This is an optimization exercise on Yosys and OpenROAD, whose aim is small area, not a production implementation.
The RTL was checked by simulation tests, not by an equivalence proof against the original design.
The series may have gaps, and a smaller design here may also do less where the tests do not look.

run_1/layer_met1.png
The bar under the picture is 100 microns long.
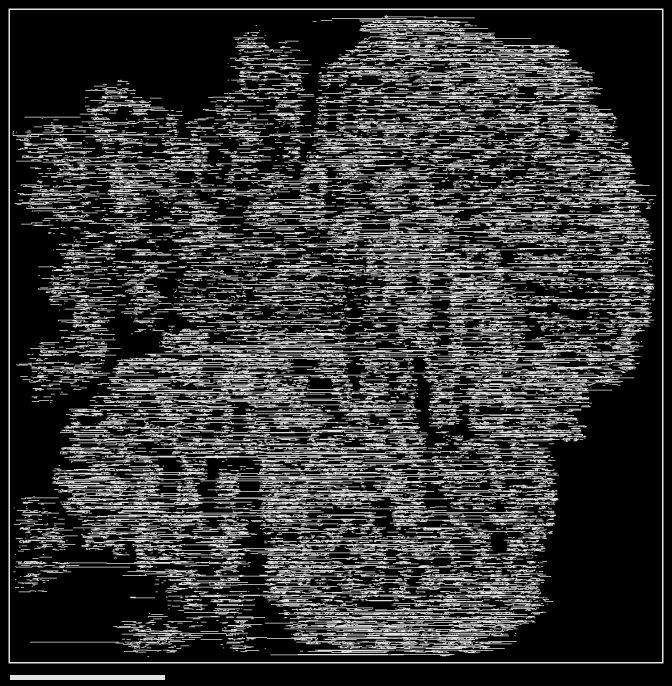
run_1/layer_met2.png
The bar under the picture is 100 microns long.
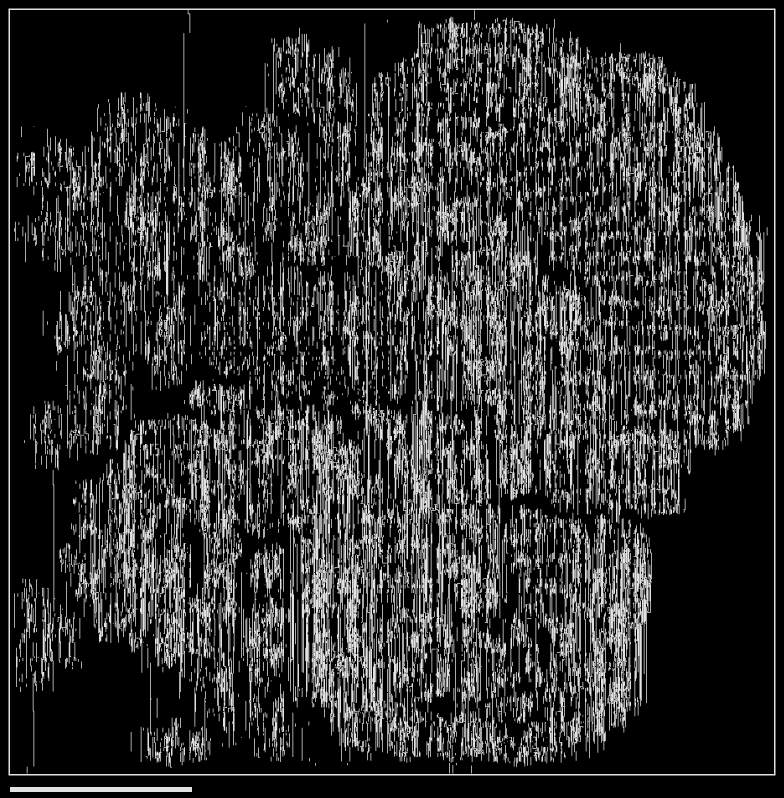
run_1/layer_met3.png
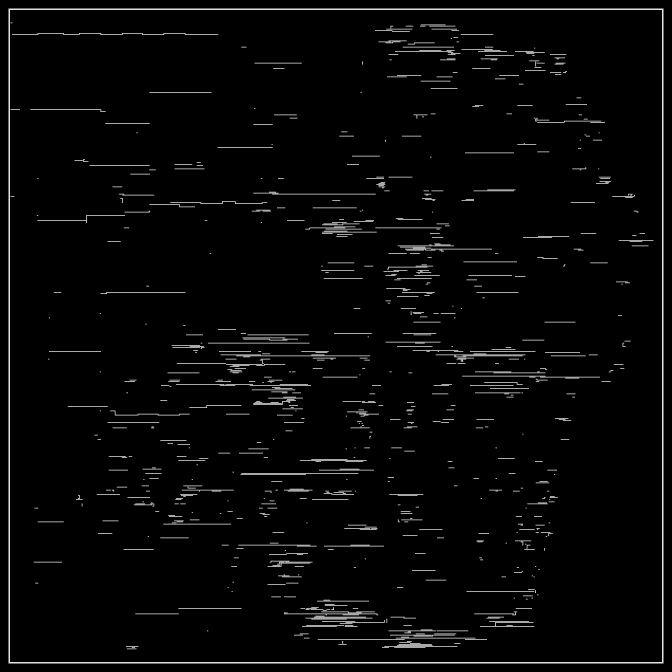
**design/flow/config.mk**
```make
export PLATFORM = sky130hd
export DESIGN_NAME = top
export DESIGN_NICKNAME = top
export VERILOG_FILES = /design/flow/design.v
export SDC_FILE = /design/flow/constraint.sdc
export NUM_CORES = 4
export LEC_CHECK = 0
export CAP_MARGIN = 20
export CORE_MARGIN = 2
export CORE_UTILIZATION = 40
export SLEW_MARGIN = 20
```
**design/flow/constraint.sdc**
```tcl
create_clock -name core_clock -period 100.0 [get_ports {clk}]
set_input_delay 20.0000 -clock core_clock [delete_from_list [all_inputs] [get_ports {clk}]]
set_output_delay 20.0000 -clock core_clock [all_outputs]
set_load 0.01 [all_outputs]
```
**design/flow/design.v**
```verilog
module top(
    input	wire		    clk		,
    input	wire		    rst_n	,
    input   wire            dq_in   ,
    output  wire            dq_oe   ,
    input   wire            rx      ,
    output  wire            tx      ,
    output  wire            SH_CP   ,
    output  wire            ST_CP   ,
    output  wire            DS      
);
    wire    [1:0]   key_out     ;
    wire    [24:0]  temp_data   ;
    wire    [5:0]   dot         ;
    wire            tx_idle     ;
    wire            tx_done     ;
    wire    [7:0]   tx_data     ;
    wire            tx_start    ;
    wire    [7:0]   sel         ;
    wire    [7:0]   seg         ;
    wire    [1:0]   ratio_num   ;
    wire            ratio_en    ;
    wire            sign        ;
    ds18b20_ctrl #(.TIME_750ms(28'd99_999)) ds18b20_ctrl_inst(
        .clk            (clk            ),
        .rst_n          (rst_n          ),
        .ratio_num      (ratio_num      ), 
        .ratio_en       (ratio_en       ), 
        .dq             (dq_in          ),
        .dq_oe_o        (dq_oe          ),
        .sign           (sign           ), 
        .dot            (dot            ), 
        .temp_data      (temp_data      )  
    );
    seg_driver seg_driver_inst(
          .clk		    (clk		    ),
          .rst_n	        (rst_n	        ),
           .seg_value      (temp_data      ), 
           .dot            (dot            ), 
          .sel	        (sel	        ), 
          .seg	        (seg	        )  
    );
    data_ctrl #(.TIME_1s(28'd399_999)) data_ctrl_inst(
             .clk            (clk	        ),
             .rst_n          (rst_n	        ),
             .rx             (rx             ), 
             .sign           (sign           ),
             .temp_data      (temp_data      ), 
             .ratio_num      (ratio_num      ), 
             .ratio_en       (ratio_en       ), 
             .tx             (tx             )
    );
    HC595_Driver u_HC595_Driver(
        .clk            (clk                ),
        .rst_n          (rst_n              ),
        .Data           ({seg,sel }         ),
        .S_EN           (1'b1               ),
        .SH_CP          (SH_CP              ),
        .ST_CP          (ST_CP              ),
        .DS             (DS                 )
    );
endmodule
module ds18b20_ctrl(
    input	wire		    clk		    ,
    input	wire		    rst_n	    ,
    input   wire            dq          ,
    output  wire            dq_oe_o     ,
    input   wire    [1:0]   ratio_num   , 
    input   wire            ratio_en    ,
    output  wire            sign        ,
    output  reg     [5:0]   dot         ,
    output  reg     [24:0]  temp_data
);
    parameter   TIME_750ms  = 28'd37_499_999    ; 
    parameter   TIME_1ms   = 20'd49_999        ; 
    localparam 
                IDLE        = 8'b00_000_001,
                INIT        = 8'b00_000_010,
                SKROM       = 8'b00_000_100,
                SET         = 8'b00_001_000,
                CONVERT     = 8'b00_010_000,
                WAIT        = 8'b00_100_000,
                READ        = 8'b01_000_000,
                READ_TEMP   = 8'b10_000_000;
    localparam 
                SKIP_ROM            =   8'hcc       ,
                WRITE_SCRATCHPAD    =   8'h4e       , 
                CONVERT_T           =   8'h44       , 
                READ_SCRATCHPAD     =   8'hbe       , 
                temp_hight          =   8'h2d       , 
                temp_low            =   8'hf6       ; 
    reg     [7:0]   cstate,nstate   ;
    wire            idle2init       ;
    wire            init2skrom      ;
    wire            init2idle       ;
    wire            skrom2set       ;
    wire            set2idle        ;
    wire            skrom2convert   ;
    wire            convert2wait    ;
    wire            wait2idle       ;
    wire            skrom2read      ;
    wire            read2read_temp  ;
    wire            read_temp2idle  ;
    reg     [1:0]   cmd             ; 
    wire    [2:0]   cmd_ok          ;
    wire            dq_in           ; 
    wire            dq_out          ;
    wire            dq_oe           ;
    wire    [15:0]  rec_data        ; 
    reg     [7:0]   send_data       ; 
    wire            end_init        ; 
    wire            end_bit         ; 
    reg     [19:0]  cnt_1ms         ; 
    wire            add_cnt_1ms     ;
    wire            end_cnt_1ms     ;
    reg     [27:0]  cnt_750ms       ; 
    wire            add_cnt_750ms   ;
    wire            end_cnt_750ms   ;
    wire    [10:0]  neg_mag         ;
    reg             convert_read    ; 
    reg             set_flag        ; 
    reg     [7:0]   ratio           ;
    reg     [1:0]   set_byte        ; 
    wire            add_byte        ;
    wire            end_byte        ;
    one_wire one_wire_inst(
      .clk		(clk	    ),
      .rst_n	    (rst_n	    ),
      .cmd	    (cmd	    ),
      .dq_in	    (dq_in	    ),
       .data       (send_data  ),
      .end_init   (end_init   ),
      .end_bit    (end_bit    ),
       .cmd_ok     (cmd_ok     ),
       .rec_data   (rec_data   ),
      .dq_out	    (dq_out	    ),
      .dq_oe	    (dq_oe	    )    	
    );
    always @(posedge clk or negedge rst_n) begin
        if (!rst_n) begin
            cstate <= IDLE;
        end
        else begin
            cstate <= nstate;
        end
    end
    always @(*) begin
        case (cstate)
            IDLE    :begin
                if (idle2init) begin
                    nstate = INIT;
                end
                else begin
                    nstate = IDLE;
                end
            end
            INIT    :begin
                if (init2idle) begin
                    nstate = IDLE;
                end
                else if (init2skrom) begin
                    nstate = SKROM;
                end
                else begin
                    nstate = INIT;
                end
            end
            SKROM   :begin
                if (skrom2set) begin
                    nstate = SET;
                end
                else if (skrom2convert) begin
                    nstate = CONVERT;
                end
                else if (skrom2read) begin
                    nstate = READ;
                end
                else begin
                    nstate = SKROM;
                end
            end
            SET     :begin
                if (set2idle) begin
                    nstate = IDLE;
                end
                else begin
                    nstate = SET;
                end
            end
            CONVERT :begin
                if (convert2wait) begin
                    nstate = WAIT;
                end
                else begin
                    nstate = CONVERT;
                end
            end
            WAIT    :begin
                if (wait2idle) begin
                    nstate = IDLE;
                end
                else begin
                    nstate = WAIT;
                end
            end
            READ    :begin
                if (read2read_temp) begin
                    nstate = READ_TEMP;
                end
                else begin
                    nstate = READ;
                end
            end
            READ_TEMP:begin
                if (read_temp2idle) begin
                    nstate = IDLE;
                end
                else begin
                    nstate = READ_TEMP;
                end
            end
            default: nstate = IDLE;
        endcase
    end
    assign idle2init        = cstate == IDLE        && end_cnt_1ms                  ;
    assign init2idle        = cstate == INIT        && !cmd_ok[0]    && end_init    ;
    assign init2skrom       = cstate == INIT        && cmd_ok[0]     && end_init    ;
    assign skrom2set        = cstate == SKROM       && set_flag      && end_bit     ;
    assign set2idle         = cstate == SET         && end_byte                     ;
    assign skrom2convert    = cstate == SKROM       && !convert_read && end_bit     ;
    assign convert2wait     = cstate == CONVERT     && cmd_ok[1]                    ;
    assign wait2idle        = cstate == WAIT        && end_cnt_750ms                ;
    assign skrom2read       = cstate == SKROM       && convert_read  && end_bit     ;
    assign read2read_temp   = cstate == READ        && cmd_ok[1]                    ;
    assign read_temp2idle   = cstate == READ_TEMP   && cmd_ok[2]                    ;
    always @(posedge clk or negedge rst_n) begin
        if (!rst_n) begin
            set_flag <= 1'b0;
        end
        else if (ratio_en) begin
            set_flag <= 1'b1;
        end
        else if (set2idle) begin
            set_flag <= 1'b0;
        end
        else begin
            set_flag <= set_flag;
        end
    end
    always @(*) begin
        case (ratio_num)
            2'd0: ratio = 8'h7f;
            2'd1: ratio = 8'h5f;
            2'd2: ratio = 8'h3f;
            2'd3: ratio = 8'h1f;
            default: ratio = 8'h7f;
        endcase
    end
    always @(posedge clk or negedge rst_n) begin
        if (!rst_n) begin
            set_byte <= 2'd0;
        end
        else begin
            if (add_byte) begin
                if (end_byte) begin
                    set_byte <= 2'd0;
                end
                else begin
                    set_byte <= set_byte + 2'd1;
                end
            end
            else begin
                set_byte <= set_byte;
            end
        end
    end
    assign add_byte = cstate == SET && end_bit;
    assign end_byte = add_byte && set_byte == 2'd3;
    always @(posedge clk or negedge rst_n) begin
        if (!rst_n) begin
            send_data <= 8'h0;
        end
        else begin
            case (nstate)
                IDLE,INIT,WAIT,READ_TEMP    : send_data <= 8'h0             ;
                SKROM                       : send_data <= SKIP_ROM         ;
                CONVERT                     : send_data <= CONVERT_T        ;
                READ                        : send_data <= READ_SCRATCHPAD  ;
                SET                         :begin
                    case (set_byte)
                        2'd0: send_data <= WRITE_SCRATCHPAD ;
                        2'd1: send_data <= temp_hight       ;
                        2'd2: send_data <= temp_low         ;
                        2'd3: send_data <= ratio            ;
                        default: send_data <= send_data;
                    endcase
                end
                default : send_data <= 8'h0  ;
            endcase
        end
    end
    always @(posedge clk or negedge rst_n) begin
        if (!rst_n) begin
            cmd <= 2'd0;
        end
        else if (idle2init) begin
            cmd <= 2'd1;
        end
        else if (init2skrom || skrom2convert || skrom2read || skrom2set || add_byte) begin
            cmd <= 2'd2;
        end
        else if (read2read_temp) begin
            cmd <= 2'd3;
        end
        else begin
            cmd <= 2'd0;
        end
    end
    always @(posedge clk or negedge rst_n) begin
        if (!rst_n) begin
            cnt_1ms <= 20'd0;
        end
        else begin
            if (add_cnt_1ms) begin
                if (end_cnt_1ms) begin
                    cnt_1ms <= 20'd0;
                end
                else begin
                    cnt_1ms <= cnt_1ms + 20'd1;
                end
            end
            else begin
                cnt_1ms <= cnt_1ms;
            end
        end
    end
    assign add_cnt_1ms = cstate == IDLE;
    assign end_cnt_1ms = add_cnt_1ms && cnt_1ms == TIME_1ms;
    always @(posedge clk or negedge rst_n) begin
        if (!rst_n) begin
            cnt_750ms <= 28'd0;
        end
        else begin
            if (add_cnt_750ms) begin
                if (end_cnt_750ms) begin
                    cnt_750ms <= 28'd0;
                end
                else begin
                    cnt_750ms <= cnt_750ms + 28'd1;
                end
            end
            else begin
                cnt_750ms <= cnt_750ms;
            end
        end
    end
    assign add_cnt_750ms = cstate == WAIT;
    assign end_cnt_750ms = add_cnt_750ms && cnt_750ms == TIME_750ms;
    always @(posedge clk or negedge rst_n) begin
        if (!rst_n) begin
            convert_read <= 1'b0;
        end
        else if (set2idle) begin
            convert_read <= 1'b0;
        end
        else if (wait2idle) begin
            convert_read <= 1'b1;
        end
        else if (read_temp2idle) begin
            convert_read <= 1'b0;
        end
        else begin
            convert_read <= convert_read;
        end
    end
    always @(posedge clk or negedge rst_n) begin
        if (!rst_n) begin
            temp_data <= 25'd0;
        end
        else if (!rec_data[15]) begin
            temp_data <= rec_data[10:0] * 11'd625 ;
            dot <= 6'b111_101;
        end
        else if (rec_data[15]) begin
            temp_data <= neg_mag * 11'd625  ;
            dot <= 6'b111_101;
        end
        else begin
            temp_data <= temp_data;
            dot <= dot;
        end
    end
    assign neg_mag = ~rec_data[10:0] + 11'd1;
    assign dq_in = dq;
    assign dq_oe_o = dq_oe;
    assign sign = rec_data[15];
endmodule
module one_wire(
    input	wire		    clk		,
    input	wire		    rst_n	,
    input	wire	[1:0]   cmd	    ,
    input	wire            dq_in	,
    input   wire    [7:0]   data    ,
    output  reg     [2:0]   cmd_ok  ,
    output  reg     [15:0]  rec_data,
    output  reg             end_init,
    output  reg             end_bit ,
    output	reg             dq_out	,
    output	reg		        dq_oe	        	
);
    parameter   TIME_1000us = 16'd49999 ; 
    parameter   TIME_500us  = 16'd24999 ; 
    parameter   TIME_80us   = 12'd3999  ; 
    parameter   TIME_70us   = 12'd3499  ; 
    parameter   TIME_60us   = 12'd2999  ; 
    parameter   TIME_12us   = 12'd599   ; 
    parameter   TIME_7us    = 12'd349   ; 
    parameter   TIME_3us    = 8'd150    ; 
    reg     [15:0]  cnt_1000us      ;
    wire            add_cnt_1000us  ;
    wire            end_cnt_1000us  ;
    reg     [15:0]  cnt_60us        ;
    wire            add_cnt_60us    ;
    wire            end_cnt_60us    ;
    reg     [15:0]  cnt_us          ; 
    wire            add_cnt_us      ;
    wire            end_cnt_us      ;
    reg     [3:0]   cnt_bit         ; 
    wire            add_cnt_bit     ;
    wire            end_cnt_bit     ;
    reg             start_flag      ; 
    reg     [1:0]   cmd_r           ;
    reg             cnt_byte        ; 
    always @(posedge clk or negedge rst_n) begin
        if (!rst_n) begin
            cmd_r <= 2'd0;
        end
        else begin
            case (cmd)
                2'd0: cmd_r <= cmd_r;
                2'd1: cmd_r <= 2'd1 ;
                2'd2: cmd_r <= 2'd2 ;
                2'd3: cmd_r <= 2'd3 ;
                default: cmd_r <= 2'd0;
            endcase
        end
    end
    always @(posedge clk or negedge rst_n) begin
        if (!rst_n) begin
            cnt_1000us <= 16'd0;
        end
        else if (cmd_r != 2'd1) begin
            cnt_1000us <= 16'd0;
        end
        else begin
            if (add_cnt_1000us) begin
                if (end_cnt_1000us) begin
                    cnt_1000us <= 16'd0;
                end
                else begin
                    cnt_1000us <= cnt_1000us + 16'd1;
                end
            end
            else begin
                cnt_1000us <= cnt_1000us;
            end
        end
    end
    assign add_cnt_1000us = cmd_r == 2'd1;
    assign end_cnt_1000us = add_cnt_1000us && cnt_1000us == TIME_1000us;
    always @(posedge clk or negedge rst_n) begin
        if (!rst_n) begin
            cnt_60us <= 16'd0;
        end
        else if (cmd_r != 2'd1) begin
            cnt_60us <= 16'd0;
        end
        else begin
            if (add_cnt_60us) begin
                if (end_cnt_60us) begin
                    cnt_60us <= 16'd0;
                end
                else begin
                    cnt_60us <= cnt_60us + 16'd1;
                end
            end
            else begin
                cnt_60us <= cnt_60us;
            end
        end
    end
    assign add_cnt_60us = cnt_1000us > TIME_500us && dq_in == 1'b0;
    assign end_cnt_60us = add_cnt_60us && end_cnt_1000us;
    always @(posedge clk or negedge rst_n) begin
        if (!rst_n) begin
            end_init <= 1'b0;
        end
        else if (end_cnt_1000us) begin
            end_init <= 1'b1;
        end
        else begin
            end_init <= 1'b0;
        end
    end
    always @(posedge clk or negedge rst_n) begin
        if (!rst_n) begin
            start_flag <= 1'b0;
        end
        else if (end_cnt_bit) begin
            start_flag <= 1'b0;
        end
        else if (cnt_byte) begin
            start_flag <= 1'b1;
        end
        else if (cmd == 2'd2 || cmd == 2'd3) begin
            start_flag <= 1'b1;
        end
        else begin
            start_flag <= start_flag;
        end
    end
    always @(posedge clk or negedge rst_n) begin
        if (!rst_n) begin
            cnt_us <= 15'd0;
        end
        else begin
            if (add_cnt_us) begin
                if (end_cnt_us) begin
                    cnt_us <= 15'd0;
                end
                else begin
                    cnt_us <= cnt_us + 15'd1;
                end
            end
            else begin
                cnt_us <= cnt_us;
            end
        end
    end
    assign add_cnt_us = start_flag;
    assign end_cnt_us = add_cnt_us && cnt_us == TIME_80us;
    always @(posedge clk or negedge rst_n) begin
        if (!rst_n) begin
            cnt_bit <= 3'd0;
        end
        else if (add_cnt_bit) begin
            if (end_cnt_bit) begin
                cnt_bit <= 3'd0;
            end
            else begin
                cnt_bit <= cnt_bit + 3'd1;
            end
        end
        else begin
            cnt_bit <= cnt_bit;
        end
    end
    assign add_cnt_bit = end_cnt_us;
    assign end_cnt_bit = add_cnt_bit && cnt_bit >= 3'd7;
    always @(posedge clk or negedge rst_n) begin
        if (!rst_n) begin
            end_bit <= 1'b0;
        end
        else if (end_cnt_bit) begin
            end_bit <= 1'b1;
        end
        else begin
            end_bit <= 1'b0;
        end
    end
    always @(*) begin
        if (cmd_r == 2'd1) begin
            if (cnt_1000us <= TIME_500us) begin
                dq_oe   = 1'b1;
                dq_out  = 1'b0;
            end
            else begin
                dq_oe   = 1'b0;
                dq_out  = 1'b0;
            end
        end
        else if (cmd_r == 2'd2) begin
            if (data[cnt_bit]) begin  
                if (cnt_us <= TIME_7us) begin  
                    dq_oe  = 1'b1;
                    dq_out = 1'b0;
                end
                else begin
                    dq_oe  = 1'b0;
                    dq_out = 1'b0;
                end
            end
            else begin  
                if (cnt_us <= TIME_70us) begin  
                    dq_oe  = 1'b1;
                    dq_out = 1'b0;
                end
                else begin
                    dq_oe  = 1'b0;
                    dq_out = 1'b0;  
                end
            end
        end
        else if (cmd_r == 2'd3) begin
            if (cnt_us <= TIME_3us) begin
                dq_oe  = 1'b1;
                dq_out = 1'b0;
            end
            else begin
                dq_oe  = 1'b0;
                dq_out = 1'b0;
            end
        end
        else begin
            dq_oe  = 1'b0;
            dq_out = 1'b0;
        end
    end
    always @(posedge clk or negedge rst_n) begin
        if (!rst_n) begin
            cnt_byte <= 1'b0;
        end
        else if (cmd_r != 2'd3) begin
            cnt_byte <= 1'b0;
        end
        else if (end_cnt_bit && cmd_r == 2'd3) begin
            cnt_byte <= ~cnt_byte;
        end
        else begin
            cnt_byte <= cnt_byte;
        end
    end
    always @(posedge clk or negedge rst_n) begin
        if (!rst_n) begin
            rec_data <= 16'd0;
        end
        else if (cmd_r == 2'd3) begin
            if (cnt_us == TIME_12us) begin
                case (cnt_byte)
                    1'b0: rec_data[cnt_bit] <= dq_in;
                    1'b1: rec_data[ 8 + cnt_bit] <= dq_in;   
                    default: rec_data <= 16'd0;
                endcase
            end
        end
    end
    always @(posedge clk or negedge rst_n) begin
        if (!rst_n) begin
            cmd_ok <= 2'd0;
        end
        else if (cmd_r == 2'd1) begin
            if (end_cnt_1000us && cnt_60us >= TIME_60us) begin
                cmd_ok[0] <= 1'b1;
            end
            else begin
                cmd_ok <= 2'd0;
            end
        end
        else if (cmd_r == 2'd2) begin
            if (end_cnt_bit) begin
                cmd_ok[1] <= 1'b1;
            end
            else begin
                cmd_ok <= 2'd0;
            end
        end
        else if (cmd_r == 2'd3) begin
            if (cnt_byte && end_cnt_bit) begin
                cmd_ok[2] <= 1'b1;
            end
            else begin
                cmd_ok <= 2'd0;
            end
        end
        else begin
            cmd_ok <= 2'd0;
        end
    end
endmodule
module data_ctrl(
    input	wire		    clk		    ,
    input	wire		    rst_n	    ,
    input   wire            rx          ,
    input   wire            sign        ,
    input	wire	[24:0]  temp_data   ,
    output  reg     [1:0]   ratio_num   ,
    output  reg             ratio_en    ,
    output	wire			tx	
);
    parameter TIME_1s   = 28'd49_999_999;
    parameter BIT_NUM   = 5'd16;
    localparam 
                ASCII0  = 8'h30, 
                ASCII1  = 8'h31, 
                ASCII2  = 8'h32, 
                ASCII3  = 8'h33, 
                ASCII4  = 8'h34, 
                ASCII5  = 8'h35, 
                ASCII6  = 8'h36, 
                ASCII7  = 8'h37, 
                ASCII8  = 8'h38, 
                ASCII9  = 8'h39, 
                ASCIIdot= 8'h2e, 
                ASCIIhx = 8'h0A, 
                ASCIIw  = 8'hCE, 
                ASCIIe  = 8'hC2,
                ASCIId  = 8'hB6, 
                ASCIIu  = 8'hC8,
                ASCIImh = 8'h3A, 
                ASCIISHE= 8'hA1, 
                ASCIISHI= 8'hE6,
                ASCIIA  = 8'h41, 
                ASCIIB  = 8'h42, 
                ASCIIC  = 8'h43, 
                ASCIIa  = 8'h61, 
                ASCIIb  = 8'h62, 
                ASCIIc  = 8'h63, 
                ASCIIFU = 8'h2D, 
                ASCIIZHE= 8'h2B; 
    reg             tx_start        ;           
    reg     [7:0]   tx_data         ;
    wire            tx_done         ;
    wire            tx_idle         ;
    wire    [1:0]   choose          ;
    wire            rx_done         ;
    wire    [7:0]   rx_data         ;
    reg     [7:0]   rx_data_r       ;
    reg     [5:0]   cnt_bit         ;
    wire            add_cnt_bit     ;
    wire            end_cnt_bit     ;
    reg     [27:0]  cnt_1s          ; 
    wire            add_cnt_1s      ;
    wire            end_cnt_1s      ;
    reg     [24:0]  temp_data_r     ; 
    reg     [7:0]   number          ;
    reg             start_flag      ;
    uart_rx#(
        .CLK_FREQ   (50_000_000 ),  
        .BIT_W      (8          )
    )uart_rx_inst(
          .clk        (clk            ),
          .rst_n      (rst_n          ),
          .rx         (rx             ),
          .BAUD       (115200         ),  
          .key        (1'b0           ),
          .tx_idle    (tx_idle        ),
          .choose     (choose         ),
          .rx_data    (rx_data        ),
          .rx_done    (rx_done        )
    );
    uart_tx#(
        .CLK_FREQ   (28'd50_000_000 ),  
        .BIT_W      (4'd8           )
    )uart_tx_inst(
          .clk        (clk            ),
          .rst_n	    (rst_n	        ),
          .BAUD       (115200         ),  
          .tx_start   (tx_start       ),
          .choose     (choose         ),
          .tx_data    (tx_data        ),
          .tx_idle    (tx_idle        ), 
          .tx_done    (tx_done        ), 
          .tx	    	(tx	    	    )
    );
    always @(posedge clk or negedge rst_n) begin
        if (!rst_n) begin
            rx_data_r <= 8'h0;
        end
        else if (rx_done) begin
            rx_data_r <= rx_data;
        end
        else begin
            rx_data_r <= rx_data_r;
        end
    end
    always @(posedge clk or negedge rst_n) begin
        if (!rst_n) begin
            ratio_num <= 2'd0;
        end
        else begin
            case (rx_data_r)
                ASCII9: ratio_num <= 2'd3;
                ASCIIA,ASCIIa: ratio_num <= 2'd2;
                ASCIIB,ASCIIb: ratio_num <= 2'd1;
                ASCIIC,ASCIIc: ratio_num <= 2'd0;
                default: ratio_num <= ratio_num;
            endcase
        end
    end
    always @(posedge clk or negedge rst_n) begin
        if (!rst_n) begin
            ratio_en <= 1'b0;
        end
        else if (rx_done) begin
            ratio_en <= 1'b1;
        end
        else begin
            ratio_en <= 1'b0;
        end
    end
    always @(posedge clk or negedge rst_n) begin
        if (!rst_n) begin
            cnt_1s <= 28'd0;
        end
        else begin
            if (add_cnt_1s) begin
                if (end_cnt_1s) begin
                    cnt_1s <= 28'd0;
                end
                else begin
                    cnt_1s <= cnt_1s + 28'd1;
                end
            end
            else begin
                cnt_1s <= cnt_1s;
            end
        end
    end
    assign add_cnt_1s = 1'b1;
    assign end_cnt_1s = add_cnt_1s && cnt_1s == TIME_1s;
    always @(posedge clk or negedge rst_n) begin
        if (!rst_n) begin
            tx_start <= 1'b0;
        end
        else if (end_cnt_bit) begin
            tx_start <= 1'b0;
        end
        else if (end_cnt_1s) begin
            tx_start <= 1'b1;
        end
        else begin
            tx_start <= tx_start;
        end
    end
    always @(posedge clk or negedge rst_n) begin
        if (!rst_n) begin
            temp_data_r <= 25'd0;
        end
        else if(end_cnt_bit) begin
            temp_data_r <= temp_data;
        end
        else begin
            temp_data_r <= temp_data_r;
        end
    end
    always @(posedge clk or negedge rst_n)begin 
		if(!rst_n)begin
			start_flag <= 1'b0;
		end  
		else if(end_cnt_bit)begin
			start_flag <= 1'b0;
		end  
		else if(tx_start)begin
			start_flag <= 1'b1;
		end
		else begin
			start_flag <= start_flag;
		end
	end
    always @(posedge clk or negedge rst_n) begin
        if (!rst_n) begin
            cnt_bit <= 5'd0;
        end
        else begin
            if (add_cnt_bit) begin
                if (end_cnt_bit) begin
                    cnt_bit <= 5'd0;
                end
                else begin
                    cnt_bit <= cnt_bit + 5'd1;
                end
            end
            else begin
                cnt_bit <= cnt_bit;
            end
        end
    end
    assign add_cnt_bit = tx_done && start_flag;
    assign end_cnt_bit = add_cnt_bit && cnt_bit == BIT_NUM - 1;
    always @(posedge clk or negedge rst_n) begin
        if (!rst_n) begin
            number <= 5'd0;
        end
        else begin 
            case (cnt_bit)
                5'd0    : number = 8'd30; 
                5'd1    : number = 8'd31;
                5'd2    : number = 8'd32; 
                5'd3    : number = 8'd33;
                5'd4    : number = 8'd34; 
                5'd5    : number = sign?8'd37:8'd38; 
                5'd6    : number = temp_data_r / 100000     ;
                5'd7    : number = temp_data_r / 10000  % 10;
                5'd8    : number = 8'd20; 
                5'd9    : number = temp_data_r / 1000   % 10;
                5'd10   : number = temp_data_r / 100    % 10;
                5'd11   : number = temp_data_r / 10     % 10;
                5'd12   : number = temp_data_r          % 10;
                5'd13   : number = 8'd35; 
                5'd14   : number = 8'd36;
                5'd15   : number = 8'd21; 
                default: number = number;
            endcase
        end
    end
    always @(*) begin
        case (number)
            8'd0    : tx_data <= ASCII0     ;
            8'd1    : tx_data <= ASCII1     ;
            8'd2    : tx_data <= ASCII2     ;
            8'd3    : tx_data <= ASCII3     ;
            8'd4    : tx_data <= ASCII4     ;
            8'd5    : tx_data <= ASCII5     ;
            8'd6    : tx_data <= ASCII6     ;
            8'd7    : tx_data <= ASCII7     ;
            8'd8    : tx_data <= ASCII8     ;
            8'd9    : tx_data <= ASCII9     ;
            8'd20   : tx_data <= ASCIIdot   ;
            8'd21   : tx_data <= ASCIIhx    ;
            8'd30   : tx_data <= ASCIIw     ;
            8'd31   : tx_data <= ASCIIe     ;
            8'd32   : tx_data <= ASCIId     ;
            8'd33   : tx_data <= ASCIIu     ;
            8'd34   : tx_data <= ASCIImh    ;
            8'd35   : tx_data <= ASCIISHE   ;
            8'd36   : tx_data <= ASCIISHI   ;
            8'd37   : tx_data <= ASCIIFU    ;
            8'd38   : tx_data <= ASCIIZHE   ;
            default: tx_data <= 8'h0;
        endcase
    end
endmodule
module seg_driver(
    input	wire		    clk		    ,
    input	wire		    rst_n	    ,
    input   wire    [24:0]  seg_value   ,
    input   wire    [5:0]   dot         ,
    output	reg     [7:0]	sel	        ,
    output	reg		[7:0]	seg	
);
    parameter   TIME_200us   = 9999;
    localparam  N0          = 8'b1100_0000  ,
                N1          = 8'b1111_1001  ,
                N2          = 8'b1010_0100  ,
                N3          = 8'b1011_0000  ,
                N4          = 8'b1001_1001  ,
                N5          = 8'b1001_0010  ,
                N6          = 8'b1000_0010  ,
                N7          = 8'b1111_1000  ,
                N8          = 8'b1000_0000  ,
                N9          = 8'b1001_0000  ,
                NA          = 8'b1000_1000  ,
                NB          = 8'b1000_0011  ,
                NC          = 8'b1100_0110  ,
                ND          = 8'b1010_0001  ,
                NE          = 8'b1000_0110  ,
                NF          = 8'b1000_1110  ;
    reg     [25:0]  cnt_200us        ;
    wire            add_cnt_200us    ;
    wire            end_cnt_200us    ;
    reg             dot_r           ;
    wire    [3:0] 	sel0            ; 
    wire    [3:0] 	sel1            ; 
    wire    [3:0] 	sel2            ; 
    wire    [3:0] 	sel3            ; 
    wire    [3:0] 	sel4            ; 
    wire    [3:0] 	sel5            ; 
    reg     [4:0]   number          ;
    always@(posedge clk or negedge rst_n)begin
        if (!rst_n) begin
            cnt_200us <= 26'd0;
        end
        else begin
            if (add_cnt_200us) begin
                if (end_cnt_200us) begin
                    cnt_200us <= 26'd0;
                end
                else begin
                    cnt_200us <= cnt_200us + 26'd1;
                end
            end
            else begin
                cnt_200us <= cnt_200us;
            end
        end
    end
    assign add_cnt_200us = 1'b1;
    assign end_cnt_200us = add_cnt_200us && cnt_200us == TIME_200us;
    always@(posedge clk or negedge rst_n)begin
        if(!rst_n)begin
            sel <= 8'b00_000_001;                
        end 
        else if(end_cnt_200us)begin
            sel<={sel[6:0],sel[7]};       
        end 
        else begin
            sel <= sel;                      
        end 
    end
    assign sel0    = seg_value % 10             ;    
    assign sel1    = seg_value /10      % 10    ;    
    assign sel2    = seg_value /100     % 10    ;    
    assign sel3    = seg_value /1000    % 10    ;    
    assign sel4    = seg_value /10000   % 10    ;    
    assign sel5    = seg_value /100000          ;    
    always @(*) begin
        case(sel)
            8'b00_000_001: begin
                number = sel0   ;
                dot_r = dot[5];
            end
            8'b00_000_010: begin
                number = sel1   ;
                dot_r = dot[4]  ;
            end
            8'b00_000_100: begin
                number = sel2   ;
                dot_r = dot[3]  ;
            end
            8'b00_001_000: begin
                number = sel3   ;
                dot_r = dot[2]  ;
            end
            8'b00_010_000: begin
                number = sel4   ;
                dot_r = dot[1]  ;
            end
            8'b00_100_000: begin
                number = sel5   ;
                dot_r = dot[0]  ;
            end
            default: begin   
                number = 4'd0  ;
                dot_r = 1'b1;
            end
        endcase 
    end
    always@(posedge clk or negedge rst_n)begin
        if(!rst_n)begin
            seg <= N0; 
        end
        else begin
            case(number)
                5'd0    :	seg <= {dot_r,N0[6:0]};     
                5'd1    :	seg <= {dot_r,N1[6:0]};     
                5'd2    : 	seg <= {dot_r,N2[6:0]};     
                5'd3    : 	seg <= {dot_r,N3[6:0]};     
                5'd4    : 	seg <= {dot_r,N4[6:0]};     
                5'd5    : 	seg <= {dot_r,N5[6:0]};     
                5'd6    : 	seg <= {dot_r,N6[6:0]};     
                5'd7    : 	seg <= {dot_r,N7[6:0]};     
                5'd8    : 	seg <= {dot_r,N8[6:0]};     
                5'd9    :   seg <= {dot_r,N9[6:0]};     
                5'd10   :   seg <= {dot_r,NA[6:0]};
                5'd11   :   seg <= {dot_r,NB[6:0]};
                5'd12   :   seg <= {dot_r,NC[6:0]};
                5'd13   :   seg <= {dot_r,ND[6:0]};
                5'd14   :   seg <= {dot_r,NE[6:0]};
                5'd15   :   seg <= {dot_r,NF[6:0]};
                default:	seg <= {dot_r,N0[6:0]};     
            endcase 
        end
    end
endmodule
module HC595_Driver (
    input           clk     ,
    input           rst_n   ,
    input   [15:0]  Data    ,
    input           S_EN    ,
    output  reg     SH_CP   ,
    output  reg     ST_CP   ,
    output  reg     DS
);
    parameter CNT_MAX = 4;  
    reg [15:0]  divider_cnt; 
    reg [15:0]  r_data;
    always@(posedge clk or negedge rst_n)
    if(!rst_n)
        divider_cnt <= 16'd0;
    else if(divider_cnt == CNT_MAX)
        divider_cnt <= 16'd0;
    else
        divider_cnt <= divider_cnt + 1'b1;
    wire sck_pluse;
    assign sck_pluse = (divider_cnt == CNT_MAX);
    reg [4:0]SHCP_EDGE_CNT; 
   always@(posedge clk or negedge rst_n)
    if(!rst_n)
        SHCP_EDGE_CNT <= 5'd0;
    else if(sck_pluse)begin
        if(SHCP_EDGE_CNT ==  5'd31)
            SHCP_EDGE_CNT <= 5'd0;
        else
            SHCP_EDGE_CNT <= SHCP_EDGE_CNT + 1'd1;
    end
    else
        SHCP_EDGE_CNT <= SHCP_EDGE_CNT;
    always @(posedge clk) begin
        if (S_EN) begin
            r_data <= Data;
        end
        else begin
            r_data <= r_data;
        end
    end
    always@(posedge clk or negedge rst_n)
    if(!rst_n)begin
        SH_CP <= 1'b0;
        ST_CP <= 1'b0;
        DS <= 1'b0;
    end
    else begin
        case(SHCP_EDGE_CNT)
            5'd0:begin SH_CP <= 1'b0; ST_CP <= 1'b1; DS <= r_data[15]; end
            5'd1:begin SH_CP <= 1'b1; ST_CP <= 1'b0;end
            5'd2:begin SH_CP <= 1'b0; DS <= r_data[14];end
            5'd3:begin SH_CP <= 1'b1; end
            5'd4:begin SH_CP <= 1'b0; DS <= r_data[13];end
            5'd5:begin SH_CP <= 1'b1; end
            5'd6:begin SH_CP <= 1'b0; DS <= r_data[12];end
            5'd7:begin SH_CP <= 1'b1; end
            5'd8:begin SH_CP <= 1'b0; DS <= r_data[11];end
            5'd9:begin SH_CP <= 1'b1; end
            5'd10:begin SH_CP <= 1'b0; DS <= r_data[10];end
            5'd11:begin SH_CP <= 1'b1; end
            5'd12:begin SH_CP <= 1'b0; DS <= r_data[9];end
            5'd13:begin SH_CP <= 1'b1; end
            5'd14:begin SH_CP <= 1'b0; DS <= r_data[8];end
            5'd15:begin SH_CP <= 1'b1; end
            5'd16:begin SH_CP <= 1'b0; DS <= r_data[7];end
            5'd17:begin SH_CP <= 1'b1; end
            5'd18:begin SH_CP <= 1'b0; DS <= r_data[6];end
            5'd19:begin SH_CP <= 1'b1; end
            5'd20:begin SH_CP <= 1'b0; DS <= r_data[5];end
            5'd21:begin SH_CP <= 1'b1; end
            5'd22:begin SH_CP <= 1'b0; DS <= r_data[4];end
            5'd23:begin SH_CP <= 1'b1; end
            5'd24:begin SH_CP <= 1'b0; DS <= r_data[3];end
            5'd25:begin SH_CP <= 1'b1; end
            5'd26:begin SH_CP <= 1'b0; DS <= r_data[2];end
            5'd27:begin SH_CP <= 1'b1; end
            5'd28:begin SH_CP <= 1'b0; DS <= r_data[1];end
            5'd29:begin SH_CP <= 1'b1; end
            5'd30:begin SH_CP <= 1'b0; DS <= r_data[0];end
            5'd31:begin SH_CP <= 1'b1; end
        endcase
    end
endmodule
module uart_tx#(
    parameter   CLK_FREQ    =   28'd50_000_000,  
    parameter   BIT_W       =   4'd8
)(
    input	wire		            clk		    ,
    input	wire		            rst_n	    ,
    input   wire    [31:0]          BAUD        , 
    input   wire    [1:0]           choose      ,
    input	wire                    tx_start	, 
    input	wire    [BIT_W - 1:0]   tx_data	    , 
    output	reg		    	        tx_idle	    , 
    output  reg                     tx_done     , 
    output	reg		    	        tx	    	  
);
    localparam     
                IDLE  = 4'b0001 ,
                START = 4'b0010 ,
                SEND  = 4'b0100 ,
                STOP  = 4'b1000 ;
    reg     [3:0]       cstate,nstate   ; 
    wire                idle2start      ;
    wire                start2send      ;
    wire                send2stop       ;
    wire                stop2idle       ;
    wire    [31:0]      MAX_BAUD        ;
    reg     [BIT_W:0]   data_r          ; 
    reg     [23:0]      cnt_baud        ; 
    wire                add_cnt_baud    ;
    wire                end_cnt_baud    ;
    reg     [3:0]       cnt_bit         ; 
    wire                add_cnt_bit     ;
    wire                end_cnt_bit     ;
    assign MAX_BAUD = CLK_FREQ / BAUD - 1;
    always @(posedge clk or negedge rst_n) begin
        if (!rst_n) begin
            cstate <= IDLE;
        end
        else begin
            cstate <= nstate;
        end
    end
    always @(*) begin
        case (cstate)
            IDLE :begin
                if (idle2start) begin
                    nstate = START;
                end
                else begin
                    nstate = IDLE;
                end
            end
            START:begin
                if (start2send) begin
                    nstate = SEND;
                end
                else begin
                    nstate = START;
                end
            end
            SEND :begin
                if (send2stop) begin
                    nstate = STOP;
                end
                else begin
                    nstate = SEND;
                end
            end
            STOP :begin
                if (stop2idle) begin
                    nstate = IDLE;
                end
                else begin
                    nstate = STOP;
                end
            end 
            default: nstate = IDLE;
        endcase
    end
    assign idle2start   = cstate == IDLE    && (tx_start    && tx_idle  );
    assign start2send   = cstate == START   && (end_cnt_baud            );
    assign send2stop    = cstate == SEND    && (end_cnt_bit             );
    assign stop2idle    = cstate == STOP    && (end_cnt_baud            );
    always @(posedge clk or negedge rst_n) begin
        if (!rst_n) begin
            data_r <= 8'd0;
        end
        else if (cstate == START) begin
            data_r <= tx_data;
        end
        else begin
            data_r <= data_r;
        end
    end
    always @(posedge clk or negedge rst_n) begin
        if (!rst_n) begin
            tx_idle <= 1'd1;
        end
        else if (cstate == START) begin
            tx_idle <= 1'b0;
        end
        else if (cstate == STOP && end_cnt_baud) begin
            tx_idle <= 1'd1;
        end
        else begin
            tx_idle <= tx_idle;
        end
    end
    always @(posedge clk or negedge rst_n) begin
        if (!rst_n) begin
            tx_done <= 1'b0;
        end
        else if (cstate == IDLE) begin
            tx_done <= 1'b0;
        end
        else if (cstate == STOP && end_cnt_baud) begin
            tx_done <= 1'b1;
        end
        else begin
            tx_done <= tx_done;
        end
    end
    always @(posedge clk or negedge rst_n) begin
        if (!rst_n) begin
            cnt_baud <= 24'd0;
        end
        else begin
            if (add_cnt_baud) begin
                if (end_cnt_baud) begin
                    cnt_baud <= 24'd0;
                end
                else begin
                    cnt_baud <= cnt_baud + 24'd1;
                end
            end
            else begin
                cnt_baud <= 24'd0;
            end
        end
    end
    assign add_cnt_baud = cstate != IDLE;
    assign end_cnt_baud = add_cnt_baud && cnt_baud == MAX_BAUD;
    always @(posedge clk or negedge rst_n) begin
        if (!rst_n) begin
            cnt_bit <= 4'd0;
        end
        else begin
            if (add_cnt_bit) begin
                if (end_cnt_bit) begin
                    cnt_bit <= 4'd0;
                end
                else begin
                    cnt_bit <= cnt_bit + 4'd1;
                end
            end
            else begin
                cnt_bit <= cnt_bit;
            end
        end
    end
    assign add_cnt_bit = (cstate == SEND) && end_cnt_baud;
    assign end_cnt_bit = add_cnt_bit && cnt_bit == BIT_W -1;
    always @(posedge clk or negedge rst_n) begin
        if (!rst_n) begin
            tx <= 1'b1;
        end
        else begin
            case (cstate)
                IDLE    : tx <= 1'b1;
                START   : tx <= 1'b0;
                SEND    : tx <= data_r[cnt_bit];
                STOP    : tx <= 1'b1;
                default: tx <= 1'b1;
            endcase
        end
    end
endmodule
module uart_rx#(
    parameter   CLK_FREQ    =   50_000_000,  
    parameter   BIT_W   =   8
)(
    input	wire		            clk		    ,
    input	wire		            rst_n	    ,
    input   wire    [31:0]          BAUD        , 
    input	wire                    rx	        , 
    input   wire                    key         , 
    input   wire                    tx_idle     ,
    output	reg     [BIT_W  :0]     rx_data	    , 
    output  reg     [1:0]           choose      , 
    output	reg		    	        rx_done	      
);
    localparam     
                IDLE    = 4'b0001   ,
                START   = 4'b0010   ,
                RECEIVE = 4'b0100   ,
                STOP    = 4'b1000   ;
    reg     [3:0]       cstate,nstate   ; 
    wire                idle2start      ; 
    wire                start2receive   ;
    wire                start2idle      ;
    wire                receive2stop    ;
    wire                receive2idle    ;
    wire                stop2idle       ;
    wire    [31:0]      MAX_BAUD        ; 
    wire    [23:0]      HALF_BAUD       ; 
    reg                 rx_r0           ; 
    reg                 rx_r1           ;
    reg                 rx_r2           ;
    wire                nedge           ; 
    reg     [23:0]      cnt_baud        ; 
    wire                add_cnt_baud    ;
    wire                end_cnt_baud    ;
    reg     [3:0]       cnt_bit         ; 
    wire                add_cnt_bit     ;
    wire                end_cnt_bit     ;
    reg                 check           ; 
    wire                add_choose      ;
    wire                end_choose      ;
    wire                check_bit       ; 
    assign check_bit = 1'b0;
    assign MAX_BAUD = CLK_FREQ / BAUD - 1;
    assign HALF_BAUD = MAX_BAUD / 2 - 1;
    always @(posedge clk or negedge rst_n) begin
        if (!rst_n) begin
            rx_r0 <= 1'b0;
            rx_r1 <= 1'b0;
            rx_r2 <= 1'b0;
        end
        else begin
            rx_r0 <= rx;
            rx_r1 <= rx_r0;
            rx_r2 <= rx_r1;
        end
    end
    assign nedge = (~rx_r1)&&rx_r2;
    always @(posedge clk or negedge rst_n) begin
        if (!rst_n) begin
            cstate <= IDLE;
        end
        else begin
            cstate <= nstate;
        end
    end
    always @(*) begin
        case (cstate)
            IDLE :begin
                if (idle2start) begin
                    nstate = START;
                end
                else begin
                    nstate = IDLE;
                end
            end
            START:begin
                if (start2receive) begin
                    nstate = RECEIVE;
                end
                else if (start2idle) begin
                    nstate = IDLE;
                end
                else begin
                    nstate = START;
                end
            end
            RECEIVE :begin
                if (receive2stop) begin
                    nstate = STOP;
                end
                else begin
                    nstate = RECEIVE;
                end
            end
            STOP :begin
                if (stop2idle) begin
                    nstate = IDLE;
                end
                else begin
                    nstate = STOP;
                end
            end 
            default: nstate = IDLE; 
        endcase
    end
    assign idle2start       = cstate == IDLE    && (nedge                           );
    assign start2receive    = cstate == START   && (end_cnt_baud  && check          );
    assign start2idle       = cstate == START   && (check == 1'b0                   );
    assign receive2stop     = cstate == RECEIVE && (end_cnt_bit                     );
    assign stop2idle        = cstate == STOP    && (end_cnt_baud  || check == 1'b0  );
    always @(posedge clk or negedge rst_n) begin
        if (!rst_n) begin
            choose <= 2'd0;
        end
        else begin
            if (add_choose) begin
                if (end_choose) begin
                    choose <= 2'd0;
                end
                else begin
                    choose <= choose + 2'd1;
                end
            end
            else begin
                choose <= choose;
            end
        end
    end
    assign add_choose = cstate == IDLE && key;
    assign end_choose = add_choose && choose == 2'd2;
    always @(posedge clk or negedge rst_n) begin
        if (!rst_n) begin
            cnt_bit <= 4'd0;
        end
        else if (check == 1'b0) begin
            cnt_bit <= 4'd0;
        end
        else begin
            if (add_cnt_bit) begin
                if (end_cnt_bit) begin
                    cnt_bit <= 4'd0;
                end
                else begin
                    cnt_bit <= cnt_bit + 4'd1;
                end
            end
            else begin
                cnt_bit <= cnt_bit;
            end
        end
    end
    assign add_cnt_bit = (cstate == RECEIVE) && end_cnt_baud;
    assign end_cnt_bit = add_cnt_bit && ((choose== 2'b0) ?( (cnt_bit == BIT_W -1) ? 1'b1:1'b0 ) :( (cnt_bit == BIT_W ) ? 1'b1:1'b0 ));
    always @(posedge clk or negedge rst_n) begin
        if (!rst_n) begin
            rx_data <= 8'd0;
        end
        else if (check == 1'b0) begin
            rx_data <= 8'd0;
        end
        else begin
            case (cstate)
                IDLE    : begin
                    rx_data <= 8'h00;
                end
                START   : begin
                    rx_data <= 8'h00;
                end
                RECEIVE : begin
                    if (cnt_baud == HALF_BAUD) begin
                        rx_data[cnt_bit] = rx_r2;
                    end
                    else begin
                        rx_data <= rx_data;
                    end
                end
                STOP    : begin
                    rx_data <= rx_data;
                end
                default: rx_data <= rx_data; 
            endcase
        end
    end
    always @(posedge clk or negedge rst_n) begin
        if (!rst_n) begin
            check <= 1'd1;
        end
        else begin
            case (cstate)
                IDLE,RECEIVE    : check <= 1'b1;
                START   : begin
                    if (cnt_baud == HALF_BAUD) begin
                        if (rx_r2 == 1'b0) begin
                            check <= 1'b1;
                        end
                        else begin
                            check <= 1'b0;
                        end
                    end
                    else begin
                        check <= check;
                    end
                end
                STOP    : begin
                    if (cnt_baud == HALF_BAUD) begin
                        if (rx_r2 == 1'b1) begin
                            check <= 1'b1;
                        end
                        else begin
                            check <= 1'b0;
                        end
                    end
                    else if ((choose != 2'd0) && (check_bit != rx_data[BIT_W])) begin
                        check <= 1'b0;
                    end
                    else begin
                        check <= check;
                    end
                end
                default: check <= check;
            endcase
        end
    end
    always @(posedge clk or negedge rst_n) begin
        if (!rst_n) begin
            rx_done <= 1'b0;
        end
        else if (cstate == IDLE) begin
            rx_done <= 1'b0;
        end
        else if(cstate == STOP && end_cnt_baud) begin
            rx_done <=  1'b1;
        end
        else begin
            rx_done <= rx_done;
        end
    end
    always @(posedge clk or negedge rst_n) begin
        if (!rst_n) begin
            cnt_baud <= 24'd0;
        end
        else if (cstate == IDLE) begin
            cnt_baud <= 24'd0;
        end
        else begin
            if (add_cnt_baud) begin
                if (end_cnt_baud) begin
                    cnt_baud <= 24'd0;
                end
                else begin
                    cnt_baud <= cnt_baud + 24'd1;
                end
            end
            else begin
                cnt_baud <= 24'd0;
            end
        end
    end
    assign add_cnt_baud = cstate != IDLE;
    assign end_cnt_baud = add_cnt_baud && cnt_baud == MAX_BAUD;
endmodule
```
**design/flow/run.sh**
```bash
#!/bin/bash
# synth_recipe.tcl (not shown) runs the flow's synth.tcl, then flattens the netlist and writes it again
# the make line also repeats each setting of config.mk as NAME=value (left out here)
make -C /OpenROAD-flow-scripts/flow DESIGN_CONFIG=/design/flow/config.mk WORK_HOME=/design/flow/orfs CLKGATE_MAP_FILE= SYNTH_SCRIPT=/design/flow/synth_recipe.tcl finish
```
==> results.ini, run 1 <==
[run_status]
status = no timing/DRC/antenna violations

[floorplan]
design.core.area_sq_um = 172000
die_h_microns = 419
start_util_pct = 40.2

[yosys]
synth_area_leaders = dfrtp_1, ha_1, nor2_1
avgSynthCellArea_sq_um = 7.42

[min_path]
hold_path.class = flop to flop

[finish]
final_nets = 9955
fin_util_pct = 43.0

[clocking]
cts_tree = yes
clock_latency_ns = 0.61
cts_root_buf = clkbuf_16
clk_pin_slew_ns = 0.06

[placement]
gp_congestion = 0.929

[timing]
setup_tns_ns = 0
whs_ns = 0.368
maxSlewHeadroom_pct = 18.9

[job]
drv_cap = 0

[route]
vias_per_cell = 6.01

[grt]
grt_max_degree = 77
overflow = 0

[setup_path]
slowest_delay_ns = 0.74
path_max_fanout = 39
setup.worst_path.class = flop to flop

About layer_met1.png:
main direction: horizontal
share of all routed wire: 48%
nets with wire on the layer: 9584
wire length on this layer: 95.6 mm
longest straight run: 132 microns
M1 GR Usage: 30.4%
Routed WL: 200000 microns
vias: 69200

About layer_met2.png:
share of all routed wire: 46%
nets with wire on the layer: 8464
M2 GR Usage: 37.0%

About layer_met3.png:
main direction: horizontal
nets with wire on the layer: 602
longest straight run: 86.0 microns
share of all routed wire: 4.0%

## run 1: area by class of cell
class | instances | area (sq um) | share of cell area (%)
multi-input combinational | 8194 | 56500 | 76.7
sequential | 410 | 10200 | 13.8
tap | 2310 | 2890 | 3.92
inverter | 399 | 1510 | 2.04
clock buffer | 61 | 1320 | 1.79
timing repair buffer | 120 | 935 | 1.27
clock inverter | 27 | 348 | 0.472
## run 1: registers in the layout (all words and copies together), names as in the netlist, 12 cells and up
signal / count
data_ctrl_inst.temp_data_r: 21
data_ctrl_inst.uart_rx_inst.cnt_baud: 24
u_HC595_Driver.divider_cnt: 16
data_ctrl_inst.cnt_1s: 28
ds18b20_ctrl_inst.cnt_750ms: 28
ds18b20_ctrl_inst.one_wire_inst.rec_data: 12
ds18b20_ctrl_inst.cnt_1ms: 20
ds18b20_ctrl_inst.one_wire_inst.cnt_us: 16
ds18b20_ctrl_inst.one_wire_inst.cnt_1000us: 16
ds18b20_ctrl_inst.temp_data: 21
u_HC595_Driver.r_data: 16
ds18b20_ctrl_inst.one_wire_inst.cnt_60us: 16
seg_driver_inst.cnt_200us: 26
data_ctrl_inst.uart_tx_inst.cnt_baud: 24
## run 1: path summary, 6_finish.rpt
check	startpoint	to	slack, ns	cells after the start
worst max-delay path	seg_driver_inst.sel[5]	seg_driver_inst.seg[0]	6.88	413
worst min register to register	data_ctrl_inst.uart_rx_inst.rx_r0	data_ctrl_inst.uart_rx_inst.rx_r1	0.37	0
min in group asynchronous	rst_n	seg_driver_inst.cnt_200us[10]	19.38	1
max in group asynchronous	rst_n	data_ctrl_inst.uart_tx_inst.cnt_baud[9]	77.68	4
worst max register to register	seg_driver_inst.sel[5]	seg_driver_inst.seg[0]	6.88	413
worst min-delay path	data_ctrl_inst.uart_rx_inst.rx_r0	data_ctrl_inst.uart_rx_inst.rx_r1	0.37	0
## run 1: cells in the mapped netlist (43+ instances only)
library cell  count
inv_1           393
dfrtp_1         385
nor3_1          530
mux2i_1         101
o21ai_1          48
ha_1            739
nand4_1         139
nand3_1         283
a21boi_0         43
a211oi_1         76
nor2b_1          69
nand2b_1         72
o21bai_1         47
a31oi_1          98
o31ai_1         213
or3_1           121
o21a_1          383
nor4_1           97
o211ai_1        107
xor2_1          212
nor2_1          912
or2_2           124
and2_1           96
clkbuf_1        251
a21o_1          129
or4_1            52
a21oi_1         605
o22ai_1          47
nand2_1         852
o21ai_0         475
mux2_2          149
xnor2_1         384
and3_1          107
## run 1: worst max-delay path: cells and delay by family, from the launching register on
family                   cells  cell delay, ns
multiplexers                11            3.33
buffers and inverters       23            3.20
flip-flops                   1            0.43
XOR/XNOR                     1            0.17
AND/OR/NAND/NOR            103           24.40
AO/OA/AOI/OAI              245           52.44
adder cells (fa/ha/maj)     30            8.95
## run 1: metal layers
metal  part of all wire [%]  up-vias  global-route usage [%]
met3                    4.0      251                    1.44
met1                     48    32900                    30.4
met4                    2.2        0                    5.32
met2                     46     1553                    37.0
met5                      0        -                       0
li1                       -    34600                       -
## run 1: kinds of logic (layout without fill, tap and decap cells)
kind of cell / Yosys count / count (layout) / share of synthesized area (%)
xor+xnor: 598 / 598 / 7.62
simple gates: 3709 / 3710 / 27.0
buf+inv: 717 / 607 / 4.02
other cells: 1 / 22 / 0.00543
fa+ha+maj: 789 / 789 / 14.7
mux: 260 / 260 / 4.18
compound gates: 2814 / 2815 / 27.8
flops: 410 / 410 / 14.8
## run 1: timing repair
action	in CTS	in global routing
setup buffers	0	17
gates resized for setup	0	82
endpoints found under the setup margin	0	15
--- run 2 (changed files replaced; the others as in run 1) ---
==> design/flow/design.v <==
module top(
    input  wire clk,
    input  wire rst_n,
    input  wire dq_in,
    output wire dq_oe,
    input  wire rx,
    output wire tx,
    output wire SH_CP,
    output wire ST_CP,
    output wire DS
);
    reg [2:0]  d;
    reg [11:0] b;
    reg [2:0]  p1;
    reg [2:0]  m5;
    wire d_end  = (d == 3'd4);
    wire b_end  = (b == 12'd3999);
    wire t200   = (d == 3'd0) && (b == 12'd0 || b == 12'd2000);    
    wire w200   = d_end && (b == 12'd1999 || b_end);                 
    wire end_1s = w200 && p1 == 3'd7 && m5 == 3'd4;                  
    always @(posedge clk or negedge rst_n)
        if (!rst_n) begin
            d <= 3'd0; b <= 12'd0; p1 <= 3'd7; m5 <= 3'd4;
        end else begin
            d <= d_end ? 3'd0 : d + 3'd1;
            if (d_end) b <= b_end ? 12'd0 : b + 12'd1;
            if (t200) begin
                p1 <= p1 + 3'd1;
                if (p1 == 3'd7) m5 <= (m5 == 3'd4) ? 3'd0 : m5 + 3'd1;
            end
        end
    localparam S_IDLE = 3'd0, S_INIT = 3'd1, S_SKROM = 3'd2, S_SET = 3'd3,
               S_CONV = 3'd4, S_WAIT = 3'd5, S_READ = 3'd6, S_RDT = 3'd7;
    reg [2:0]  cs;
    reg        set_flag, convert_read;
    reg [1:0]  set_byte;
    reg [1:0]  cmd;
    reg [16:0] cw;           
    reg [1:0]  cmd_r;
    reg [15:0] cnt_1000us;
    reg [11:0] cnt_60;       
    reg        end_init, end_bit, start_flag, cnt_byte;
    reg [11:0] cnt_us;
    reg [2:0]  cnt_bit;
    reg [2:0]  cmd_ok;
    reg [1:0]  ratio_num;
    reg        ratio_en;
    reg [11:0] R;            
    reg        samp;
    wire st_idle = cs == S_IDLE;
    wire st_init = cs == S_INIT;
    wire st_skrom = cs == S_SKROM;
    wire st_set  = cs == S_SET;
    wire st_conv = cs == S_CONV;
    wire st_wait = cs == S_WAIT;
    wire st_read = cs == S_READ;
    wire st_rdt  = cs == S_RDT;
    wire end_1ms  = st_idle && cw == 17'd49999;
    wire end_750  = st_wait && cw == 17'd99999;
    wire init2idle  = st_init && !cmd_ok[0] && end_init;
    wire init2skrom = st_init && cmd_ok[0] && end_init;
    wire skrom2set  = st_skrom && set_flag && end_bit;
    wire skrom2conv = st_skrom && !convert_read && end_bit;
    wire skrom2read = st_skrom && convert_read && end_bit;
    wire add_byte   = st_set && end_bit;
    wire set2idle   = add_byte && set_byte == 2'd3;
    wire conv2wait  = st_conv && cmd_ok[1];
    wire read2rdt   = st_read && cmd_ok[1];
    wire rdt2idle   = st_rdt && cmd_ok[2];
    reg [2:0] ns;
    always @(*) begin
        ns = cs;
        case (cs)
            S_IDLE:  if (end_1ms) ns = S_INIT;
            S_INIT:  if (init2idle) ns = S_IDLE; else if (init2skrom) ns = S_SKROM;
            S_SKROM: if (skrom2set) ns = S_SET; else if (skrom2conv) ns = S_CONV;
                     else if (skrom2read) ns = S_READ;
            S_SET:   if (set2idle) ns = S_IDLE;
            S_CONV:  if (conv2wait) ns = S_WAIT;
            S_WAIT:  if (end_750) ns = S_IDLE;
            S_READ:  if (read2rdt) ns = S_RDT;
            S_RDT:   if (rdt2idle) ns = S_IDLE;
        endcase
    end
    reg [7:0] sd;            
    always @(*) begin
        case (cs)
            S_SKROM: sd = 8'hcc;
            S_CONV:  sd = 8'h44;
            S_READ:  sd = 8'hbe;
            S_SET: case (set_byte)
                2'd0: sd = 8'h4e;
                2'd1: sd = 8'h2d;
                2'd2: sd = 8'hf6;
                default: sd = {1'b0, ~ratio_num, 5'h1f};
            endcase
            default: sd = 8'h00;
        endcase
    end
    always @(posedge clk or negedge rst_n)
        if (!rst_n) begin
            cs <= S_IDLE; set_flag <= 1'b0; convert_read <= 1'b0;
            set_byte <= 2'd0; cmd <= 2'd0; cw <= 17'd0;
        end else begin
            cs <= ns;
            if (ratio_en) set_flag <= 1'b1;
            else if (set2idle) set_flag <= 1'b0;
            if (set2idle) convert_read <= 1'b0;
            else if (end_750) convert_read <= 1'b1;
            else if (rdt2idle) convert_read <= 1'b0;
            if (add_byte) set_byte <= set_byte + 2'd1;
            if (end_1ms) cmd <= 2'd1;
            else if (init2skrom || skrom2set || skrom2conv || skrom2read || add_byte) cmd <= 2'd2;
            else if (read2rdt) cmd <= 2'd3;
            else cmd <= 2'd0;
            if (st_idle) cw <= end_1ms ? 17'd0 : cw + 17'd1;
            else if (st_wait) cw <= end_750 ? 17'd0 : cw + 17'd1;
        end
    wire end_1000    = cmd_r == 2'd1 && cnt_1000us == 16'd49999;
    wire add_60      = cnt_1000us > 16'd24999 && !dq_in;
    wire end_us      = start_flag && cnt_us == 12'd3999;
    wire end_cnt_bit = end_us && cnt_bit == 3'd7;
    wire rd_slot     = cmd_r == 2'd3;
    wire [3:0] idx   = {cnt_byte, cnt_bit};
    assign dq_oe = (cmd_r == 2'd1) ? (cnt_1000us <= 16'd24999) :
                   (cmd_r == 2'd2) ? (sd[cnt_bit] ? (cnt_us <= 12'd349) : (cnt_us <= 12'd3499)) :
                   (cmd_r == 2'd3) ? (cnt_us <= 12'd150) : 1'b0;
    always @(posedge clk or negedge rst_n)
        if (!rst_n) begin
            cmd_r <= 2'd0; cnt_1000us <= 16'd0; cnt_60 <= 12'd0; end_init <= 1'b0;
            start_flag <= 1'b0; cnt_us <= 12'd0; cnt_bit <= 3'd0; end_bit <= 1'b0;
            cnt_byte <= 1'b0; cmd_ok <= 3'd0;
        end else begin
            if (cmd != 2'd0) cmd_r <= cmd;
            if (cmd_r != 2'd1) cnt_1000us <= 16'd0;
            else cnt_1000us <= end_1000 ? 16'd0 : cnt_1000us + 16'd1;
            if (cmd_r != 2'd1) cnt_60 <= 12'd0;
            else if (add_60) cnt_60 <= end_1000 ? 12'd0 : (cnt_60 == 12'd2999) ? cnt_60 : cnt_60 + 12'd1;
            end_init <= end_1000;
            if (end_cnt_bit) start_flag <= 1'b0;
            else if (cnt_byte || cmd[1]) start_flag <= 1'b1;
            if (start_flag) cnt_us <= end_us ? 12'd0 : cnt_us + 12'd1;
            if (end_us) cnt_bit <= cnt_bit + 3'd1;
            end_bit <= end_cnt_bit;
            if (!rd_slot) cnt_byte <= 1'b0;
            else if (end_cnt_bit) cnt_byte <= ~cnt_byte;
            if (cmd_r == 2'd1) begin
                if (end_1000 && cnt_60 >= 12'd2999) cmd_ok[0] <= 1'b1; else cmd_ok <= 3'd0;
            end else if (cmd_r == 2'd2) begin
                if (end_cnt_bit) cmd_ok[1] <= 1'b1; else cmd_ok <= 3'd0;
            end else if (cmd_r == 2'd3) begin
                if (cnt_byte && end_cnt_bit) cmd_ok[2] <= 1'b1; else cmd_ok <= 3'd0;
            end else cmd_ok <= 3'd0;
        end
    always @(posedge clk)
        if (rd_slot && cnt_us == 12'd599) samp <= dq_in;
    integer i;
    always @(posedge clk or negedge rst_n)
        if (!rst_n) R <= 12'd0;
        else if (rd_slot && cnt_us == 12'd602) begin
            for (i = 0; i < 11; i = i + 1)
                if (idx == i) R[i] <= samp;
            if (idx == 4'd15) R[11] <= samp;
        end
    wire sign_live = (rd_slot && idx == 4'd15 && cnt_us >= 12'd600 && cnt_us <= 12'd602) ? samp : R[11];
    wire [10:0] mag = R[11] ? (~R[10:0] + 11'd1) : R[10:0];
    wire [3:0]  fr  = mag[3:0];
    wire [6:0]  nn  = mag[10:4];
    wire [3:0]  d5  = nn / 7'd10;
    wire [3:0]  d4  = nn % 7'd10;
    function [3:0] fdig;     
        input [3:0] f;
        input [1:0] k;
        begin
            case (k)
                2'd0: fdig = f[0] ? 4'd5 : 4'd0;
                2'd1: case (f[1:0]) 2'd0: fdig = 4'd0; 2'd1: fdig = 4'd2; 2'd2: fdig = 4'd5; default: fdig = 4'd7; endcase
                2'd2: case (f[2:0]) 3'd0: fdig = 4'd0; 3'd1: fdig = 4'd6; 3'd2: fdig = 4'd2; 3'd3: fdig = 4'd8;
                                    3'd4: fdig = 4'd5; 3'd5: fdig = 4'd1; 3'd6: fdig = 4'd7; default: fdig = 4'd3; endcase
                default: case (f) 4'd0, 4'd1: fdig = 4'd0; 4'd2, 4'd3: fdig = 4'd1; 4'd4: fdig = 4'd2;
                                  4'd5, 4'd6: fdig = 4'd3; 4'd7: fdig = 4'd4; 4'd8, 4'd9: fdig = 4'd5;
                                  4'd10, 4'd11: fdig = 4'd6; 4'd12: fdig = 4'd7; 4'd13, 4'd14: fdig = 4'd8;
                                  default: fdig = 4'd9; endcase
            endcase
        end
    endfunction
    function [6:0] segtab;
        input [3:0] n;
        case (n)
            4'd0: segtab = 7'h40; 4'd1: segtab = 7'h79; 4'd2: segtab = 7'h24; 4'd3: segtab = 7'h30;
            4'd4: segtab = 7'h19; 4'd5: segtab = 7'h12; 4'd6: segtab = 7'h02; 4'd7: segtab = 7'h78;
            4'd8: segtab = 7'h00; 4'd9: segtab = 7'h10; 4'd10: segtab = 7'h08; 4'd11: segtab = 7'h03;
            4'd12: segtab = 7'h46; 4'd13: segtab = 7'h21; 4'd14: segtab = 7'h06; default: segtab = 7'h0e;
        endcase
    endfunction
    reg [3:0] num;
    always @(*) begin
        case (p1)
            3'd0, 3'd1, 3'd2, 3'd3: num = fdig(fr, p1[1:0]);
            3'd4: num = d4;
            3'd5: num = d5;
            default: num = 4'd0;
        endcase
    end
    wire [2:0] bi     = ~b[3:1];
    wire       dot_r  = (p1 != 3'd4) | (d == 3'd1 && b == 12'd0);
    wire [7:0] segv   = {dot_r, segtab(num)};
    wire       segbit = segv[bi];
    wire       selbit = (p1 == bi);
    reg sh_r, st_r, ds_r;
    always @(posedge clk or negedge rst_n)
        if (!rst_n) begin
            sh_r <= 1'b0; st_r <= 1'b0; ds_r <= 1'b0;
        end else begin
            sh_r <= b[0];
            st_r <= (b[4:0] == 5'd0);
            if (!b[0]) ds_r <= b[4] ? selbit : segbit;
        end
    assign SH_CP = sh_r;
    assign ST_CP = st_r;
    assign DS    = ds_r;
    localparam R_IDLE = 2'd0, R_START = 2'd1, R_RECV = 2'd2, R_STOP = 2'd3;
    reg        rx0, rx1, rx2;
    reg [1:0]  rs;
    reg [8:0]  rcnt;
    reg [2:0]  rbit;
    reg        chk, rx_done, ratio_en2;
    reg [7:0]  rxd;
    wire nedge = ~rx1 & rx2;
    wire end_r = rs != R_IDLE && rcnt == 9'd433;
    wire half  = rcnt == 9'd215;
    always @(posedge clk or negedge rst_n)
        if (!rst_n) begin
            rx0 <= 1'b0; rx1 <= 1'b0; rx2 <= 1'b0; rs <= R_IDLE; rcnt <= 9'd0; rbit <= 3'd0;
            chk <= 1'b1; rx_done <= 1'b0; ratio_en <= 1'b0; ratio_en2 <= 1'b0; ratio_num <= 2'd0;
        end else begin
            rx0 <= rx; rx1 <= rx0; rx2 <= rx1;
            rcnt <= (rs == R_IDLE || end_r) ? 9'd0 : rcnt + 9'd1;
            case (rs)
                R_IDLE:  if (nedge) rs <= R_START;
                R_START: if (end_r && chk) rs <= R_RECV; else if (!chk) rs <= R_IDLE;
                R_RECV:  if (end_r && rbit == 3'd7) rs <= R_STOP;
                default: if (end_r || !chk) rs <= R_IDLE;
            endcase
            if (!chk) rbit <= 3'd0;
            else if (rs == R_RECV && end_r) rbit <= rbit + 3'd1;
            case (rs)
                R_IDLE, R_RECV: chk <= 1'b1;
                R_START: if (half) chk <= ~rx2;
                default: if (half) chk <= rx2;
            endcase
            if (rs == R_IDLE) rx_done <= 1'b0;
            else if (rs == R_STOP && end_r) rx_done <= 1'b1;
            ratio_en <= rx_done;
            ratio_en2 <= ratio_en;
            if (ratio_en2)
                case (rxd)
                    8'h39: ratio_num <= 2'd3;
                    8'h41, 8'h61: ratio_num <= 2'd2;
                    8'h42, 8'h62: ratio_num <= 2'd1;
                    8'h43, 8'h63: ratio_num <= 2'd0;
                    default: ;
                endcase
        end
    always @(posedge clk)
        if (rs == R_RECV && half) rxd[rbit] <= rx2;
    localparam T_IDLE = 2'd0, T_START = 2'd1, T_SEND = 2'd2, T_STOP = 2'd3;
    reg [1:0]  ts;
    reg [8:0]  tcnt;
    reg [2:0]  tbit;
    reg        tx_done, tx_r, tx_start, sign_l;
    reg [3:0]  bcnt;
    reg [11:0] mr;           
    wire end_t = ts != T_IDLE && tcnt == 9'd433;
    wire add_b = tx_done && tx_start;
    wire end_b = add_b && bcnt == 4'd15;
    reg [7:0] tbyte;
    always @(*) begin
        case (bcnt)
            4'd0:  tbyte = 8'hce;
            4'd1:  tbyte = 8'hc2;
            4'd2:  tbyte = 8'hb6;
            4'd3:  tbyte = 8'hc8;
            4'd4:  tbyte = 8'h3a;
            4'd5:  tbyte = sign_l ? 8'h2d : 8'h2b;
            4'd6:  tbyte = (mr[11:8] > 4'd9) ? 8'h00 : {4'h3, mr[11:8]};
            4'd7:  tbyte = {4'h3, mr[7:4]};
            4'd8:  tbyte = 8'h2e;
            4'd9:  tbyte = {4'h3, fdig(mr[3:0], 2'd3)};
            4'd10: tbyte = {4'h3, fdig(mr[3:0], 2'd2)};
            4'd11: tbyte = {4'h3, fdig(mr[3:0], 2'd1)};
            4'd12: tbyte = {4'h3, fdig(mr[3:0], 2'd0)};
            4'd13: tbyte = 8'ha1;
            4'd14: tbyte = 8'he6;
            default: tbyte = 8'h0a;
        endcase
    end
    always @(posedge clk or negedge rst_n)
        if (!rst_n) begin
            ts <= T_IDLE; tcnt <= 9'd0; tbit <= 3'd0; tx_done <= 1'b0; tx_r <= 1'b1;
            tx_start <= 1'b0; bcnt <= 4'd0; mr <= 12'd0;
        end else begin
            tcnt <= (ts == T_IDLE || end_t) ? 9'd0 : tcnt + 9'd1;
            case (ts)
                T_IDLE:  if (tx_start) ts <= T_START;
                T_START: if (end_t) ts <= T_SEND;
                T_SEND:  if (end_t && tbit == 3'd7) ts <= T_STOP;
                default: if (end_t) ts <= T_IDLE;
            endcase
            if (ts == T_SEND && end_t) tbit <= tbit + 3'd1;
            if (ts == T_IDLE) tx_done <= 1'b0;
            else if (ts == T_STOP && end_t) tx_done <= 1'b1;
            case (ts)
                T_START: tx_r <= 1'b0;
                T_SEND:  tx_r <= tbyte[tbit];
                default: tx_r <= 1'b1;
            endcase
            if (end_b) tx_start <= 1'b0;
            else if (end_1s) tx_start <= 1'b1;
            if (add_b) bcnt <= bcnt + 4'd1;
            if (ts == T_START && tcnt == 9'd1 && !tx_start) mr <= {d5, d4, fr};
        end
    always @(posedge clk)
        if (ts == T_START && tcnt == 9'd432) sign_l <= sign_live;
    assign tx = tx_r;
endmodule
run_2/layer_met1.png
The bar under the picture is 50 microns long.
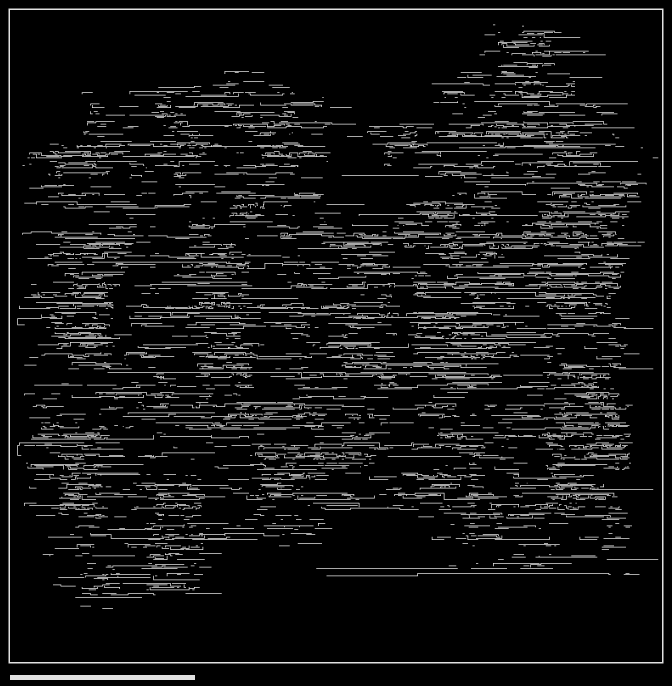
main direction: horizontal
share of all routed wire: 50%
nets with wire on the layer: 1276
wire length on this layer: 12200 microns
Routed WL: 24400 microns
M1 GR Usage: 23.0%
vias: 9315

run_2/layer_met2.png
The bar under the picture is 50 microns long.
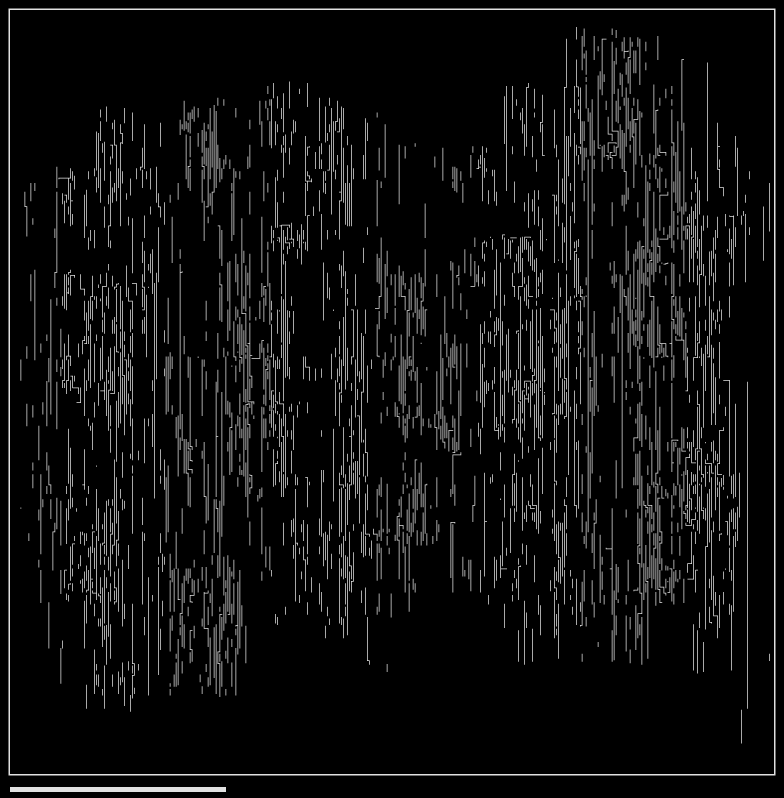
wire length on this layer: 11100 microns
share of all routed wire: 46%
main direction: vertical
nets with wire on the layer: 1079
longest straight run: 86.0 microns
M2 GR Usage: 25.9%

==> run 2 against run 1 <==
Effect of this change:
- first-iteration DRC count is 88% lower
- cell count fell by 85%
- clock-buffer cell count fell by 40
- non-clock buffer count decreased by 108
- global-route usage shrank 5.7 points
- die area shrank 82%
- still clean on timing, DRC and antenna
- critical path depth fell by 400
- via count down 87%
- synthesized area shrank 83%
==> results.ini, run 2 <==
[clocking]
clock_latency_ns = 0.44  ; was 0.61 ns
clk_pin_slew_ns = 0.07  ; was 0.06 ns
cts_resized = 0  ; unchanged
postCtsSetupBuffers = 0  ; unchanged
cts_root_buf = clkbuf_16  ; unchanged
cts_tree = yes  ; unchanged

[finish]
top_regs = cw x17, cnt_1000us x16  ; was data_ctrl_inst.cnt_1s x28, ds18b20_ctrl_inst.cnt_750ms x28, seg_driver_inst.cnt_200us x26
top_register = cw
multiInputGateArea_sq_um = 6870  ; was 56500 sq um
seq_area_sq_um = 4560  ; was 10200 sq um
antennaDiodeCount = 0  ; unchanged
largest_reg_flops = 17
final_nets = 1399  ; was 9955

[yosys]
synth_ff_type = dfrtp_1  ; unchanged
synthAdderAreaFrac_pct = 8.09  ; was 14.7%
yosysTopAreaCell = dfrtp_1  ; unchanged
yosysMostFrequentCell = dfrtp_1  ; was nor2_1
synth-xor-area-share_pct = 6.68  ; was 7.62%
avgSynthCellArea_sq_um = 8.88  ; was 7.42 sq um
synth_mux_area_share_pct = 3.86  ; was 4.18%
synth.top_cell.area_share_pct = 34.5  ; was 14.0%
synth_area_leaders = dfrtp_1, ha_1, nand2_1  ; was dfrtp_1, ha_1, nor2_1
synth-simple-area-share_pct = 22.9  ; was 27.0%
synth_compound_area_share_pct = 16.1  ; was 27.8%
synth_common_cells = dfrtp_1, nand2_1, nor2_1  ; was nor2_1, nand2_1, ha_1
synth_top_family_by_area = simple AND/OR/NAND/NOR gates  ; was compound AO/OA/AOI/OAI gates

[grt]
overflow = 0  ; unchanged
gr-usage-all-layers_pct = 16.3  ; was 22.0%
antenna_found_initial = 0  ; was 2
grt_max_degree = 70  ; was 77

[min_path]
hp-start = rx0  ; was data_ctrl_inst.uart_rx_inst.rx_r0
hold_path.class = flop to flop  ; unchanged

[setup_path]
path_max_fanout = 5  ; was 39
crit_start = set_byte[0]  ; was seg_driver_inst.sel[5]
setup.worst_path.class = flop to output pin  ; was flop to flop
timing.rr.start = R[0]  ; was seg_driver_inst.sel[5]

[route]
drt_iter0_markers = 586  ; was 4699
vias_per_cell = 5.41  ; was 6.01

[timing]
maxSlewHeadroom_pct = 42.2  ; was 18.9%
fin_crit_ns = 23.46  ; was 93.12 ns
setup_tns_ns = 0  ; unchanged

[run_status]
status = no timing/DRC/antenna violations  ; unchanged

[floorplan]
io_pins = 9  ; unchanged
die_h_microns = 177  ; was 419 microns
start_util_pct = 40.4  ; was 40.2%
design.core.area_sq_um = 29500  ; was 172000 sq um
dieArea_sq_um = 31200  ; was 176000 sq um

[job]
drv_cap = 0  ; unchanged

[placement]
gp_congestion = 0.830  ; was 0.929

==> run 2: per-stage QoR <==
step / area, sq um / cells / worst slack [ns] / hold WS, ns / utilization, %
final: 12800 / 1721 / 76.54 / 0.356 / 43.5
after global routing: 12800 / 1721 / 76.28 / 0.374 / 43.5
after CTS: 12800 / 1721 / 76.48 / 0.357 / 43.5
after detailed placement: 12300 / 1689 / 77.00 / 0.340 / 41.6
after global placement: 12300 / 1689 / 76.89 / 0.351 / 41.6
after floorplan: 11900 / 1342 / 77.63 / 0.331 / -
==> run 2: per-layer routing <==
| layer | GRT usage [%] | vias up | wire length, microns |
|---|---|---|---|
| met2 | 25.9 | 146 | 11100 |
| met4 | 4.10 | 0 | 275 |
| met3 | 2.89 | 20 | 814 |
| met5 | 0 | - | 0 |
| met1 | 23.0 | 4416 | 12200 |
| li1 | - | 4733 | - |
==> run 2: final timing paths <==
kind | end | slack, ns | cells past startpoint
max | dq_oe | 76.54 | 13
min | rx1 | 0.36 | 0
max reg2reg | ds_r | 91.50 | 30
min reg2reg | rx1 | 0.36 | 0
max in group asynchronous | cnt_us[1] | 78.60 | 3
min in group asynchronous | bcnt[0] | 19.48 | 1
==> run 2: final cells by class <==
class / count / share of cell area [%]
Clock inverter: 11 / 0.771
Sequential cell: 180 / 35.6
Clock buffer: 21 / 3.44
Timing Repair Buffer: 12 / 0.869
Inverter: 65 / 1.90
Multi-Input combinational cell: 1042 / 53.6
Tap cell: 390 / 3.81
==> run 2: logic make-up after synthesis <==
kind of cell / after synthesis
AOI/OAI and AO/OA: 287
xor gates and xnor gates: 87
adders and majority gates: 77
buffers and inverters: 120
DFF: 180
muxes: 42
and+or+nand+nor: 549
==> run 2: critical path: stages, from the launching register on <==
cell             delay (ns)
dfrtp_1                0.43
inv_1                  0.13
ha_1                   0.24
o31ai_1                0.24
nand2_1                0.08
a22oi_1                0.19
a21oi_1                0.09
a311o_1                0.33
nand2_1                0.10
o21ai_0                0.09
a21oi_1                0.15
a21oi_1                0.06
o311ai_0               0.29
clkdlybuf4s50_1        0.61
==> run 3: a larger rewrite; changed files in full <==
==> design/flow/design.v <==
module top(
    input  wire clk,
    input  wire rst_n,
    input  wire dq_in,
    output wire dq_oe,
    input  wire rx,
    output wire tx,
    output wire SH_CP,
    output wire ST_CP,
    output wire DS
);
    reg [2:0]  d;
    reg [11:0] b;
    reg [2:0]  p1;
    reg [2:0]  m5;
    wire d_end  = (d == 3'd4);
    wire b_end  = (b == 12'd3999);
    wire t200   = (d == 3'd0) && (b == 12'd0 || b == 12'd2000);    
    wire w200   = d_end && (b == 12'd1999 || b_end);                 
    wire end_1s = w200 && p1 == 3'd7 && m5 == 3'd4;                  
    always @(posedge clk or negedge rst_n)
        if (!rst_n) begin
            d <= 3'd0; b <= 12'd0; p1 <= 3'd7; m5 <= 3'd4;
        end else begin
            d <= d_end ? 3'd0 : d + 3'd1;
            if (d_end) b <= b_end ? 12'd0 : b + 12'd1;
            if (t200) begin
                p1 <= p1 + 3'd1;
                if (p1 == 3'd7) m5 <= (m5 == 3'd4) ? 3'd0 : m5 + 3'd1;
            end
        end
    localparam S_IDLE = 3'd0, S_INIT = 3'd1, S_SKROM = 3'd2, S_SET = 3'd3,
               S_CONV = 3'd4, S_WAIT = 3'd5, S_READ = 3'd6, S_RDT = 3'd7;
    reg [2:0]  cs;
    reg        set_flag, convert_read;
    reg [1:0]  set_byte;
    reg [1:0]  cmd;
    reg [16:0] C;
    reg [1:0]  cmd_r;
    reg [11:0] cnt_60;       
    reg        end_init, end_bit, start_flag, cnt_byte;
    reg [2:0]  cnt_bit;
    reg        ok;
    reg [1:0]  ratio_num;
    reg        ratio_en;
    reg [11:0] R;            
    reg        samp;
    wire st_idle = cs == S_IDLE;
    wire st_init = cs == S_INIT;
    wire st_skrom = cs == S_SKROM;
    wire st_set  = cs == S_SET;
    wire st_conv = cs == S_CONV;
    wire st_wait = cs == S_WAIT;
    wire st_read = cs == S_READ;
    wire st_rdt  = cs == S_RDT;
    wire pres    = cmd_r == 2'd1;
    wire c_49999 = C[15:0] == 16'd49999;
    wire end_1000 = pres && c_49999;
    wire xb       = cmd_r == 2'd2 && !convert_read;
    wire end_1ms  = st_idle && (pres ? (C[15:0] == 16'd0) : xb ? (C == 17'd21998) : c_49999);
    wire end_750  = st_wait && C == 17'd99999;
    wire init2idle  = st_init && !ok && end_init;
    wire init2skrom = st_init && ok && end_init;
    wire skrom2set  = st_skrom && set_flag && end_bit;
    wire skrom2conv = st_skrom && !convert_read && end_bit;
    wire skrom2read = st_skrom && convert_read && end_bit;
    wire add_byte   = st_set && end_bit;
    wire set2idle   = add_byte && set_byte == 2'd3;
    wire conv2wait  = st_conv && ok;
    wire read2rdt   = st_read && ok;
    wire rdt2idle   = st_rdt && ok;
    reg [2:0] ns;
    always @(*) begin
        ns = cs;
        case (cs)
            S_IDLE:  if (end_1ms) ns = S_INIT;
            S_INIT:  if (init2idle) ns = S_IDLE; else if (init2skrom) ns = S_SKROM;
            S_SKROM: if (skrom2set) ns = S_SET; else if (skrom2conv) ns = S_CONV;
                     else if (skrom2read) ns = S_READ;
            S_SET:   if (set2idle) ns = S_IDLE;
            S_CONV:  if (conv2wait) ns = S_WAIT;
            S_WAIT:  if (end_750) ns = S_IDLE;
            S_READ:  if (read2rdt) ns = S_RDT;
            S_RDT:   if (rdt2idle) ns = S_IDLE;
        endcase
    end
    reg [7:0] sd;            
    always @(*) begin
        case (cs)
            S_SKROM: sd = 8'hcc;
            S_CONV:  sd = 8'h44;
            S_READ:  sd = 8'hbe;
            S_SET: case (set_byte)
                2'd0: sd = 8'h4e;
                2'd1: sd = 8'h2d;
                2'd2: sd = 8'hf6;
                default: sd = {1'b0, ~ratio_num, 5'h1f};
            endcase
            default: sd = 8'h00;
        endcase
    end
    wire [11:0] cu   = C[11:0];                        
    wire end_us      = start_flag && cu == 12'd3999;
    wire end_cnt_bit = end_us && cnt_bit == 3'd7;
    wire rd_slot     = start_flag && cmd_r == 2'd3;
    wire [3:0] idx   = {cnt_byte, cnt_bit};
    wire add_60      = C[15:0] > 16'd24999 && !dq_in;
    always @(posedge clk or negedge rst_n)
        if (!rst_n) begin
            cs <= S_IDLE; set_flag <= 1'b0; convert_read <= 1'b0;
            set_byte <= 2'd0; cmd <= 2'd0; C <= 17'd0;
            cmd_r <= 2'd0; start_flag <= 1'b0; cnt_bit <= 3'd0; cnt_byte <= 1'b0;
        end else begin
            cs <= ns;
            if (ratio_en) set_flag <= 1'b1;
            else if (set2idle) set_flag <= 1'b0;
            if (set2idle) convert_read <= 1'b0;
            else if (end_750) convert_read <= 1'b1;
            else if (rdt2idle) convert_read <= 1'b0;
            if (add_byte) set_byte <= set_byte + 2'd1;
            if (end_1ms) cmd <= 2'd1;
            else if (init2skrom || skrom2set || skrom2conv || skrom2read || add_byte) cmd <= 2'd2;
            else if (read2rdt) cmd <= 2'd3;
            else cmd <= 2'd0;
            if (pres) C <= (cmd[1] || c_49999) ? 17'd0 : C + 17'd1;
            else if (st_idle) begin
                if (xb && start_flag) C <= (end_us && cnt_bit != 3'd7) ? 17'd0 : C + 17'd1;
                else if (xb) C <= (C == 17'd0 || end_1ms) ? 17'd0 : C + 17'd1;
                else C <= c_49999 ? 17'd0 : C + 17'd1;
            end
            else if (st_wait) C <= end_750 ? 17'd0 : C + 17'd1;
            else if (start_flag) C <= end_us ? 17'd0 : C + 17'd1;
            if (cmd != 2'd0) cmd_r <= cmd;
            if (end_cnt_bit) start_flag <= 1'b0;
            else if (cnt_byte || cmd[1]) start_flag <= 1'b1;
            if (end_us) cnt_bit <= cnt_bit + 3'd1;
            if (cmd_r != 2'd3) cnt_byte <= 1'b0;
            else if (end_cnt_bit) cnt_byte <= ~cnt_byte;
        end
    always @(posedge clk) begin
        if (!pres) cnt_60 <= 12'd0;
        else if (add_60) cnt_60 <= end_1000 ? 12'd0 : (cnt_60 == 12'd2999) ? cnt_60 : cnt_60 + 12'd1;
        end_init <= end_1000;
        end_bit <= end_cnt_bit;
        ok <= pres ? (end_1000 && cnt_60 >= 12'd2999) :
              (cmd_r == 2'd2) ? end_cnt_bit :
              (cmd_r == 2'd3) ? (cnt_byte && end_cnt_bit) : 1'b0;
    end
    assign dq_oe = pres ? (C[15:0] <= 16'd24999) :
                   (cmd_r == 2'd0) ? 1'b0 :
                   !start_flag ? 1'b1 :
                   (cmd_r == 2'd2) ? (sd[cnt_bit] ? (cu <= 12'd349) : (cu <= 12'd3499)) :
                   (cu <= 12'd150);
    always @(posedge clk)
        if (rd_slot && cu == 12'd599) samp <= dq_in;
    integer i;
    always @(posedge clk or negedge rst_n)
        if (!rst_n) R <= 12'd0;
        else if (rd_slot && cu == 12'd602) begin
            for (i = 0; i < 11; i = i + 1)
                if (idx == i) R[i] <= samp;
            if (idx == 4'd15) R[11] <= samp;
        end
    wire sign_live = (rd_slot && idx == 4'd15 && cu >= 12'd600 && cu <= 12'd602) ? samp : R[11];
    wire [10:0] mag = R[11] ? (~R[10:0] + 11'd1) : R[10:0];
    wire [3:0]  fr  = mag[3:0];
    wire [6:0]  nn  = mag[10:4];
    wire [3:0]  d5  = nn / 7'd10;
    wire [3:0]  d4  = nn % 7'd10;
    function [3:0] fdig;     
        input [3:0] f;
        input [1:0] k;
        begin
            case (k)
                2'd0: fdig = f[0] ? 4'd5 : 4'd0;
                2'd1: case (f[1:0]) 2'd0: fdig = 4'd0; 2'd1: fdig = 4'd2; 2'd2: fdig = 4'd5; default: fdig = 4'd7; endcase
                2'd2: case (f[2:0]) 3'd0: fdig = 4'd0; 3'd1: fdig = 4'd6; 3'd2: fdig = 4'd2; 3'd3: fdig = 4'd8;
                                    3'd4: fdig = 4'd5; 3'd5: fdig = 4'd1; 3'd6: fdig = 4'd7; default: fdig = 4'd3; endcase
                default: case (f) 4'd0, 4'd1: fdig = 4'd0; 4'd2, 4'd3: fdig = 4'd1; 4'd4: fdig = 4'd2;
                                  4'd5, 4'd6: fdig = 4'd3; 4'd7: fdig = 4'd4; 4'd8, 4'd9: fdig = 4'd5;
                                  4'd10, 4'd11: fdig = 4'd6; 4'd12: fdig = 4'd7; 4'd13, 4'd14: fdig = 4'd8;
                                  default: fdig = 4'd9; endcase
            endcase
        end
    endfunction
    function [6:0] segtab;
        input [3:0] n;
        case (n)
            4'd0: segtab = 7'h40; 4'd1: segtab = 7'h79; 4'd2: segtab = 7'h24; 4'd3: segtab = 7'h30;
            4'd4: segtab = 7'h19; 4'd5: segtab = 7'h12; 4'd6: segtab = 7'h02; 4'd7: segtab = 7'h78;
            4'd8: segtab = 7'h00; 4'd9: segtab = 7'h10; 4'd10: segtab = 7'h08; 4'd11: segtab = 7'h03;
            4'd12: segtab = 7'h46; 4'd13: segtab = 7'h21; 4'd14: segtab = 7'h06; default: segtab = 7'h0e;
        endcase
    endfunction
    reg [3:0] num;
    always @(*) begin
        case (p1)
            3'd0, 3'd1, 3'd2, 3'd3: num = fdig(fr, p1[1:0]);
            3'd4: num = d4;
            3'd5: num = d5;
            default: num = 4'd0;
        endcase
    end
    wire [2:0] bi     = ~b[3:1];
    wire       dot_r  = (p1 != 3'd4) | (d == 3'd1 && b == 12'd0);
    wire [7:0] segv   = {dot_r, segtab(num)};
    wire       segbit = segv[bi];
    wire       selbit = (p1 == bi);
    reg sh_r, st_r, ds_r;
    always @(posedge clk) begin
        sh_r <= b[0];
        st_r <= (b[4:0] == 5'd0);
        if (!b[0]) ds_r <= b[4] ? selbit : segbit;
    end
    assign SH_CP = sh_r;
    assign ST_CP = st_r;
    assign DS    = ds_r;
    localparam R_IDLE = 2'd0, R_START = 2'd1, R_RECV = 2'd2, R_STOP = 2'd3;
    reg        rx0, rx1, rx2;
    reg [1:0]  rs;
    reg [8:0]  rcnt;
    reg [2:0]  rbit;
    reg        chk, rx_done, ratio_en2;
    reg        rb0, rb1, a9, aL;
    wire nedge = ~rx1 & rx2;
    wire end_r = rs != R_IDLE && rcnt == 9'd433;
    wire half  = rcnt == 9'd215;
    always @(posedge clk or negedge rst_n)
        if (!rst_n) begin
            rx0 <= 1'b0; rx1 <= 1'b0; rx2 <= 1'b0; rs <= R_IDLE; rbit <= 3'd0;
            rx_done <= 1'b0; ratio_en <= 1'b0; ratio_en2 <= 1'b0; ratio_num <= 2'd0;
        end else begin
            rx0 <= rx; rx1 <= rx0; rx2 <= rx1;
            case (rs)
                R_IDLE:  if (nedge) rs <= R_START;
                R_START: if (end_r && chk) rs <= R_RECV; else if (!chk) rs <= R_IDLE;
                R_RECV:  if (end_r && rbit == 3'd7) rs <= R_STOP;
                default: if (end_r || !chk) rs <= R_IDLE;
            endcase
            if (!chk) rbit <= 3'd0;
            else if (rs == R_RECV && end_r) rbit <= rbit + 3'd1;
            if (rs == R_IDLE) rx_done <= 1'b0;
            else if (rs == R_STOP && end_r) rx_done <= 1'b1;
            ratio_en <= rx_done;
            ratio_en2 <= ratio_en;
            if (ratio_en2) begin
                if (a9) ratio_num <= 2'd3;
                else if (aL && (rb0 || rb1)) ratio_num <= ~{rb1, rb0};
            end
        end
    always @(posedge clk) begin
        rcnt <= (rs == R_IDLE || end_r) ? 9'd0 : rcnt + 9'd1;
        case (rs)
            R_IDLE, R_RECV: chk <= 1'b1;
            R_START: if (half) chk <= ~rx2;
            default: if (half) chk <= rx2;
        endcase
        if (rs == R_RECV && half) begin
            case (rbit)
                3'd0: begin rb0 <= rx2; a9 <= rx2; aL <= 1'b1; end
                3'd1: begin rb1 <= rx2; a9 <= a9 & ~rx2; end
                3'd2: begin a9 <= a9 & ~rx2; aL <= aL & ~rx2; end
                3'd3, 3'd4: begin a9 <= a9 & rx2; aL <= aL & ~rx2; end
                3'd5: a9 <= a9 & rx2;
                3'd6: begin a9 <= a9 & ~rx2; aL <= aL & rx2; end
                default: begin a9 <= a9 & ~rx2; aL <= aL & ~rx2; end
            endcase
        end
    end
    report u_report(.clk(clk), .rst_n(rst_n), .end_1s(end_1s), .sign_live(sign_live),
                    .dig({d5, d4, fr}), .tx(tx));
endmodule
module report(
    input  wire        clk,
    input  wire        rst_n,
    input  wire        end_1s,       
    input  wire        sign_live,    
    input  wire [11:0] dig,          
    output wire        tx
);
    function [3:0] fdig;     
        input [3:0] f;
        input [1:0] k;
        begin
            case (k)
                2'd0: fdig = f[0] ? 4'd5 : 4'd0;
                2'd1: case (f[1:0]) 2'd0: fdig = 4'd0; 2'd1: fdig = 4'd2; 2'd2: fdig = 4'd5; default: fdig = 4'd7; endcase
                2'd2: case (f[2:0]) 3'd0: fdig = 4'd0; 3'd1: fdig = 4'd6; 3'd2: fdig = 4'd2; 3'd3: fdig = 4'd8;
                                    3'd4: fdig = 4'd5; 3'd5: fdig = 4'd1; 3'd6: fdig = 4'd7; default: fdig = 4'd3; endcase
                default: case (f) 4'd0, 4'd1: fdig = 4'd0; 4'd2, 4'd3: fdig = 4'd1; 4'd4: fdig = 4'd2;
                                  4'd5, 4'd6: fdig = 4'd3; 4'd7: fdig = 4'd4; 4'd8, 4'd9: fdig = 4'd5;
                                  4'd10, 4'd11: fdig = 4'd6; 4'd12: fdig = 4'd7; 4'd13, 4'd14: fdig = 4'd8;
                                  default: fdig = 4'd9; endcase
            endcase
        end
    endfunction
    localparam T_IDLE = 2'd0, T_START = 2'd1, T_SEND = 2'd2, T_STOP = 2'd3;
    reg [1:0]  ts;
    reg [8:0]  tcnt;
    reg [2:0]  tbit;
    reg        tx_done, tx_r, tx_start, sign_l;
    reg [3:0]  bcnt;
    reg [11:0] mr;           
    wire end_t = ts != T_IDLE && tcnt == 9'd433;
    wire add_b = tx_done && tx_start;
    wire end_b = add_b && bcnt == 4'd15;
    reg [7:0] tbyte;
    always @(*) begin
        case (bcnt)
            4'd0:  tbyte = 8'hce;
            4'd1:  tbyte = 8'hc2;
            4'd2:  tbyte = 8'hb6;
            4'd3:  tbyte = 8'hc8;
            4'd4:  tbyte = 8'h3a;
            4'd5:  tbyte = sign_l ? 8'h2d : 8'h2b;
            4'd6:  tbyte = (mr[11:8] > 4'd9) ? 8'h00 : {4'h3, mr[11:8]};
            4'd7:  tbyte = {4'h3, mr[7:4]};
            4'd8:  tbyte = 8'h2e;
            4'd9:  tbyte = {4'h3, fdig(mr[3:0], 2'd3)};
            4'd10: tbyte = {4'h3, fdig(mr[3:0], 2'd2)};
            4'd11: tbyte = {4'h3, fdig(mr[3:0], 2'd1)};
            4'd12: tbyte = {4'h3, fdig(mr[3:0], 2'd0)};
            4'd13: tbyte = 8'ha1;
            4'd14: tbyte = 8'he6;
            default: tbyte = 8'h0a;
        endcase
    end
    always @(posedge clk or negedge rst_n)
        if (!rst_n) begin
            ts <= T_IDLE; tbit <= 3'd0;
            tx_start <= 1'b0; bcnt <= 4'd0; mr <= 12'd0;
        end else begin
            case (ts)
                T_IDLE:  if (tx_start) ts <= T_START;
                T_START: if (end_t) ts <= T_SEND;
                T_SEND:  if (end_t && tbit == 3'd7) ts <= T_STOP;
                default: if (end_t) ts <= T_IDLE;
            endcase
            if (ts == T_SEND && end_t) tbit <= tbit + 3'd1;
            if (end_b) tx_start <= 1'b0;
            else if (end_1s) tx_start <= 1'b1;
            if (add_b) bcnt <= bcnt + 4'd1;
            if (ts == T_START && tcnt == 9'd1 && !tx_start) mr <= dig;
        end
    always @(posedge clk) begin
        tcnt <= (ts == T_IDLE || end_t) ? 9'd0 : tcnt + 9'd1;
        tx_done <= ts == T_STOP && end_t;
        case (ts)
            T_START: tx_r <= 1'b0;
            T_SEND:  tx_r <= tbyte[tbit];
            default: tx_r <= 1'b1;
        endcase
        if (ts == T_START && tcnt == 9'd432) sign_l <= sign_live;
    end
    assign tx = tx_r;
endmodule
==> design/flow/config.mk <==
export PLATFORM = sky130hd
export DESIGN_NAME = top
export DESIGN_NICKNAME = top
export VERILOG_FILES = /design/flow/design.v
export SDC_FILE = /design/flow/constraint.sdc
export NUM_CORES = 4
export LEC_CHECK = 0
export ABC_AREA = 1
export CAP_MARGIN = 20
export CORE_MARGIN = 2
export CORE_UTILIZATION = 70
export SLEW_MARGIN = 20
run_3/layer_met1.png
The bar under the picture is 20 microns long.
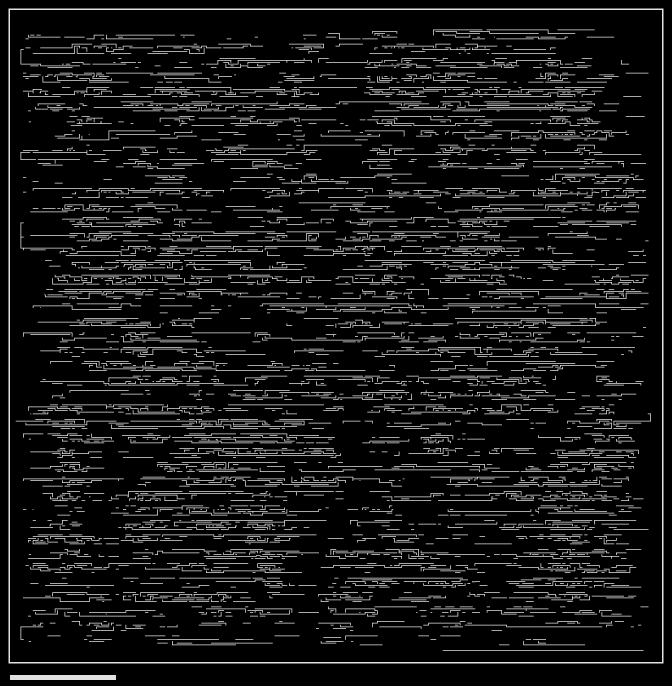
longest straight run: 37.7 microns
share of all routed wire: 44%
nets with wire on the layer: 1323
main direction: horizontal
vias: 8924
Routed WL: 22100 microns
M1 GR Usage: 37.8%

run_3/placement.png
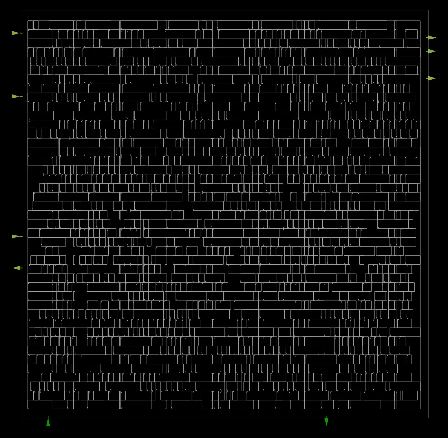
Seq cells: 146
Core Area: 13800 sq um
Seq area share: 32.8%
Layout fillers: 1057

==> run 3 against run 2 <==
Effect of this change:
- largest cell class unchanged
- critical endpoint unchanged
- global-route usage increased by 14 points
- design area decreased by 16%
- clock-buffer cell count decreased by 4
- clock skew decreased by 0.00075 ns
- critical path type unchanged
==> results.ini, run 3 <==
[run_status]
status = no timing/DRC/antenna violations  ; unchanged

[finish]
antennaDiodeCount = 0  ; unchanged
top_register = C  ; was cw
fin_util_pct = 77.5  ; was 43.5%
syn2layout_area_growth_pct = 8.26  ; was 7.56%
final_nets = 1441  ; was 1399
largest_reg_flops = 17  ; unchanged

[grt]
grt_max_degree = 69  ; was 70
overflow = 0  ; unchanged
gr-usage-all-layers_pct = 30.7  ; was 16.3%

[yosys]
synth_ff_type = dfrtp_1  ; unchanged
synth_mux_area_share_pct = 0.228  ; was 3.86%
synth-simple-area-share_pct = 28.6  ; was 22.9%
synthAdderAreaFrac_pct = 8.98  ; was 8.09%
avgSynthCellArea_sq_um = 7.31  ; was 8.88 sq um
synth_top_family_by_area = simple AND/OR/NAND/NOR gates  ; unchanged
yosysMostFrequentCell = inv_1  ; was dfrtp_1
synth.top_cell.area_share_pct = 24.5  ; was 34.5%
synth_compound_area_share_pct = 14.8  ; was 16.1%
synth-xor-area-share_pct = 2.04  ; was 6.68%
synth_common_cells = inv_1, nand2_1, nor2_1  ; was dfrtp_1, nand2_1, nor2_1

[timing]
setup_slack_ns = 76.90  ; was 76.54 ns
setup_tns_ns = 0  ; unchanged
fin_crit_ns = 23.10  ; was 23.46 ns
maxSlewHeadroom_pct = 31.2  ; was 42.2%

[setup_path]
setup.worst_path.class = flop to output pin  ; unchanged
slowest_delay_ns = 0.57  ; was 0.61 ns
r2r_end = ds_r  ; unchanged
path_max_fanout = 6  ; was 5
crit_slowest_cell = clkdlybuf4s50_1  ; unchanged
worstPathCellList = inv_1 > ha_1 > inv_1 > nand2_1 > o22ai_1 > o32ai_1 > nand2_1 > o2111ai_1 > nand2_1 > o21ai_0 > a31oi_1 > o21ai_0 > nand3_1 > nand2_1 > o21ai_0 > clkdlybuf4s50_1  ; was inv_1 > ha_1 > o31ai_1 > nand2_1 > a22oi_1 > a21oi_1 > a311o_1 > nand2_1 > o21ai_0 > a21oi_1 > a21oi_1 > o311ai_0 > clkdlybuf4s50_1
cpMostUsedCell = nand2_1  ; was a21oi_1
timing.rr.start = R[0]  ; unchanged
rrSetupSlack_ns = 94.22  ; was 91.50 ns

[clocking]
clock_latency_ns = 0.43  ; was 0.44 ns
cts_root_buf = clkbuf_16  ; unchanged
cts_resized = 0  ; unchanged
postCtsSetupBuffers = 0  ; unchanged
cts_tree = yes  ; unchanged

[min_path]
worstHoldPathCells = 0  ; unchanged
min_to = rx1  ; unchanged

[floorplan]
io_pins = 9  ; unchanged
die_h_microns = 123  ; was 177 microns
start_util_pct = 71.6  ; was 40.4%
dieArea_sq_um = 15100  ; was 31200 sq um

[route]
vias_per_cell = 5.72  ; was 5.41
drt_iter0_markers = 608  ; was 586

[job]
drv_cap = 0  ; unchanged

[placement]
pre_cts_ws_ns = 77.49  ; was 77.00 ns

[run 3: changes by cell type after synthesis, sizes merged, moves of 27 or more]
cell	delta
xnor2	-41
nand3	+49
clkbuf	-30
inv	+169
nand2	+88
dfrtp	-67
dfxtp	+37
nor2	+27
[run 3: area by class of cell]
cell class,instances,area (sq um)
well taps,180,225
clock inverters,15,146
flip-flops and latches,146,3510
fillers,1057,3110
inverters,236,891
multi-input cells,954,5410
repair buffers,11,100
clock buffers,17,425
[run 3: cells by family after synthesis]
group	after synthesis
adder cells (fa/ha/maj)	71
buffers and inverters	254
AO/OA/AOI/OAI	240
multiplexers	2
flip-flops	146
AND/OR/NAND/NOR	618
XOR/XNOR	23
[run 3: critical path, delay by kind of cell (launching register included)]
family / cells / cell delay [ns]
AO/OA/AOI/OAI: 7 / 0.86
buffers and inverters: 3 / 0.77
flip-flops: 1 / 0.46
AND/OR/NAND/NOR: 5 / 0.37
adder cells (fa/ha/maj): 1 / 0.20
[run 3: stage by stage]
stage               area (sq um)  std cells  hold WS (ns)
floorplan                   9900       1354         0.331
global placement           10100       1527         0.347
detailed placement         10100       1527         0.361
CTS                        10700       1559         0.375
global route               10700       1559         0.374
finish                     10700       1559         0.373
[run 3: routing by layer]
| metal | vias up | GRT usage [%] | wire (microns) |
|---|---|---|---|
| li1 | 4514 | - | - |
| met2 | 226 | 53.6 | 10900 |
| met3 | 44 | 6.37 | 940 |
| met1 | 4140 | 37.8 | 9800 |
| met4 | 0 | 10.6 | 484 |
| met5 | - | 0 | 0 |
[run 3: worst max path at each step]
| stage | from | endpoint | slack [ns] | cells after the start |
|---|---|---|---|---|
| after floorplan | cs[2] | dq_oe | 78.20 | 15 |
| after global placement | set_byte[0] | dq_oe | 77.51 | 16 |
| after detailed placement | set_byte[0] | dq_oe | 77.49 | 14 |
| after CTS | set_byte[0] | dq_oe | 76.95 | 16 |
| after global routing | set_byte[0] | dq_oe | 76.76 | 16 |
| final | set_byte[0] | dq_oe | 76.90 | 16 |
==> run 4, diff against run 3 <==
--- a/design/flow/design.v
+++ b/design/flow/design.v
@@ -38,7 +38,7 @@
     reg [16:0] C;
     reg [1:0]  cmd_r;
     reg [11:0] cnt_60;       
-    reg        end_init, end_bit, start_flag, cnt_byte;
+    reg        start_flag, cnt_byte;
     reg [2:0]  cnt_bit;
     reg        ok;
     reg [1:0]  ratio_num;
@@ -59,6 +59,8 @@
     wire xb       = cmd_r == 2'd2 && !convert_read;
     wire end_1ms  = st_idle && (pres ? (C[15:0] == 16'd0) : xb ? (C == 17'd21998) : c_49999);
     wire end_750  = st_wait && C == 17'd99999;
+    wire end_init   = pres && C == 17'd0;
+    wire end_bit    = !start_flag && cmd == 2'd0;
     wire init2idle  = st_init && !ok && end_init;
     wire init2skrom = st_init && ok && end_init;
     wire skrom2set  = st_skrom && set_flag && end_bit;
@@ -66,9 +68,9 @@
     wire skrom2read = st_skrom && convert_read && end_bit;
     wire add_byte   = st_set && end_bit;
     wire set2idle   = add_byte && set_byte == 2'd3;
-    wire conv2wait  = st_conv && ok;
-    wire read2rdt   = st_read && ok;
-    wire rdt2idle   = st_rdt && ok;
+    wire conv2wait  = st_conv && end_bit;
+    wire read2rdt   = st_read && end_bit;
+    wire rdt2idle   = st_rdt && end_bit && !cnt_byte;
     reg [2:0] ns;
     always @(*) begin
         ns = cs;
@@ -123,6 +125,7 @@
             else if (read2rdt) cmd <= 2'd3;
             else cmd <= 2'd0;
             if (pres) C <= (cmd[1] || c_49999) ? 17'd0 : C + 17'd1;
+            else if (cmd == 2'd1) C <= 17'h10000;
             else if (st_idle) begin
                 if (xb && start_flag) C <= (end_us && cnt_bit != 3'd7) ? 17'd0 : C + 17'd1;
                 else if (xb) C <= (C == 17'd0 || end_1ms) ? 17'd0 : C + 17'd1;
@@ -140,11 +143,7 @@
     always @(posedge clk) begin
         if (!pres) cnt_60 <= 12'd0;
         else if (add_60) cnt_60 <= end_1000 ? 12'd0 : (cnt_60 == 12'd2999) ? cnt_60 : cnt_60 + 12'd1;
-        end_init <= end_1000;
-        end_bit <= end_cnt_bit;
-        ok <= pres ? (end_1000 && cnt_60 >= 12'd2999) :
-              (cmd_r == 2'd2) ? end_cnt_bit :
-              (cmd_r == 2'd3) ? (cnt_byte && end_cnt_bit) : 1'b0;
+        ok <= end_1000 && cnt_60 >= 12'd2999;
     end
     assign dq_oe = pres ? (C[15:0] <= 16'd24999) :
                    (cmd_r == 2'd0) ? 1'b0 :
@@ -218,13 +217,28 @@
     localparam R_IDLE = 2'd0, R_START = 2'd1, R_RECV = 2'd2, R_STOP = 2'd3;
     reg        rx0, rx1, rx2;
     reg [1:0]  rs;
-    reg [8:0]  rcnt;
+    function [8:0] lfsr_step;
+        input [8:0] v;
+        lfsr_step = {v[7:0], v[8] ^ v[4]};
+    endfunction
+    function [8:0] lfsr_at;      
+        input integer n;
+        integer k;
+        reg [8:0] v;
+        begin
+            v = 9'h001;
+            for (k = 0; k < n; k = k + 1) v = lfsr_step(v);
+            lfsr_at = v;
+        end
+    endfunction
+    localparam [8:0] L215 = lfsr_at(215), L433 = lfsr_at(433);
+    reg [8:0]  rcnt;         
     reg [2:0]  rbit;
     reg        chk, rx_done, ratio_en2;
     reg        rb0, rb1, a9, aL;
     wire nedge = ~rx1 & rx2;
-    wire end_r = rs != R_IDLE && rcnt == 9'd433;
-    wire half  = rcnt == 9'd215;
+    wire end_r = rs != R_IDLE && rcnt == L433;
+    wire half  = rcnt == L215;
     always @(posedge clk or negedge rst_n)
         if (!rst_n) begin
             rx0 <= 1'b0; rx1 <= 1'b0; rx2 <= 1'b0; rs <= R_IDLE; rbit <= 3'd0;
@@ -249,7 +263,7 @@
             end
         end
     always @(posedge clk) begin
-        rcnt <= (rs == R_IDLE || end_r) ? 9'd0 : rcnt + 9'd1;
+        rcnt <= (rs == R_IDLE || end_r) ? 9'h001 : lfsr_step(rcnt);
         case (rs)
             R_IDLE, R_RECV: chk <= 1'b1;
             R_START: if (half) chk <= ~rx2;
@@ -296,12 +310,27 @@
     endfunction
     localparam T_IDLE = 2'd0, T_START = 2'd1, T_SEND = 2'd2, T_STOP = 2'd3;
     reg [1:0]  ts;
-    reg [8:0]  tcnt;
+    function [8:0] lfsr_step;
+        input [8:0] v;
+        lfsr_step = {v[7:0], v[8] ^ v[4]};
+    endfunction
+    function [8:0] lfsr_at;      
+        input integer n;
+        integer k;
+        reg [8:0] v;
+        begin
+            v = 9'h001;
+            for (k = 0; k < n; k = k + 1) v = lfsr_step(v);
+            lfsr_at = v;
+        end
+    endfunction
+    localparam [8:0] L1 = lfsr_at(1), L432 = lfsr_at(432), L433 = lfsr_at(433);
+    reg [8:0]  tcnt;         
     reg [2:0]  tbit;
     reg        tx_done, tx_r, tx_start, sign_l;
     reg [3:0]  bcnt;
     reg [11:0] mr;           
-    wire end_t = ts != T_IDLE && tcnt == 9'd433;
+    wire end_t = ts != T_IDLE && tcnt == L433;
     wire add_b = tx_done && tx_start;
     wire end_b = add_b && bcnt == 4'd15;
     reg [7:0] tbyte;
@@ -340,17 +369,17 @@
             if (end_b) tx_start <= 1'b0;
             else if (end_1s) tx_start <= 1'b1;
             if (add_b) bcnt <= bcnt + 4'd1;
-            if (ts == T_START && tcnt == 9'd1 && !tx_start) mr <= dig;
+            if (ts == T_START && tcnt == L1 && !tx_start) mr <= dig;
         end
     always @(posedge clk) begin
-        tcnt <= (ts == T_IDLE || end_t) ? 9'd0 : tcnt + 9'd1;
+        tcnt <= (ts == T_IDLE || end_t) ? 9'h001 : lfsr_step(tcnt);
         tx_done <= ts == T_STOP && end_t;
         case (ts)
             T_START: tx_r <= 1'b0;
             T_SEND:  tx_r <= tbyte[tbit];
             default: tx_r <= 1'b1;
         endcase
-        if (ts == T_START && tcnt == 9'd432) sign_l <= sign_live;
+        if (ts == T_START && tcnt == L432) sign_l <= sign_live;
     end
     assign tx = tx_r;
 endmodule
--- a/design/flow/config.mk
+++ b/design/flow/config.mk
@@ -8,5 +8,6 @@
 export ABC_AREA = 1
 export CAP_MARGIN = 20
 export CORE_MARGIN = 2
-export CORE_UTILIZATION = 70
+export CORE_UTILIZATION = 80
+export CTS_BUF_LIST = sky130_fd_sc_hd__clkbuf_4 sky130_fd_sc_hd__clkbuf_8
 export SLEW_MARGIN = 20
==> run 4 against run 3 <==
Effect of this change:
- wire length increased by 2.2%
- clock skew increased by 0.0073 ns
- global-route usage increased by 5.5 points
- cell count decreased by 3.6%
- register-to-register slack got worse by 0.13 ns
- synthesized cell count decreased by 1.8%
==> results.ini, run 4 <==
[run_status]
status = no timing/DRC/antenna violations  ; unchanged

[yosys]
avgSynthCellArea_sq_um = 7.27  ; was 7.31 sq um
synth.top_cell.area_share_pct = 25.1  ; was 24.5%
synth_area_leaders = dfrtp_1, inv_1, ha_1  ; was dfrtp_1, ha_1, inv_1
synth_common_cells = inv_1, nand2_1, nor2_1  ; unchanged
yosysMostFrequentCell = inv_1  ; unchanged

[setup_path]
cp_num_buf_inv = 2  ; was 3
cp.depth = 13  ; was 16
r2r_end = ds_r  ; unchanged
crit_slowest_cell = clkdlybuf4s50_1  ; unchanged
slowest_delay_ns = 0.58  ; was 0.57 ns
crit_family = compound AO/OA/AOI/OAI gates  ; unchanged
worstRegToRegCells = 45  ; was 46
cp-start-kind = flop  ; unchanged
crit_start = set_byte[0]  ; unchanged
rrSetupSlack_ns = 94.09  ; was 94.22 ns
crit_path_end = dq_oe  ; unchanged
timing.rr.start = R[0]  ; unchanged

[finish]
multiInputGateArea_sq_um = 5230  ; was 5410 sq um
final_nets = 1413  ; was 1441
syn2layout_area_growth_pct = 6.43  ; was 8.26%
largest_reg_flops = 17  ; unchanged
top_register = C  ; unchanged
seq_area_sq_um = 3470  ; was 3510 sq um
antennaDiodeCount = 0  ; unchanged
design_area_sq_um = 10300  ; was 10700 sq um

[floorplan]
dieArea_sq_um = 13000  ; was 15100 sq um
die_h_microns = 114  ; was 123 microns
design.core.area_sq_um = 11900  ; was 13800 sq um
start_util_pct = 81.1  ; was 71.6%
io_pins = 9  ; unchanged

[clocking]
cts_root_buf = clkbuf_8  ; was clkbuf_16
clock_latency_ns = 0.46  ; was 0.43 ns
clk_pin_slew_ns = 0.08  ; was 0.06 ns
postCtsSetupBuffers = 0  ; unchanged
cts_resized = 0  ; unchanged

[timing]
setup_slack_ns = 76.95  ; was 76.90 ns
fin_crit_ns = 23.05  ; was 23.10 ns
maxSlewHeadroom_pct = 55.3  ; was 31.2%
setup_tns_ns = 0  ; unchanged

[min_path]
hold_path.class = flop to flop  ; unchanged

[grt]
gr-usage-all-layers_pct = 36.3  ; was 30.7%
grt_max_degree = 79  ; was 69
antenna_found_initial = 0  ; unchanged

[placement]
pre_cts_ws_ns = 77.47  ; was 77.49 ns
place_area_sq_um = 9860  ; was 10100 sq um
gp_congestion = 0.966  ; was 0.948

[route]
drt_iter0_markers = 972  ; was 608

[job]
drv_cap = 0  ; unchanged

[run 4: layer usage]
metal  global-route usage (%)  up-vias  wire length [microns]
met1                     45.7     4198                   9580
met2                     62.1      399                  11100
li1                         -     4415                      -
met5                        0        -                      0
met4                     14.2        0                    613
met3                     6.85       66                   1390
[run 4: layout make-up]
cell class	instances	area share, %
clock buffer	20	2.56
inverter	235	8.63
clock inverter	12	1.21
multi-input combinational	934	50.9
sequential	144	33.8
timing repair buffer	11	1.14
tap	147	1.79
[run 4: worst min-delay path by stage]
stage	from	endpoint	depth (start not counted)
final	rx0	rx1	0
after global routing	rx0	rx1	0
after CTS	rx0	rx1	0
after detailed placement	rx0	rx1	0
after global placement	rx0	rx1	0
after floorplan	rx0	rx1	0
[run 4: kinds of logic after synthesis]
| logic type | Yosys count | synth area share [%] |
|---|---|---|
| simple gates | 614 | 29.1 |
| buf+inv | 251 | 9.89 |
| compound gates | 226 | 13.8 |
| flops | 144 | 36.0 |
| fa+ha+maj | 66 | 8.55 |
| xor+xnor | 23 | 2.16 |
| mux | 5 | 0.570 |
[run 4: per-stage QoR]
stage	cells	util, %	hold WS (ns)
after floorplan	1329	-	0.331
after global placement	1469	82.8	0.336
after detailed placement	1469	82.8	0.336
after CTS	1501	86.0	0.355
after global routing	1503	86.3	0.370
final	1503	86.3	0.354
[run 4: worst register-to-register path: cells and delay by family, from the launching register on]
family / cells / cell delay [ns]
AOI/OAI and AO/OA: 3 / 0.72
and+or+nand+nor: 29 / 2.65
DFF: 1 / 0.47
buffers and inverters: 8 / 0.79
adders and majority gates: 5 / 1.09
run_4/layer_met4.png
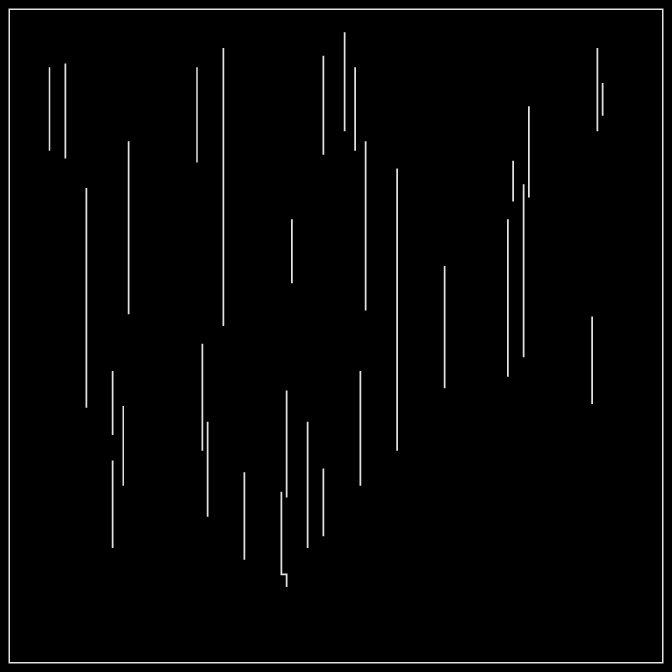
longest straight run: 49.0 microns
main direction: vertical
wire length on this layer: 614 microns
nets with wire on the layer: 28
share of all routed wire: 2.7%
Routed WL: 22600 microns
vias: 9078

run_4/layout.png
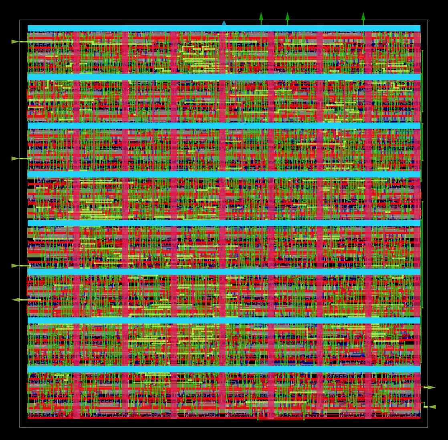
non-filler cells, final: 1503
row cnt: 40
final core utilization: 86.3%

==> run 5, diff against run 4 <==
--- a/design/flow/config.mk
+++ b/design/flow/config.mk
@@ -9,5 +9,5 @@
 export CAP_MARGIN = 20
 export CORE_MARGIN = 2
 export CORE_UTILIZATION = 80
-export CTS_BUF_LIST = sky130_fd_sc_hd__clkbuf_4 sky130_fd_sc_hd__clkbuf_8
+export CTS_BUF_LIST = sky130_fd_sc_hd__clkbuf_8
 export SLEW_MARGIN = 20
run_5/layer_met3.png
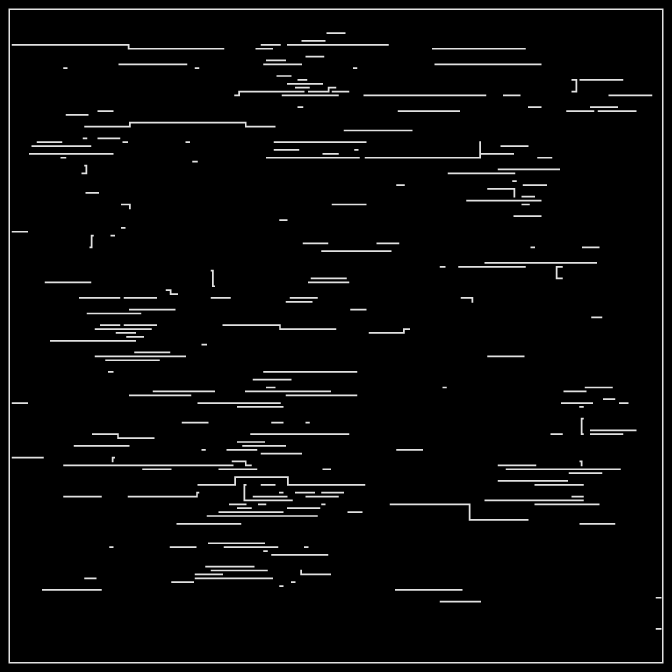
main direction: horizontal
share of all routed wire: 5.9%
vias: 9043
Routed WL: 22500 microns
met3 usage: 6.96%

==> run 5 against run 4 <==
Effect of this change:
- still clean on timing, DRC and antenna
- core utilization is 0.063 points lower
- clock-buffer cell count decreased by 2
- synthesized area unchanged
- global-route usage decreased by 0.50 points
- register-to-register slack about the same
- critical endpoint unchanged
==> results.ini, run 5 <==
[floorplan]
dieArea_sq_um = 13000  ; unchanged
start_util_pct = 81.1  ; unchanged
io_pins = 9  ; unchanged
design.core.area_sq_um = 11900  ; unchanged
die_h_microns = 114  ; unchanged

[route]
drt_iter0_markers = 1074  ; was 972
vias_per_cell = 6.02  ; was 6.04

[yosys]
synth_compound_area_share_pct = 13.8  ; unchanged
synth_area_leaders = dfrtp_1, inv_1, ha_1  ; unchanged
avgSynthCellArea_sq_um = 7.27  ; unchanged
synth_ff_type = dfrtp_1  ; unchanged
synthAdderAreaFrac_pct = 8.55  ; unchanged
synth.top_cell.area_share_pct = 25.1  ; unchanged
synth_top_family_by_area = simple AND/OR/NAND/NOR gates  ; unchanged
synth-simple-area-share_pct = 29.1  ; unchanged
synth_common_cells = inv_1, nand2_1, nor2_1  ; unchanged
yosysMostFrequentCell = inv_1  ; unchanged
yosysTopAreaCell = dfrtp_1  ; unchanged

[job]
drv_cap = 0  ; unchanged

[setup_path]
setup.worst_path.class = flop to output pin  ; unchanged
cp-start-kind = flop  ; unchanged
path_max_fanout = 5  ; was 6
cpMostUsedCell = nor2_1
slowest_delay_ns = 0.58  ; about the same

[run_status]
status = no timing/DRC/antenna violations  ; unchanged

[finish]
largest_reg_flops = 17  ; unchanged
fin_util_pct = 86.2  ; was 86.3%
syn2layout_area_growth_pct = 6.35  ; was 6.43%
fin_cells = 1503  ; unchanged
design_area_sq_um = 10300  ; about the same
final_nets = 1413  ; unchanged

[timing]
setup_slack_ns = 76.96  ; was 76.95 ns
setup_tns_ns = 0  ; unchanged
fin_crit_ns = 23.04  ; was 23.05 ns
finalCritPeriodShare_pct = 23.0  ; was 23.1%
maxSlewHeadroom_pct = 55.5  ; was 55.3%
whs_ns = 0.361  ; was 0.354 ns

[grt]
antenna_found_initial = 0  ; unchanged
overflow = 0  ; unchanged
gr-usage-all-layers_pct = 35.7  ; was 36.3%

[placement]
pre_cts_ws_ns = 77.47  ; unchanged
place_area_sq_um = 9860  ; unchanged

[clocking]
cts_tree = yes  ; unchanged
clk_pin_slew_ns = 0.09  ; was 0.08 ns
postCtsSetupBuffers = 0  ; unchanged
cts_root_buf = clkbuf_8  ; unchanged
cts_resized = 0  ; unchanged
clock_latency_ns = 0.46  ; about the same

run_5/layer_met4.png
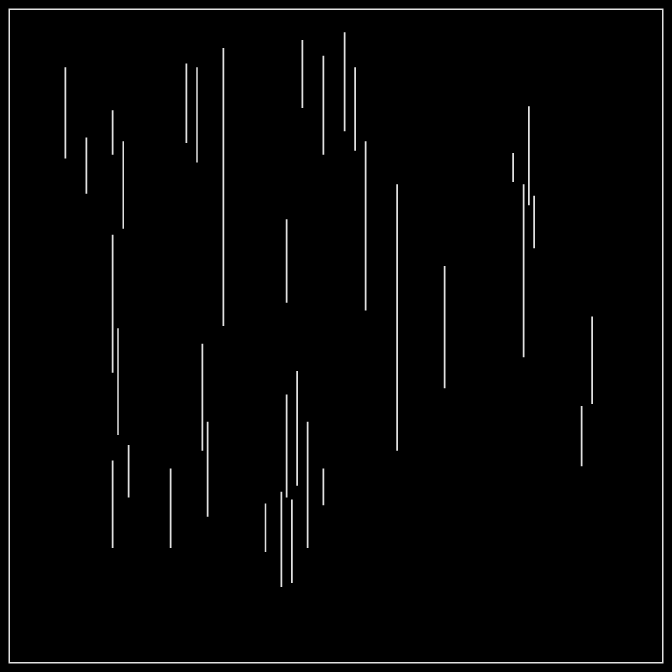
nets with wire on the layer: 31
main direction: vertical

## run 5: changes by cell type in the layout (fill, tap and decap cells not counted)
cell / delta
clkbuf_4: -2
inv_1: +2
## run 5: layer usage
layer / up-vias / GRT usage (%) / wire (microns)
li1: 4410 / - / -
met1: 4209 / 45.1 / 9620
met2: 352 / 61.2 / 11000
met3: 72 / 6.96 / 1340
met4: 0 / 13.7 / 600
met5: - / 0 / 0
## run 5: final timing paths
path,endpoint,cells past startpoint,from,slack (ns)
setup / recovery,dq_oe,13,C[11],76.96
hold / removal,rx1,0,rx0,0.36
setup reg to reg,ds_r,45,R[0],94.09
hold reg to reg,rx1,0,rx0,0.36
max in group asynchronous,p1[2],3,rst_n,79.54
min in group asynchronous,u_report.mr[7],1,rst_n,19.43
## run 5: critical path, delay by kind of cell (launching register included)
kind | cells | cell delay (ns)
AND/OR/NAND/NOR | 6 | 0.92
buffers and inverters | 3 | 0.81
AO/OA/AOI/OAI | 4 | 0.44
flip-flops | 1 | 0.42
## run 5: kinds of logic after synthesis
kind of cell / Yosys count
buffers and inverters: 251
flip-flops: 144
adder cells (fa/ha/maj): 66
AND/OR/NAND/NOR: 614
AO/OA/AOI/OAI: 226
XOR/XNOR: 23
multiplexers: 5
## run 5: final cells by class
| type | count | area (sq um) |
|---|---|---|
| clock buffer | 18 | 248 |
| clock inverter | 14 | 131 |
| fill | 715 | 1640 |
| inverter | 235 | 887 |
| multi-input combinational | 934 | 5230 |
| sequential | 144 | 3470 |
| tap | 147 | 184 |
| timing repair buffer | 11 | 118 |

## Gallery

Full-chip view from the flow's report step.
shot_01.png
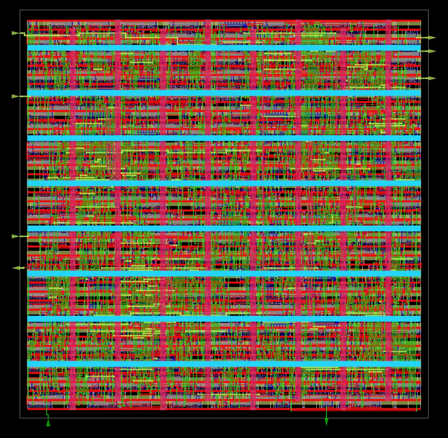
shot_02.png
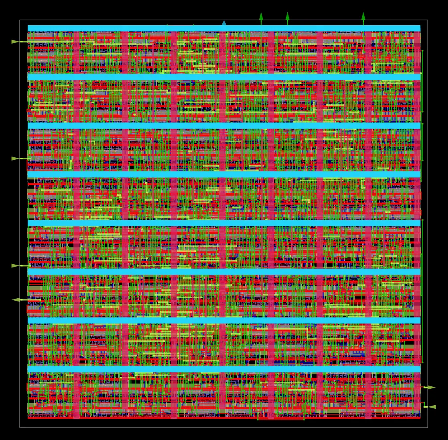
shot_03.png
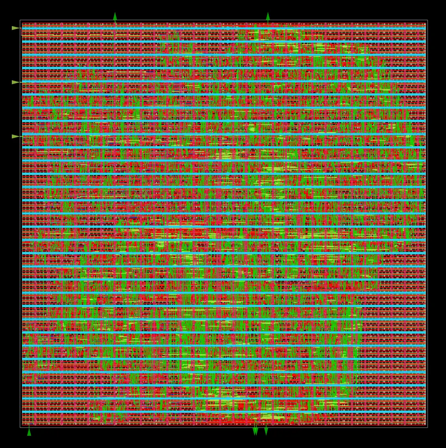
shot_04.png
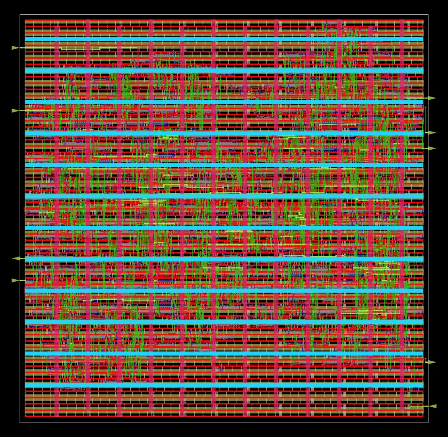
| picture | from |
|---|---|
| shot_02.png | run 5 |
| shot_03.png | run 1 |
| shot_01.png | run 3 |
| shot_04.png | run 2 |
Of these, largest die: shot_03.png

-- what the ideal ports hide --
In the flow no input, the clock included, has a driving cell. The finished layouts below were timed again as built, in two steps. Step 1 sets driving cells, clkbuf_16 on the clock port and buf_2 on the other inputs (assumed; they add their load-dependent delay and slew). Step 2 adds t to the input delays and takes it off the output delays; t is the mean of the earliest and latest rising clock arrival at the registers after step 1. Input paths then give back, and output paths get back, about the clock's delay inside the block. a / b / c = ideal / step 1 / step 2; a / b = the first two.
run | shift t [ns] | setup WS [ns] | worst setup path at the end
run 1 | 0.671 | 6.876 / 6.876 / 6.876 | register to register
run 2 | 0.476 | 76.542 / 76.495 / 76.972 | register to output
run 3 | 0.473 | 76.897 / 76.852 / 77.325 | register to output
run 4 | 0.494 | 76.948 / 76.909 / 77.403 | register to output
run 5 | 0.495 | 76.956 / 76.917 / 77.412 | register to output
After both steps setup and hold are still met in every run listed.
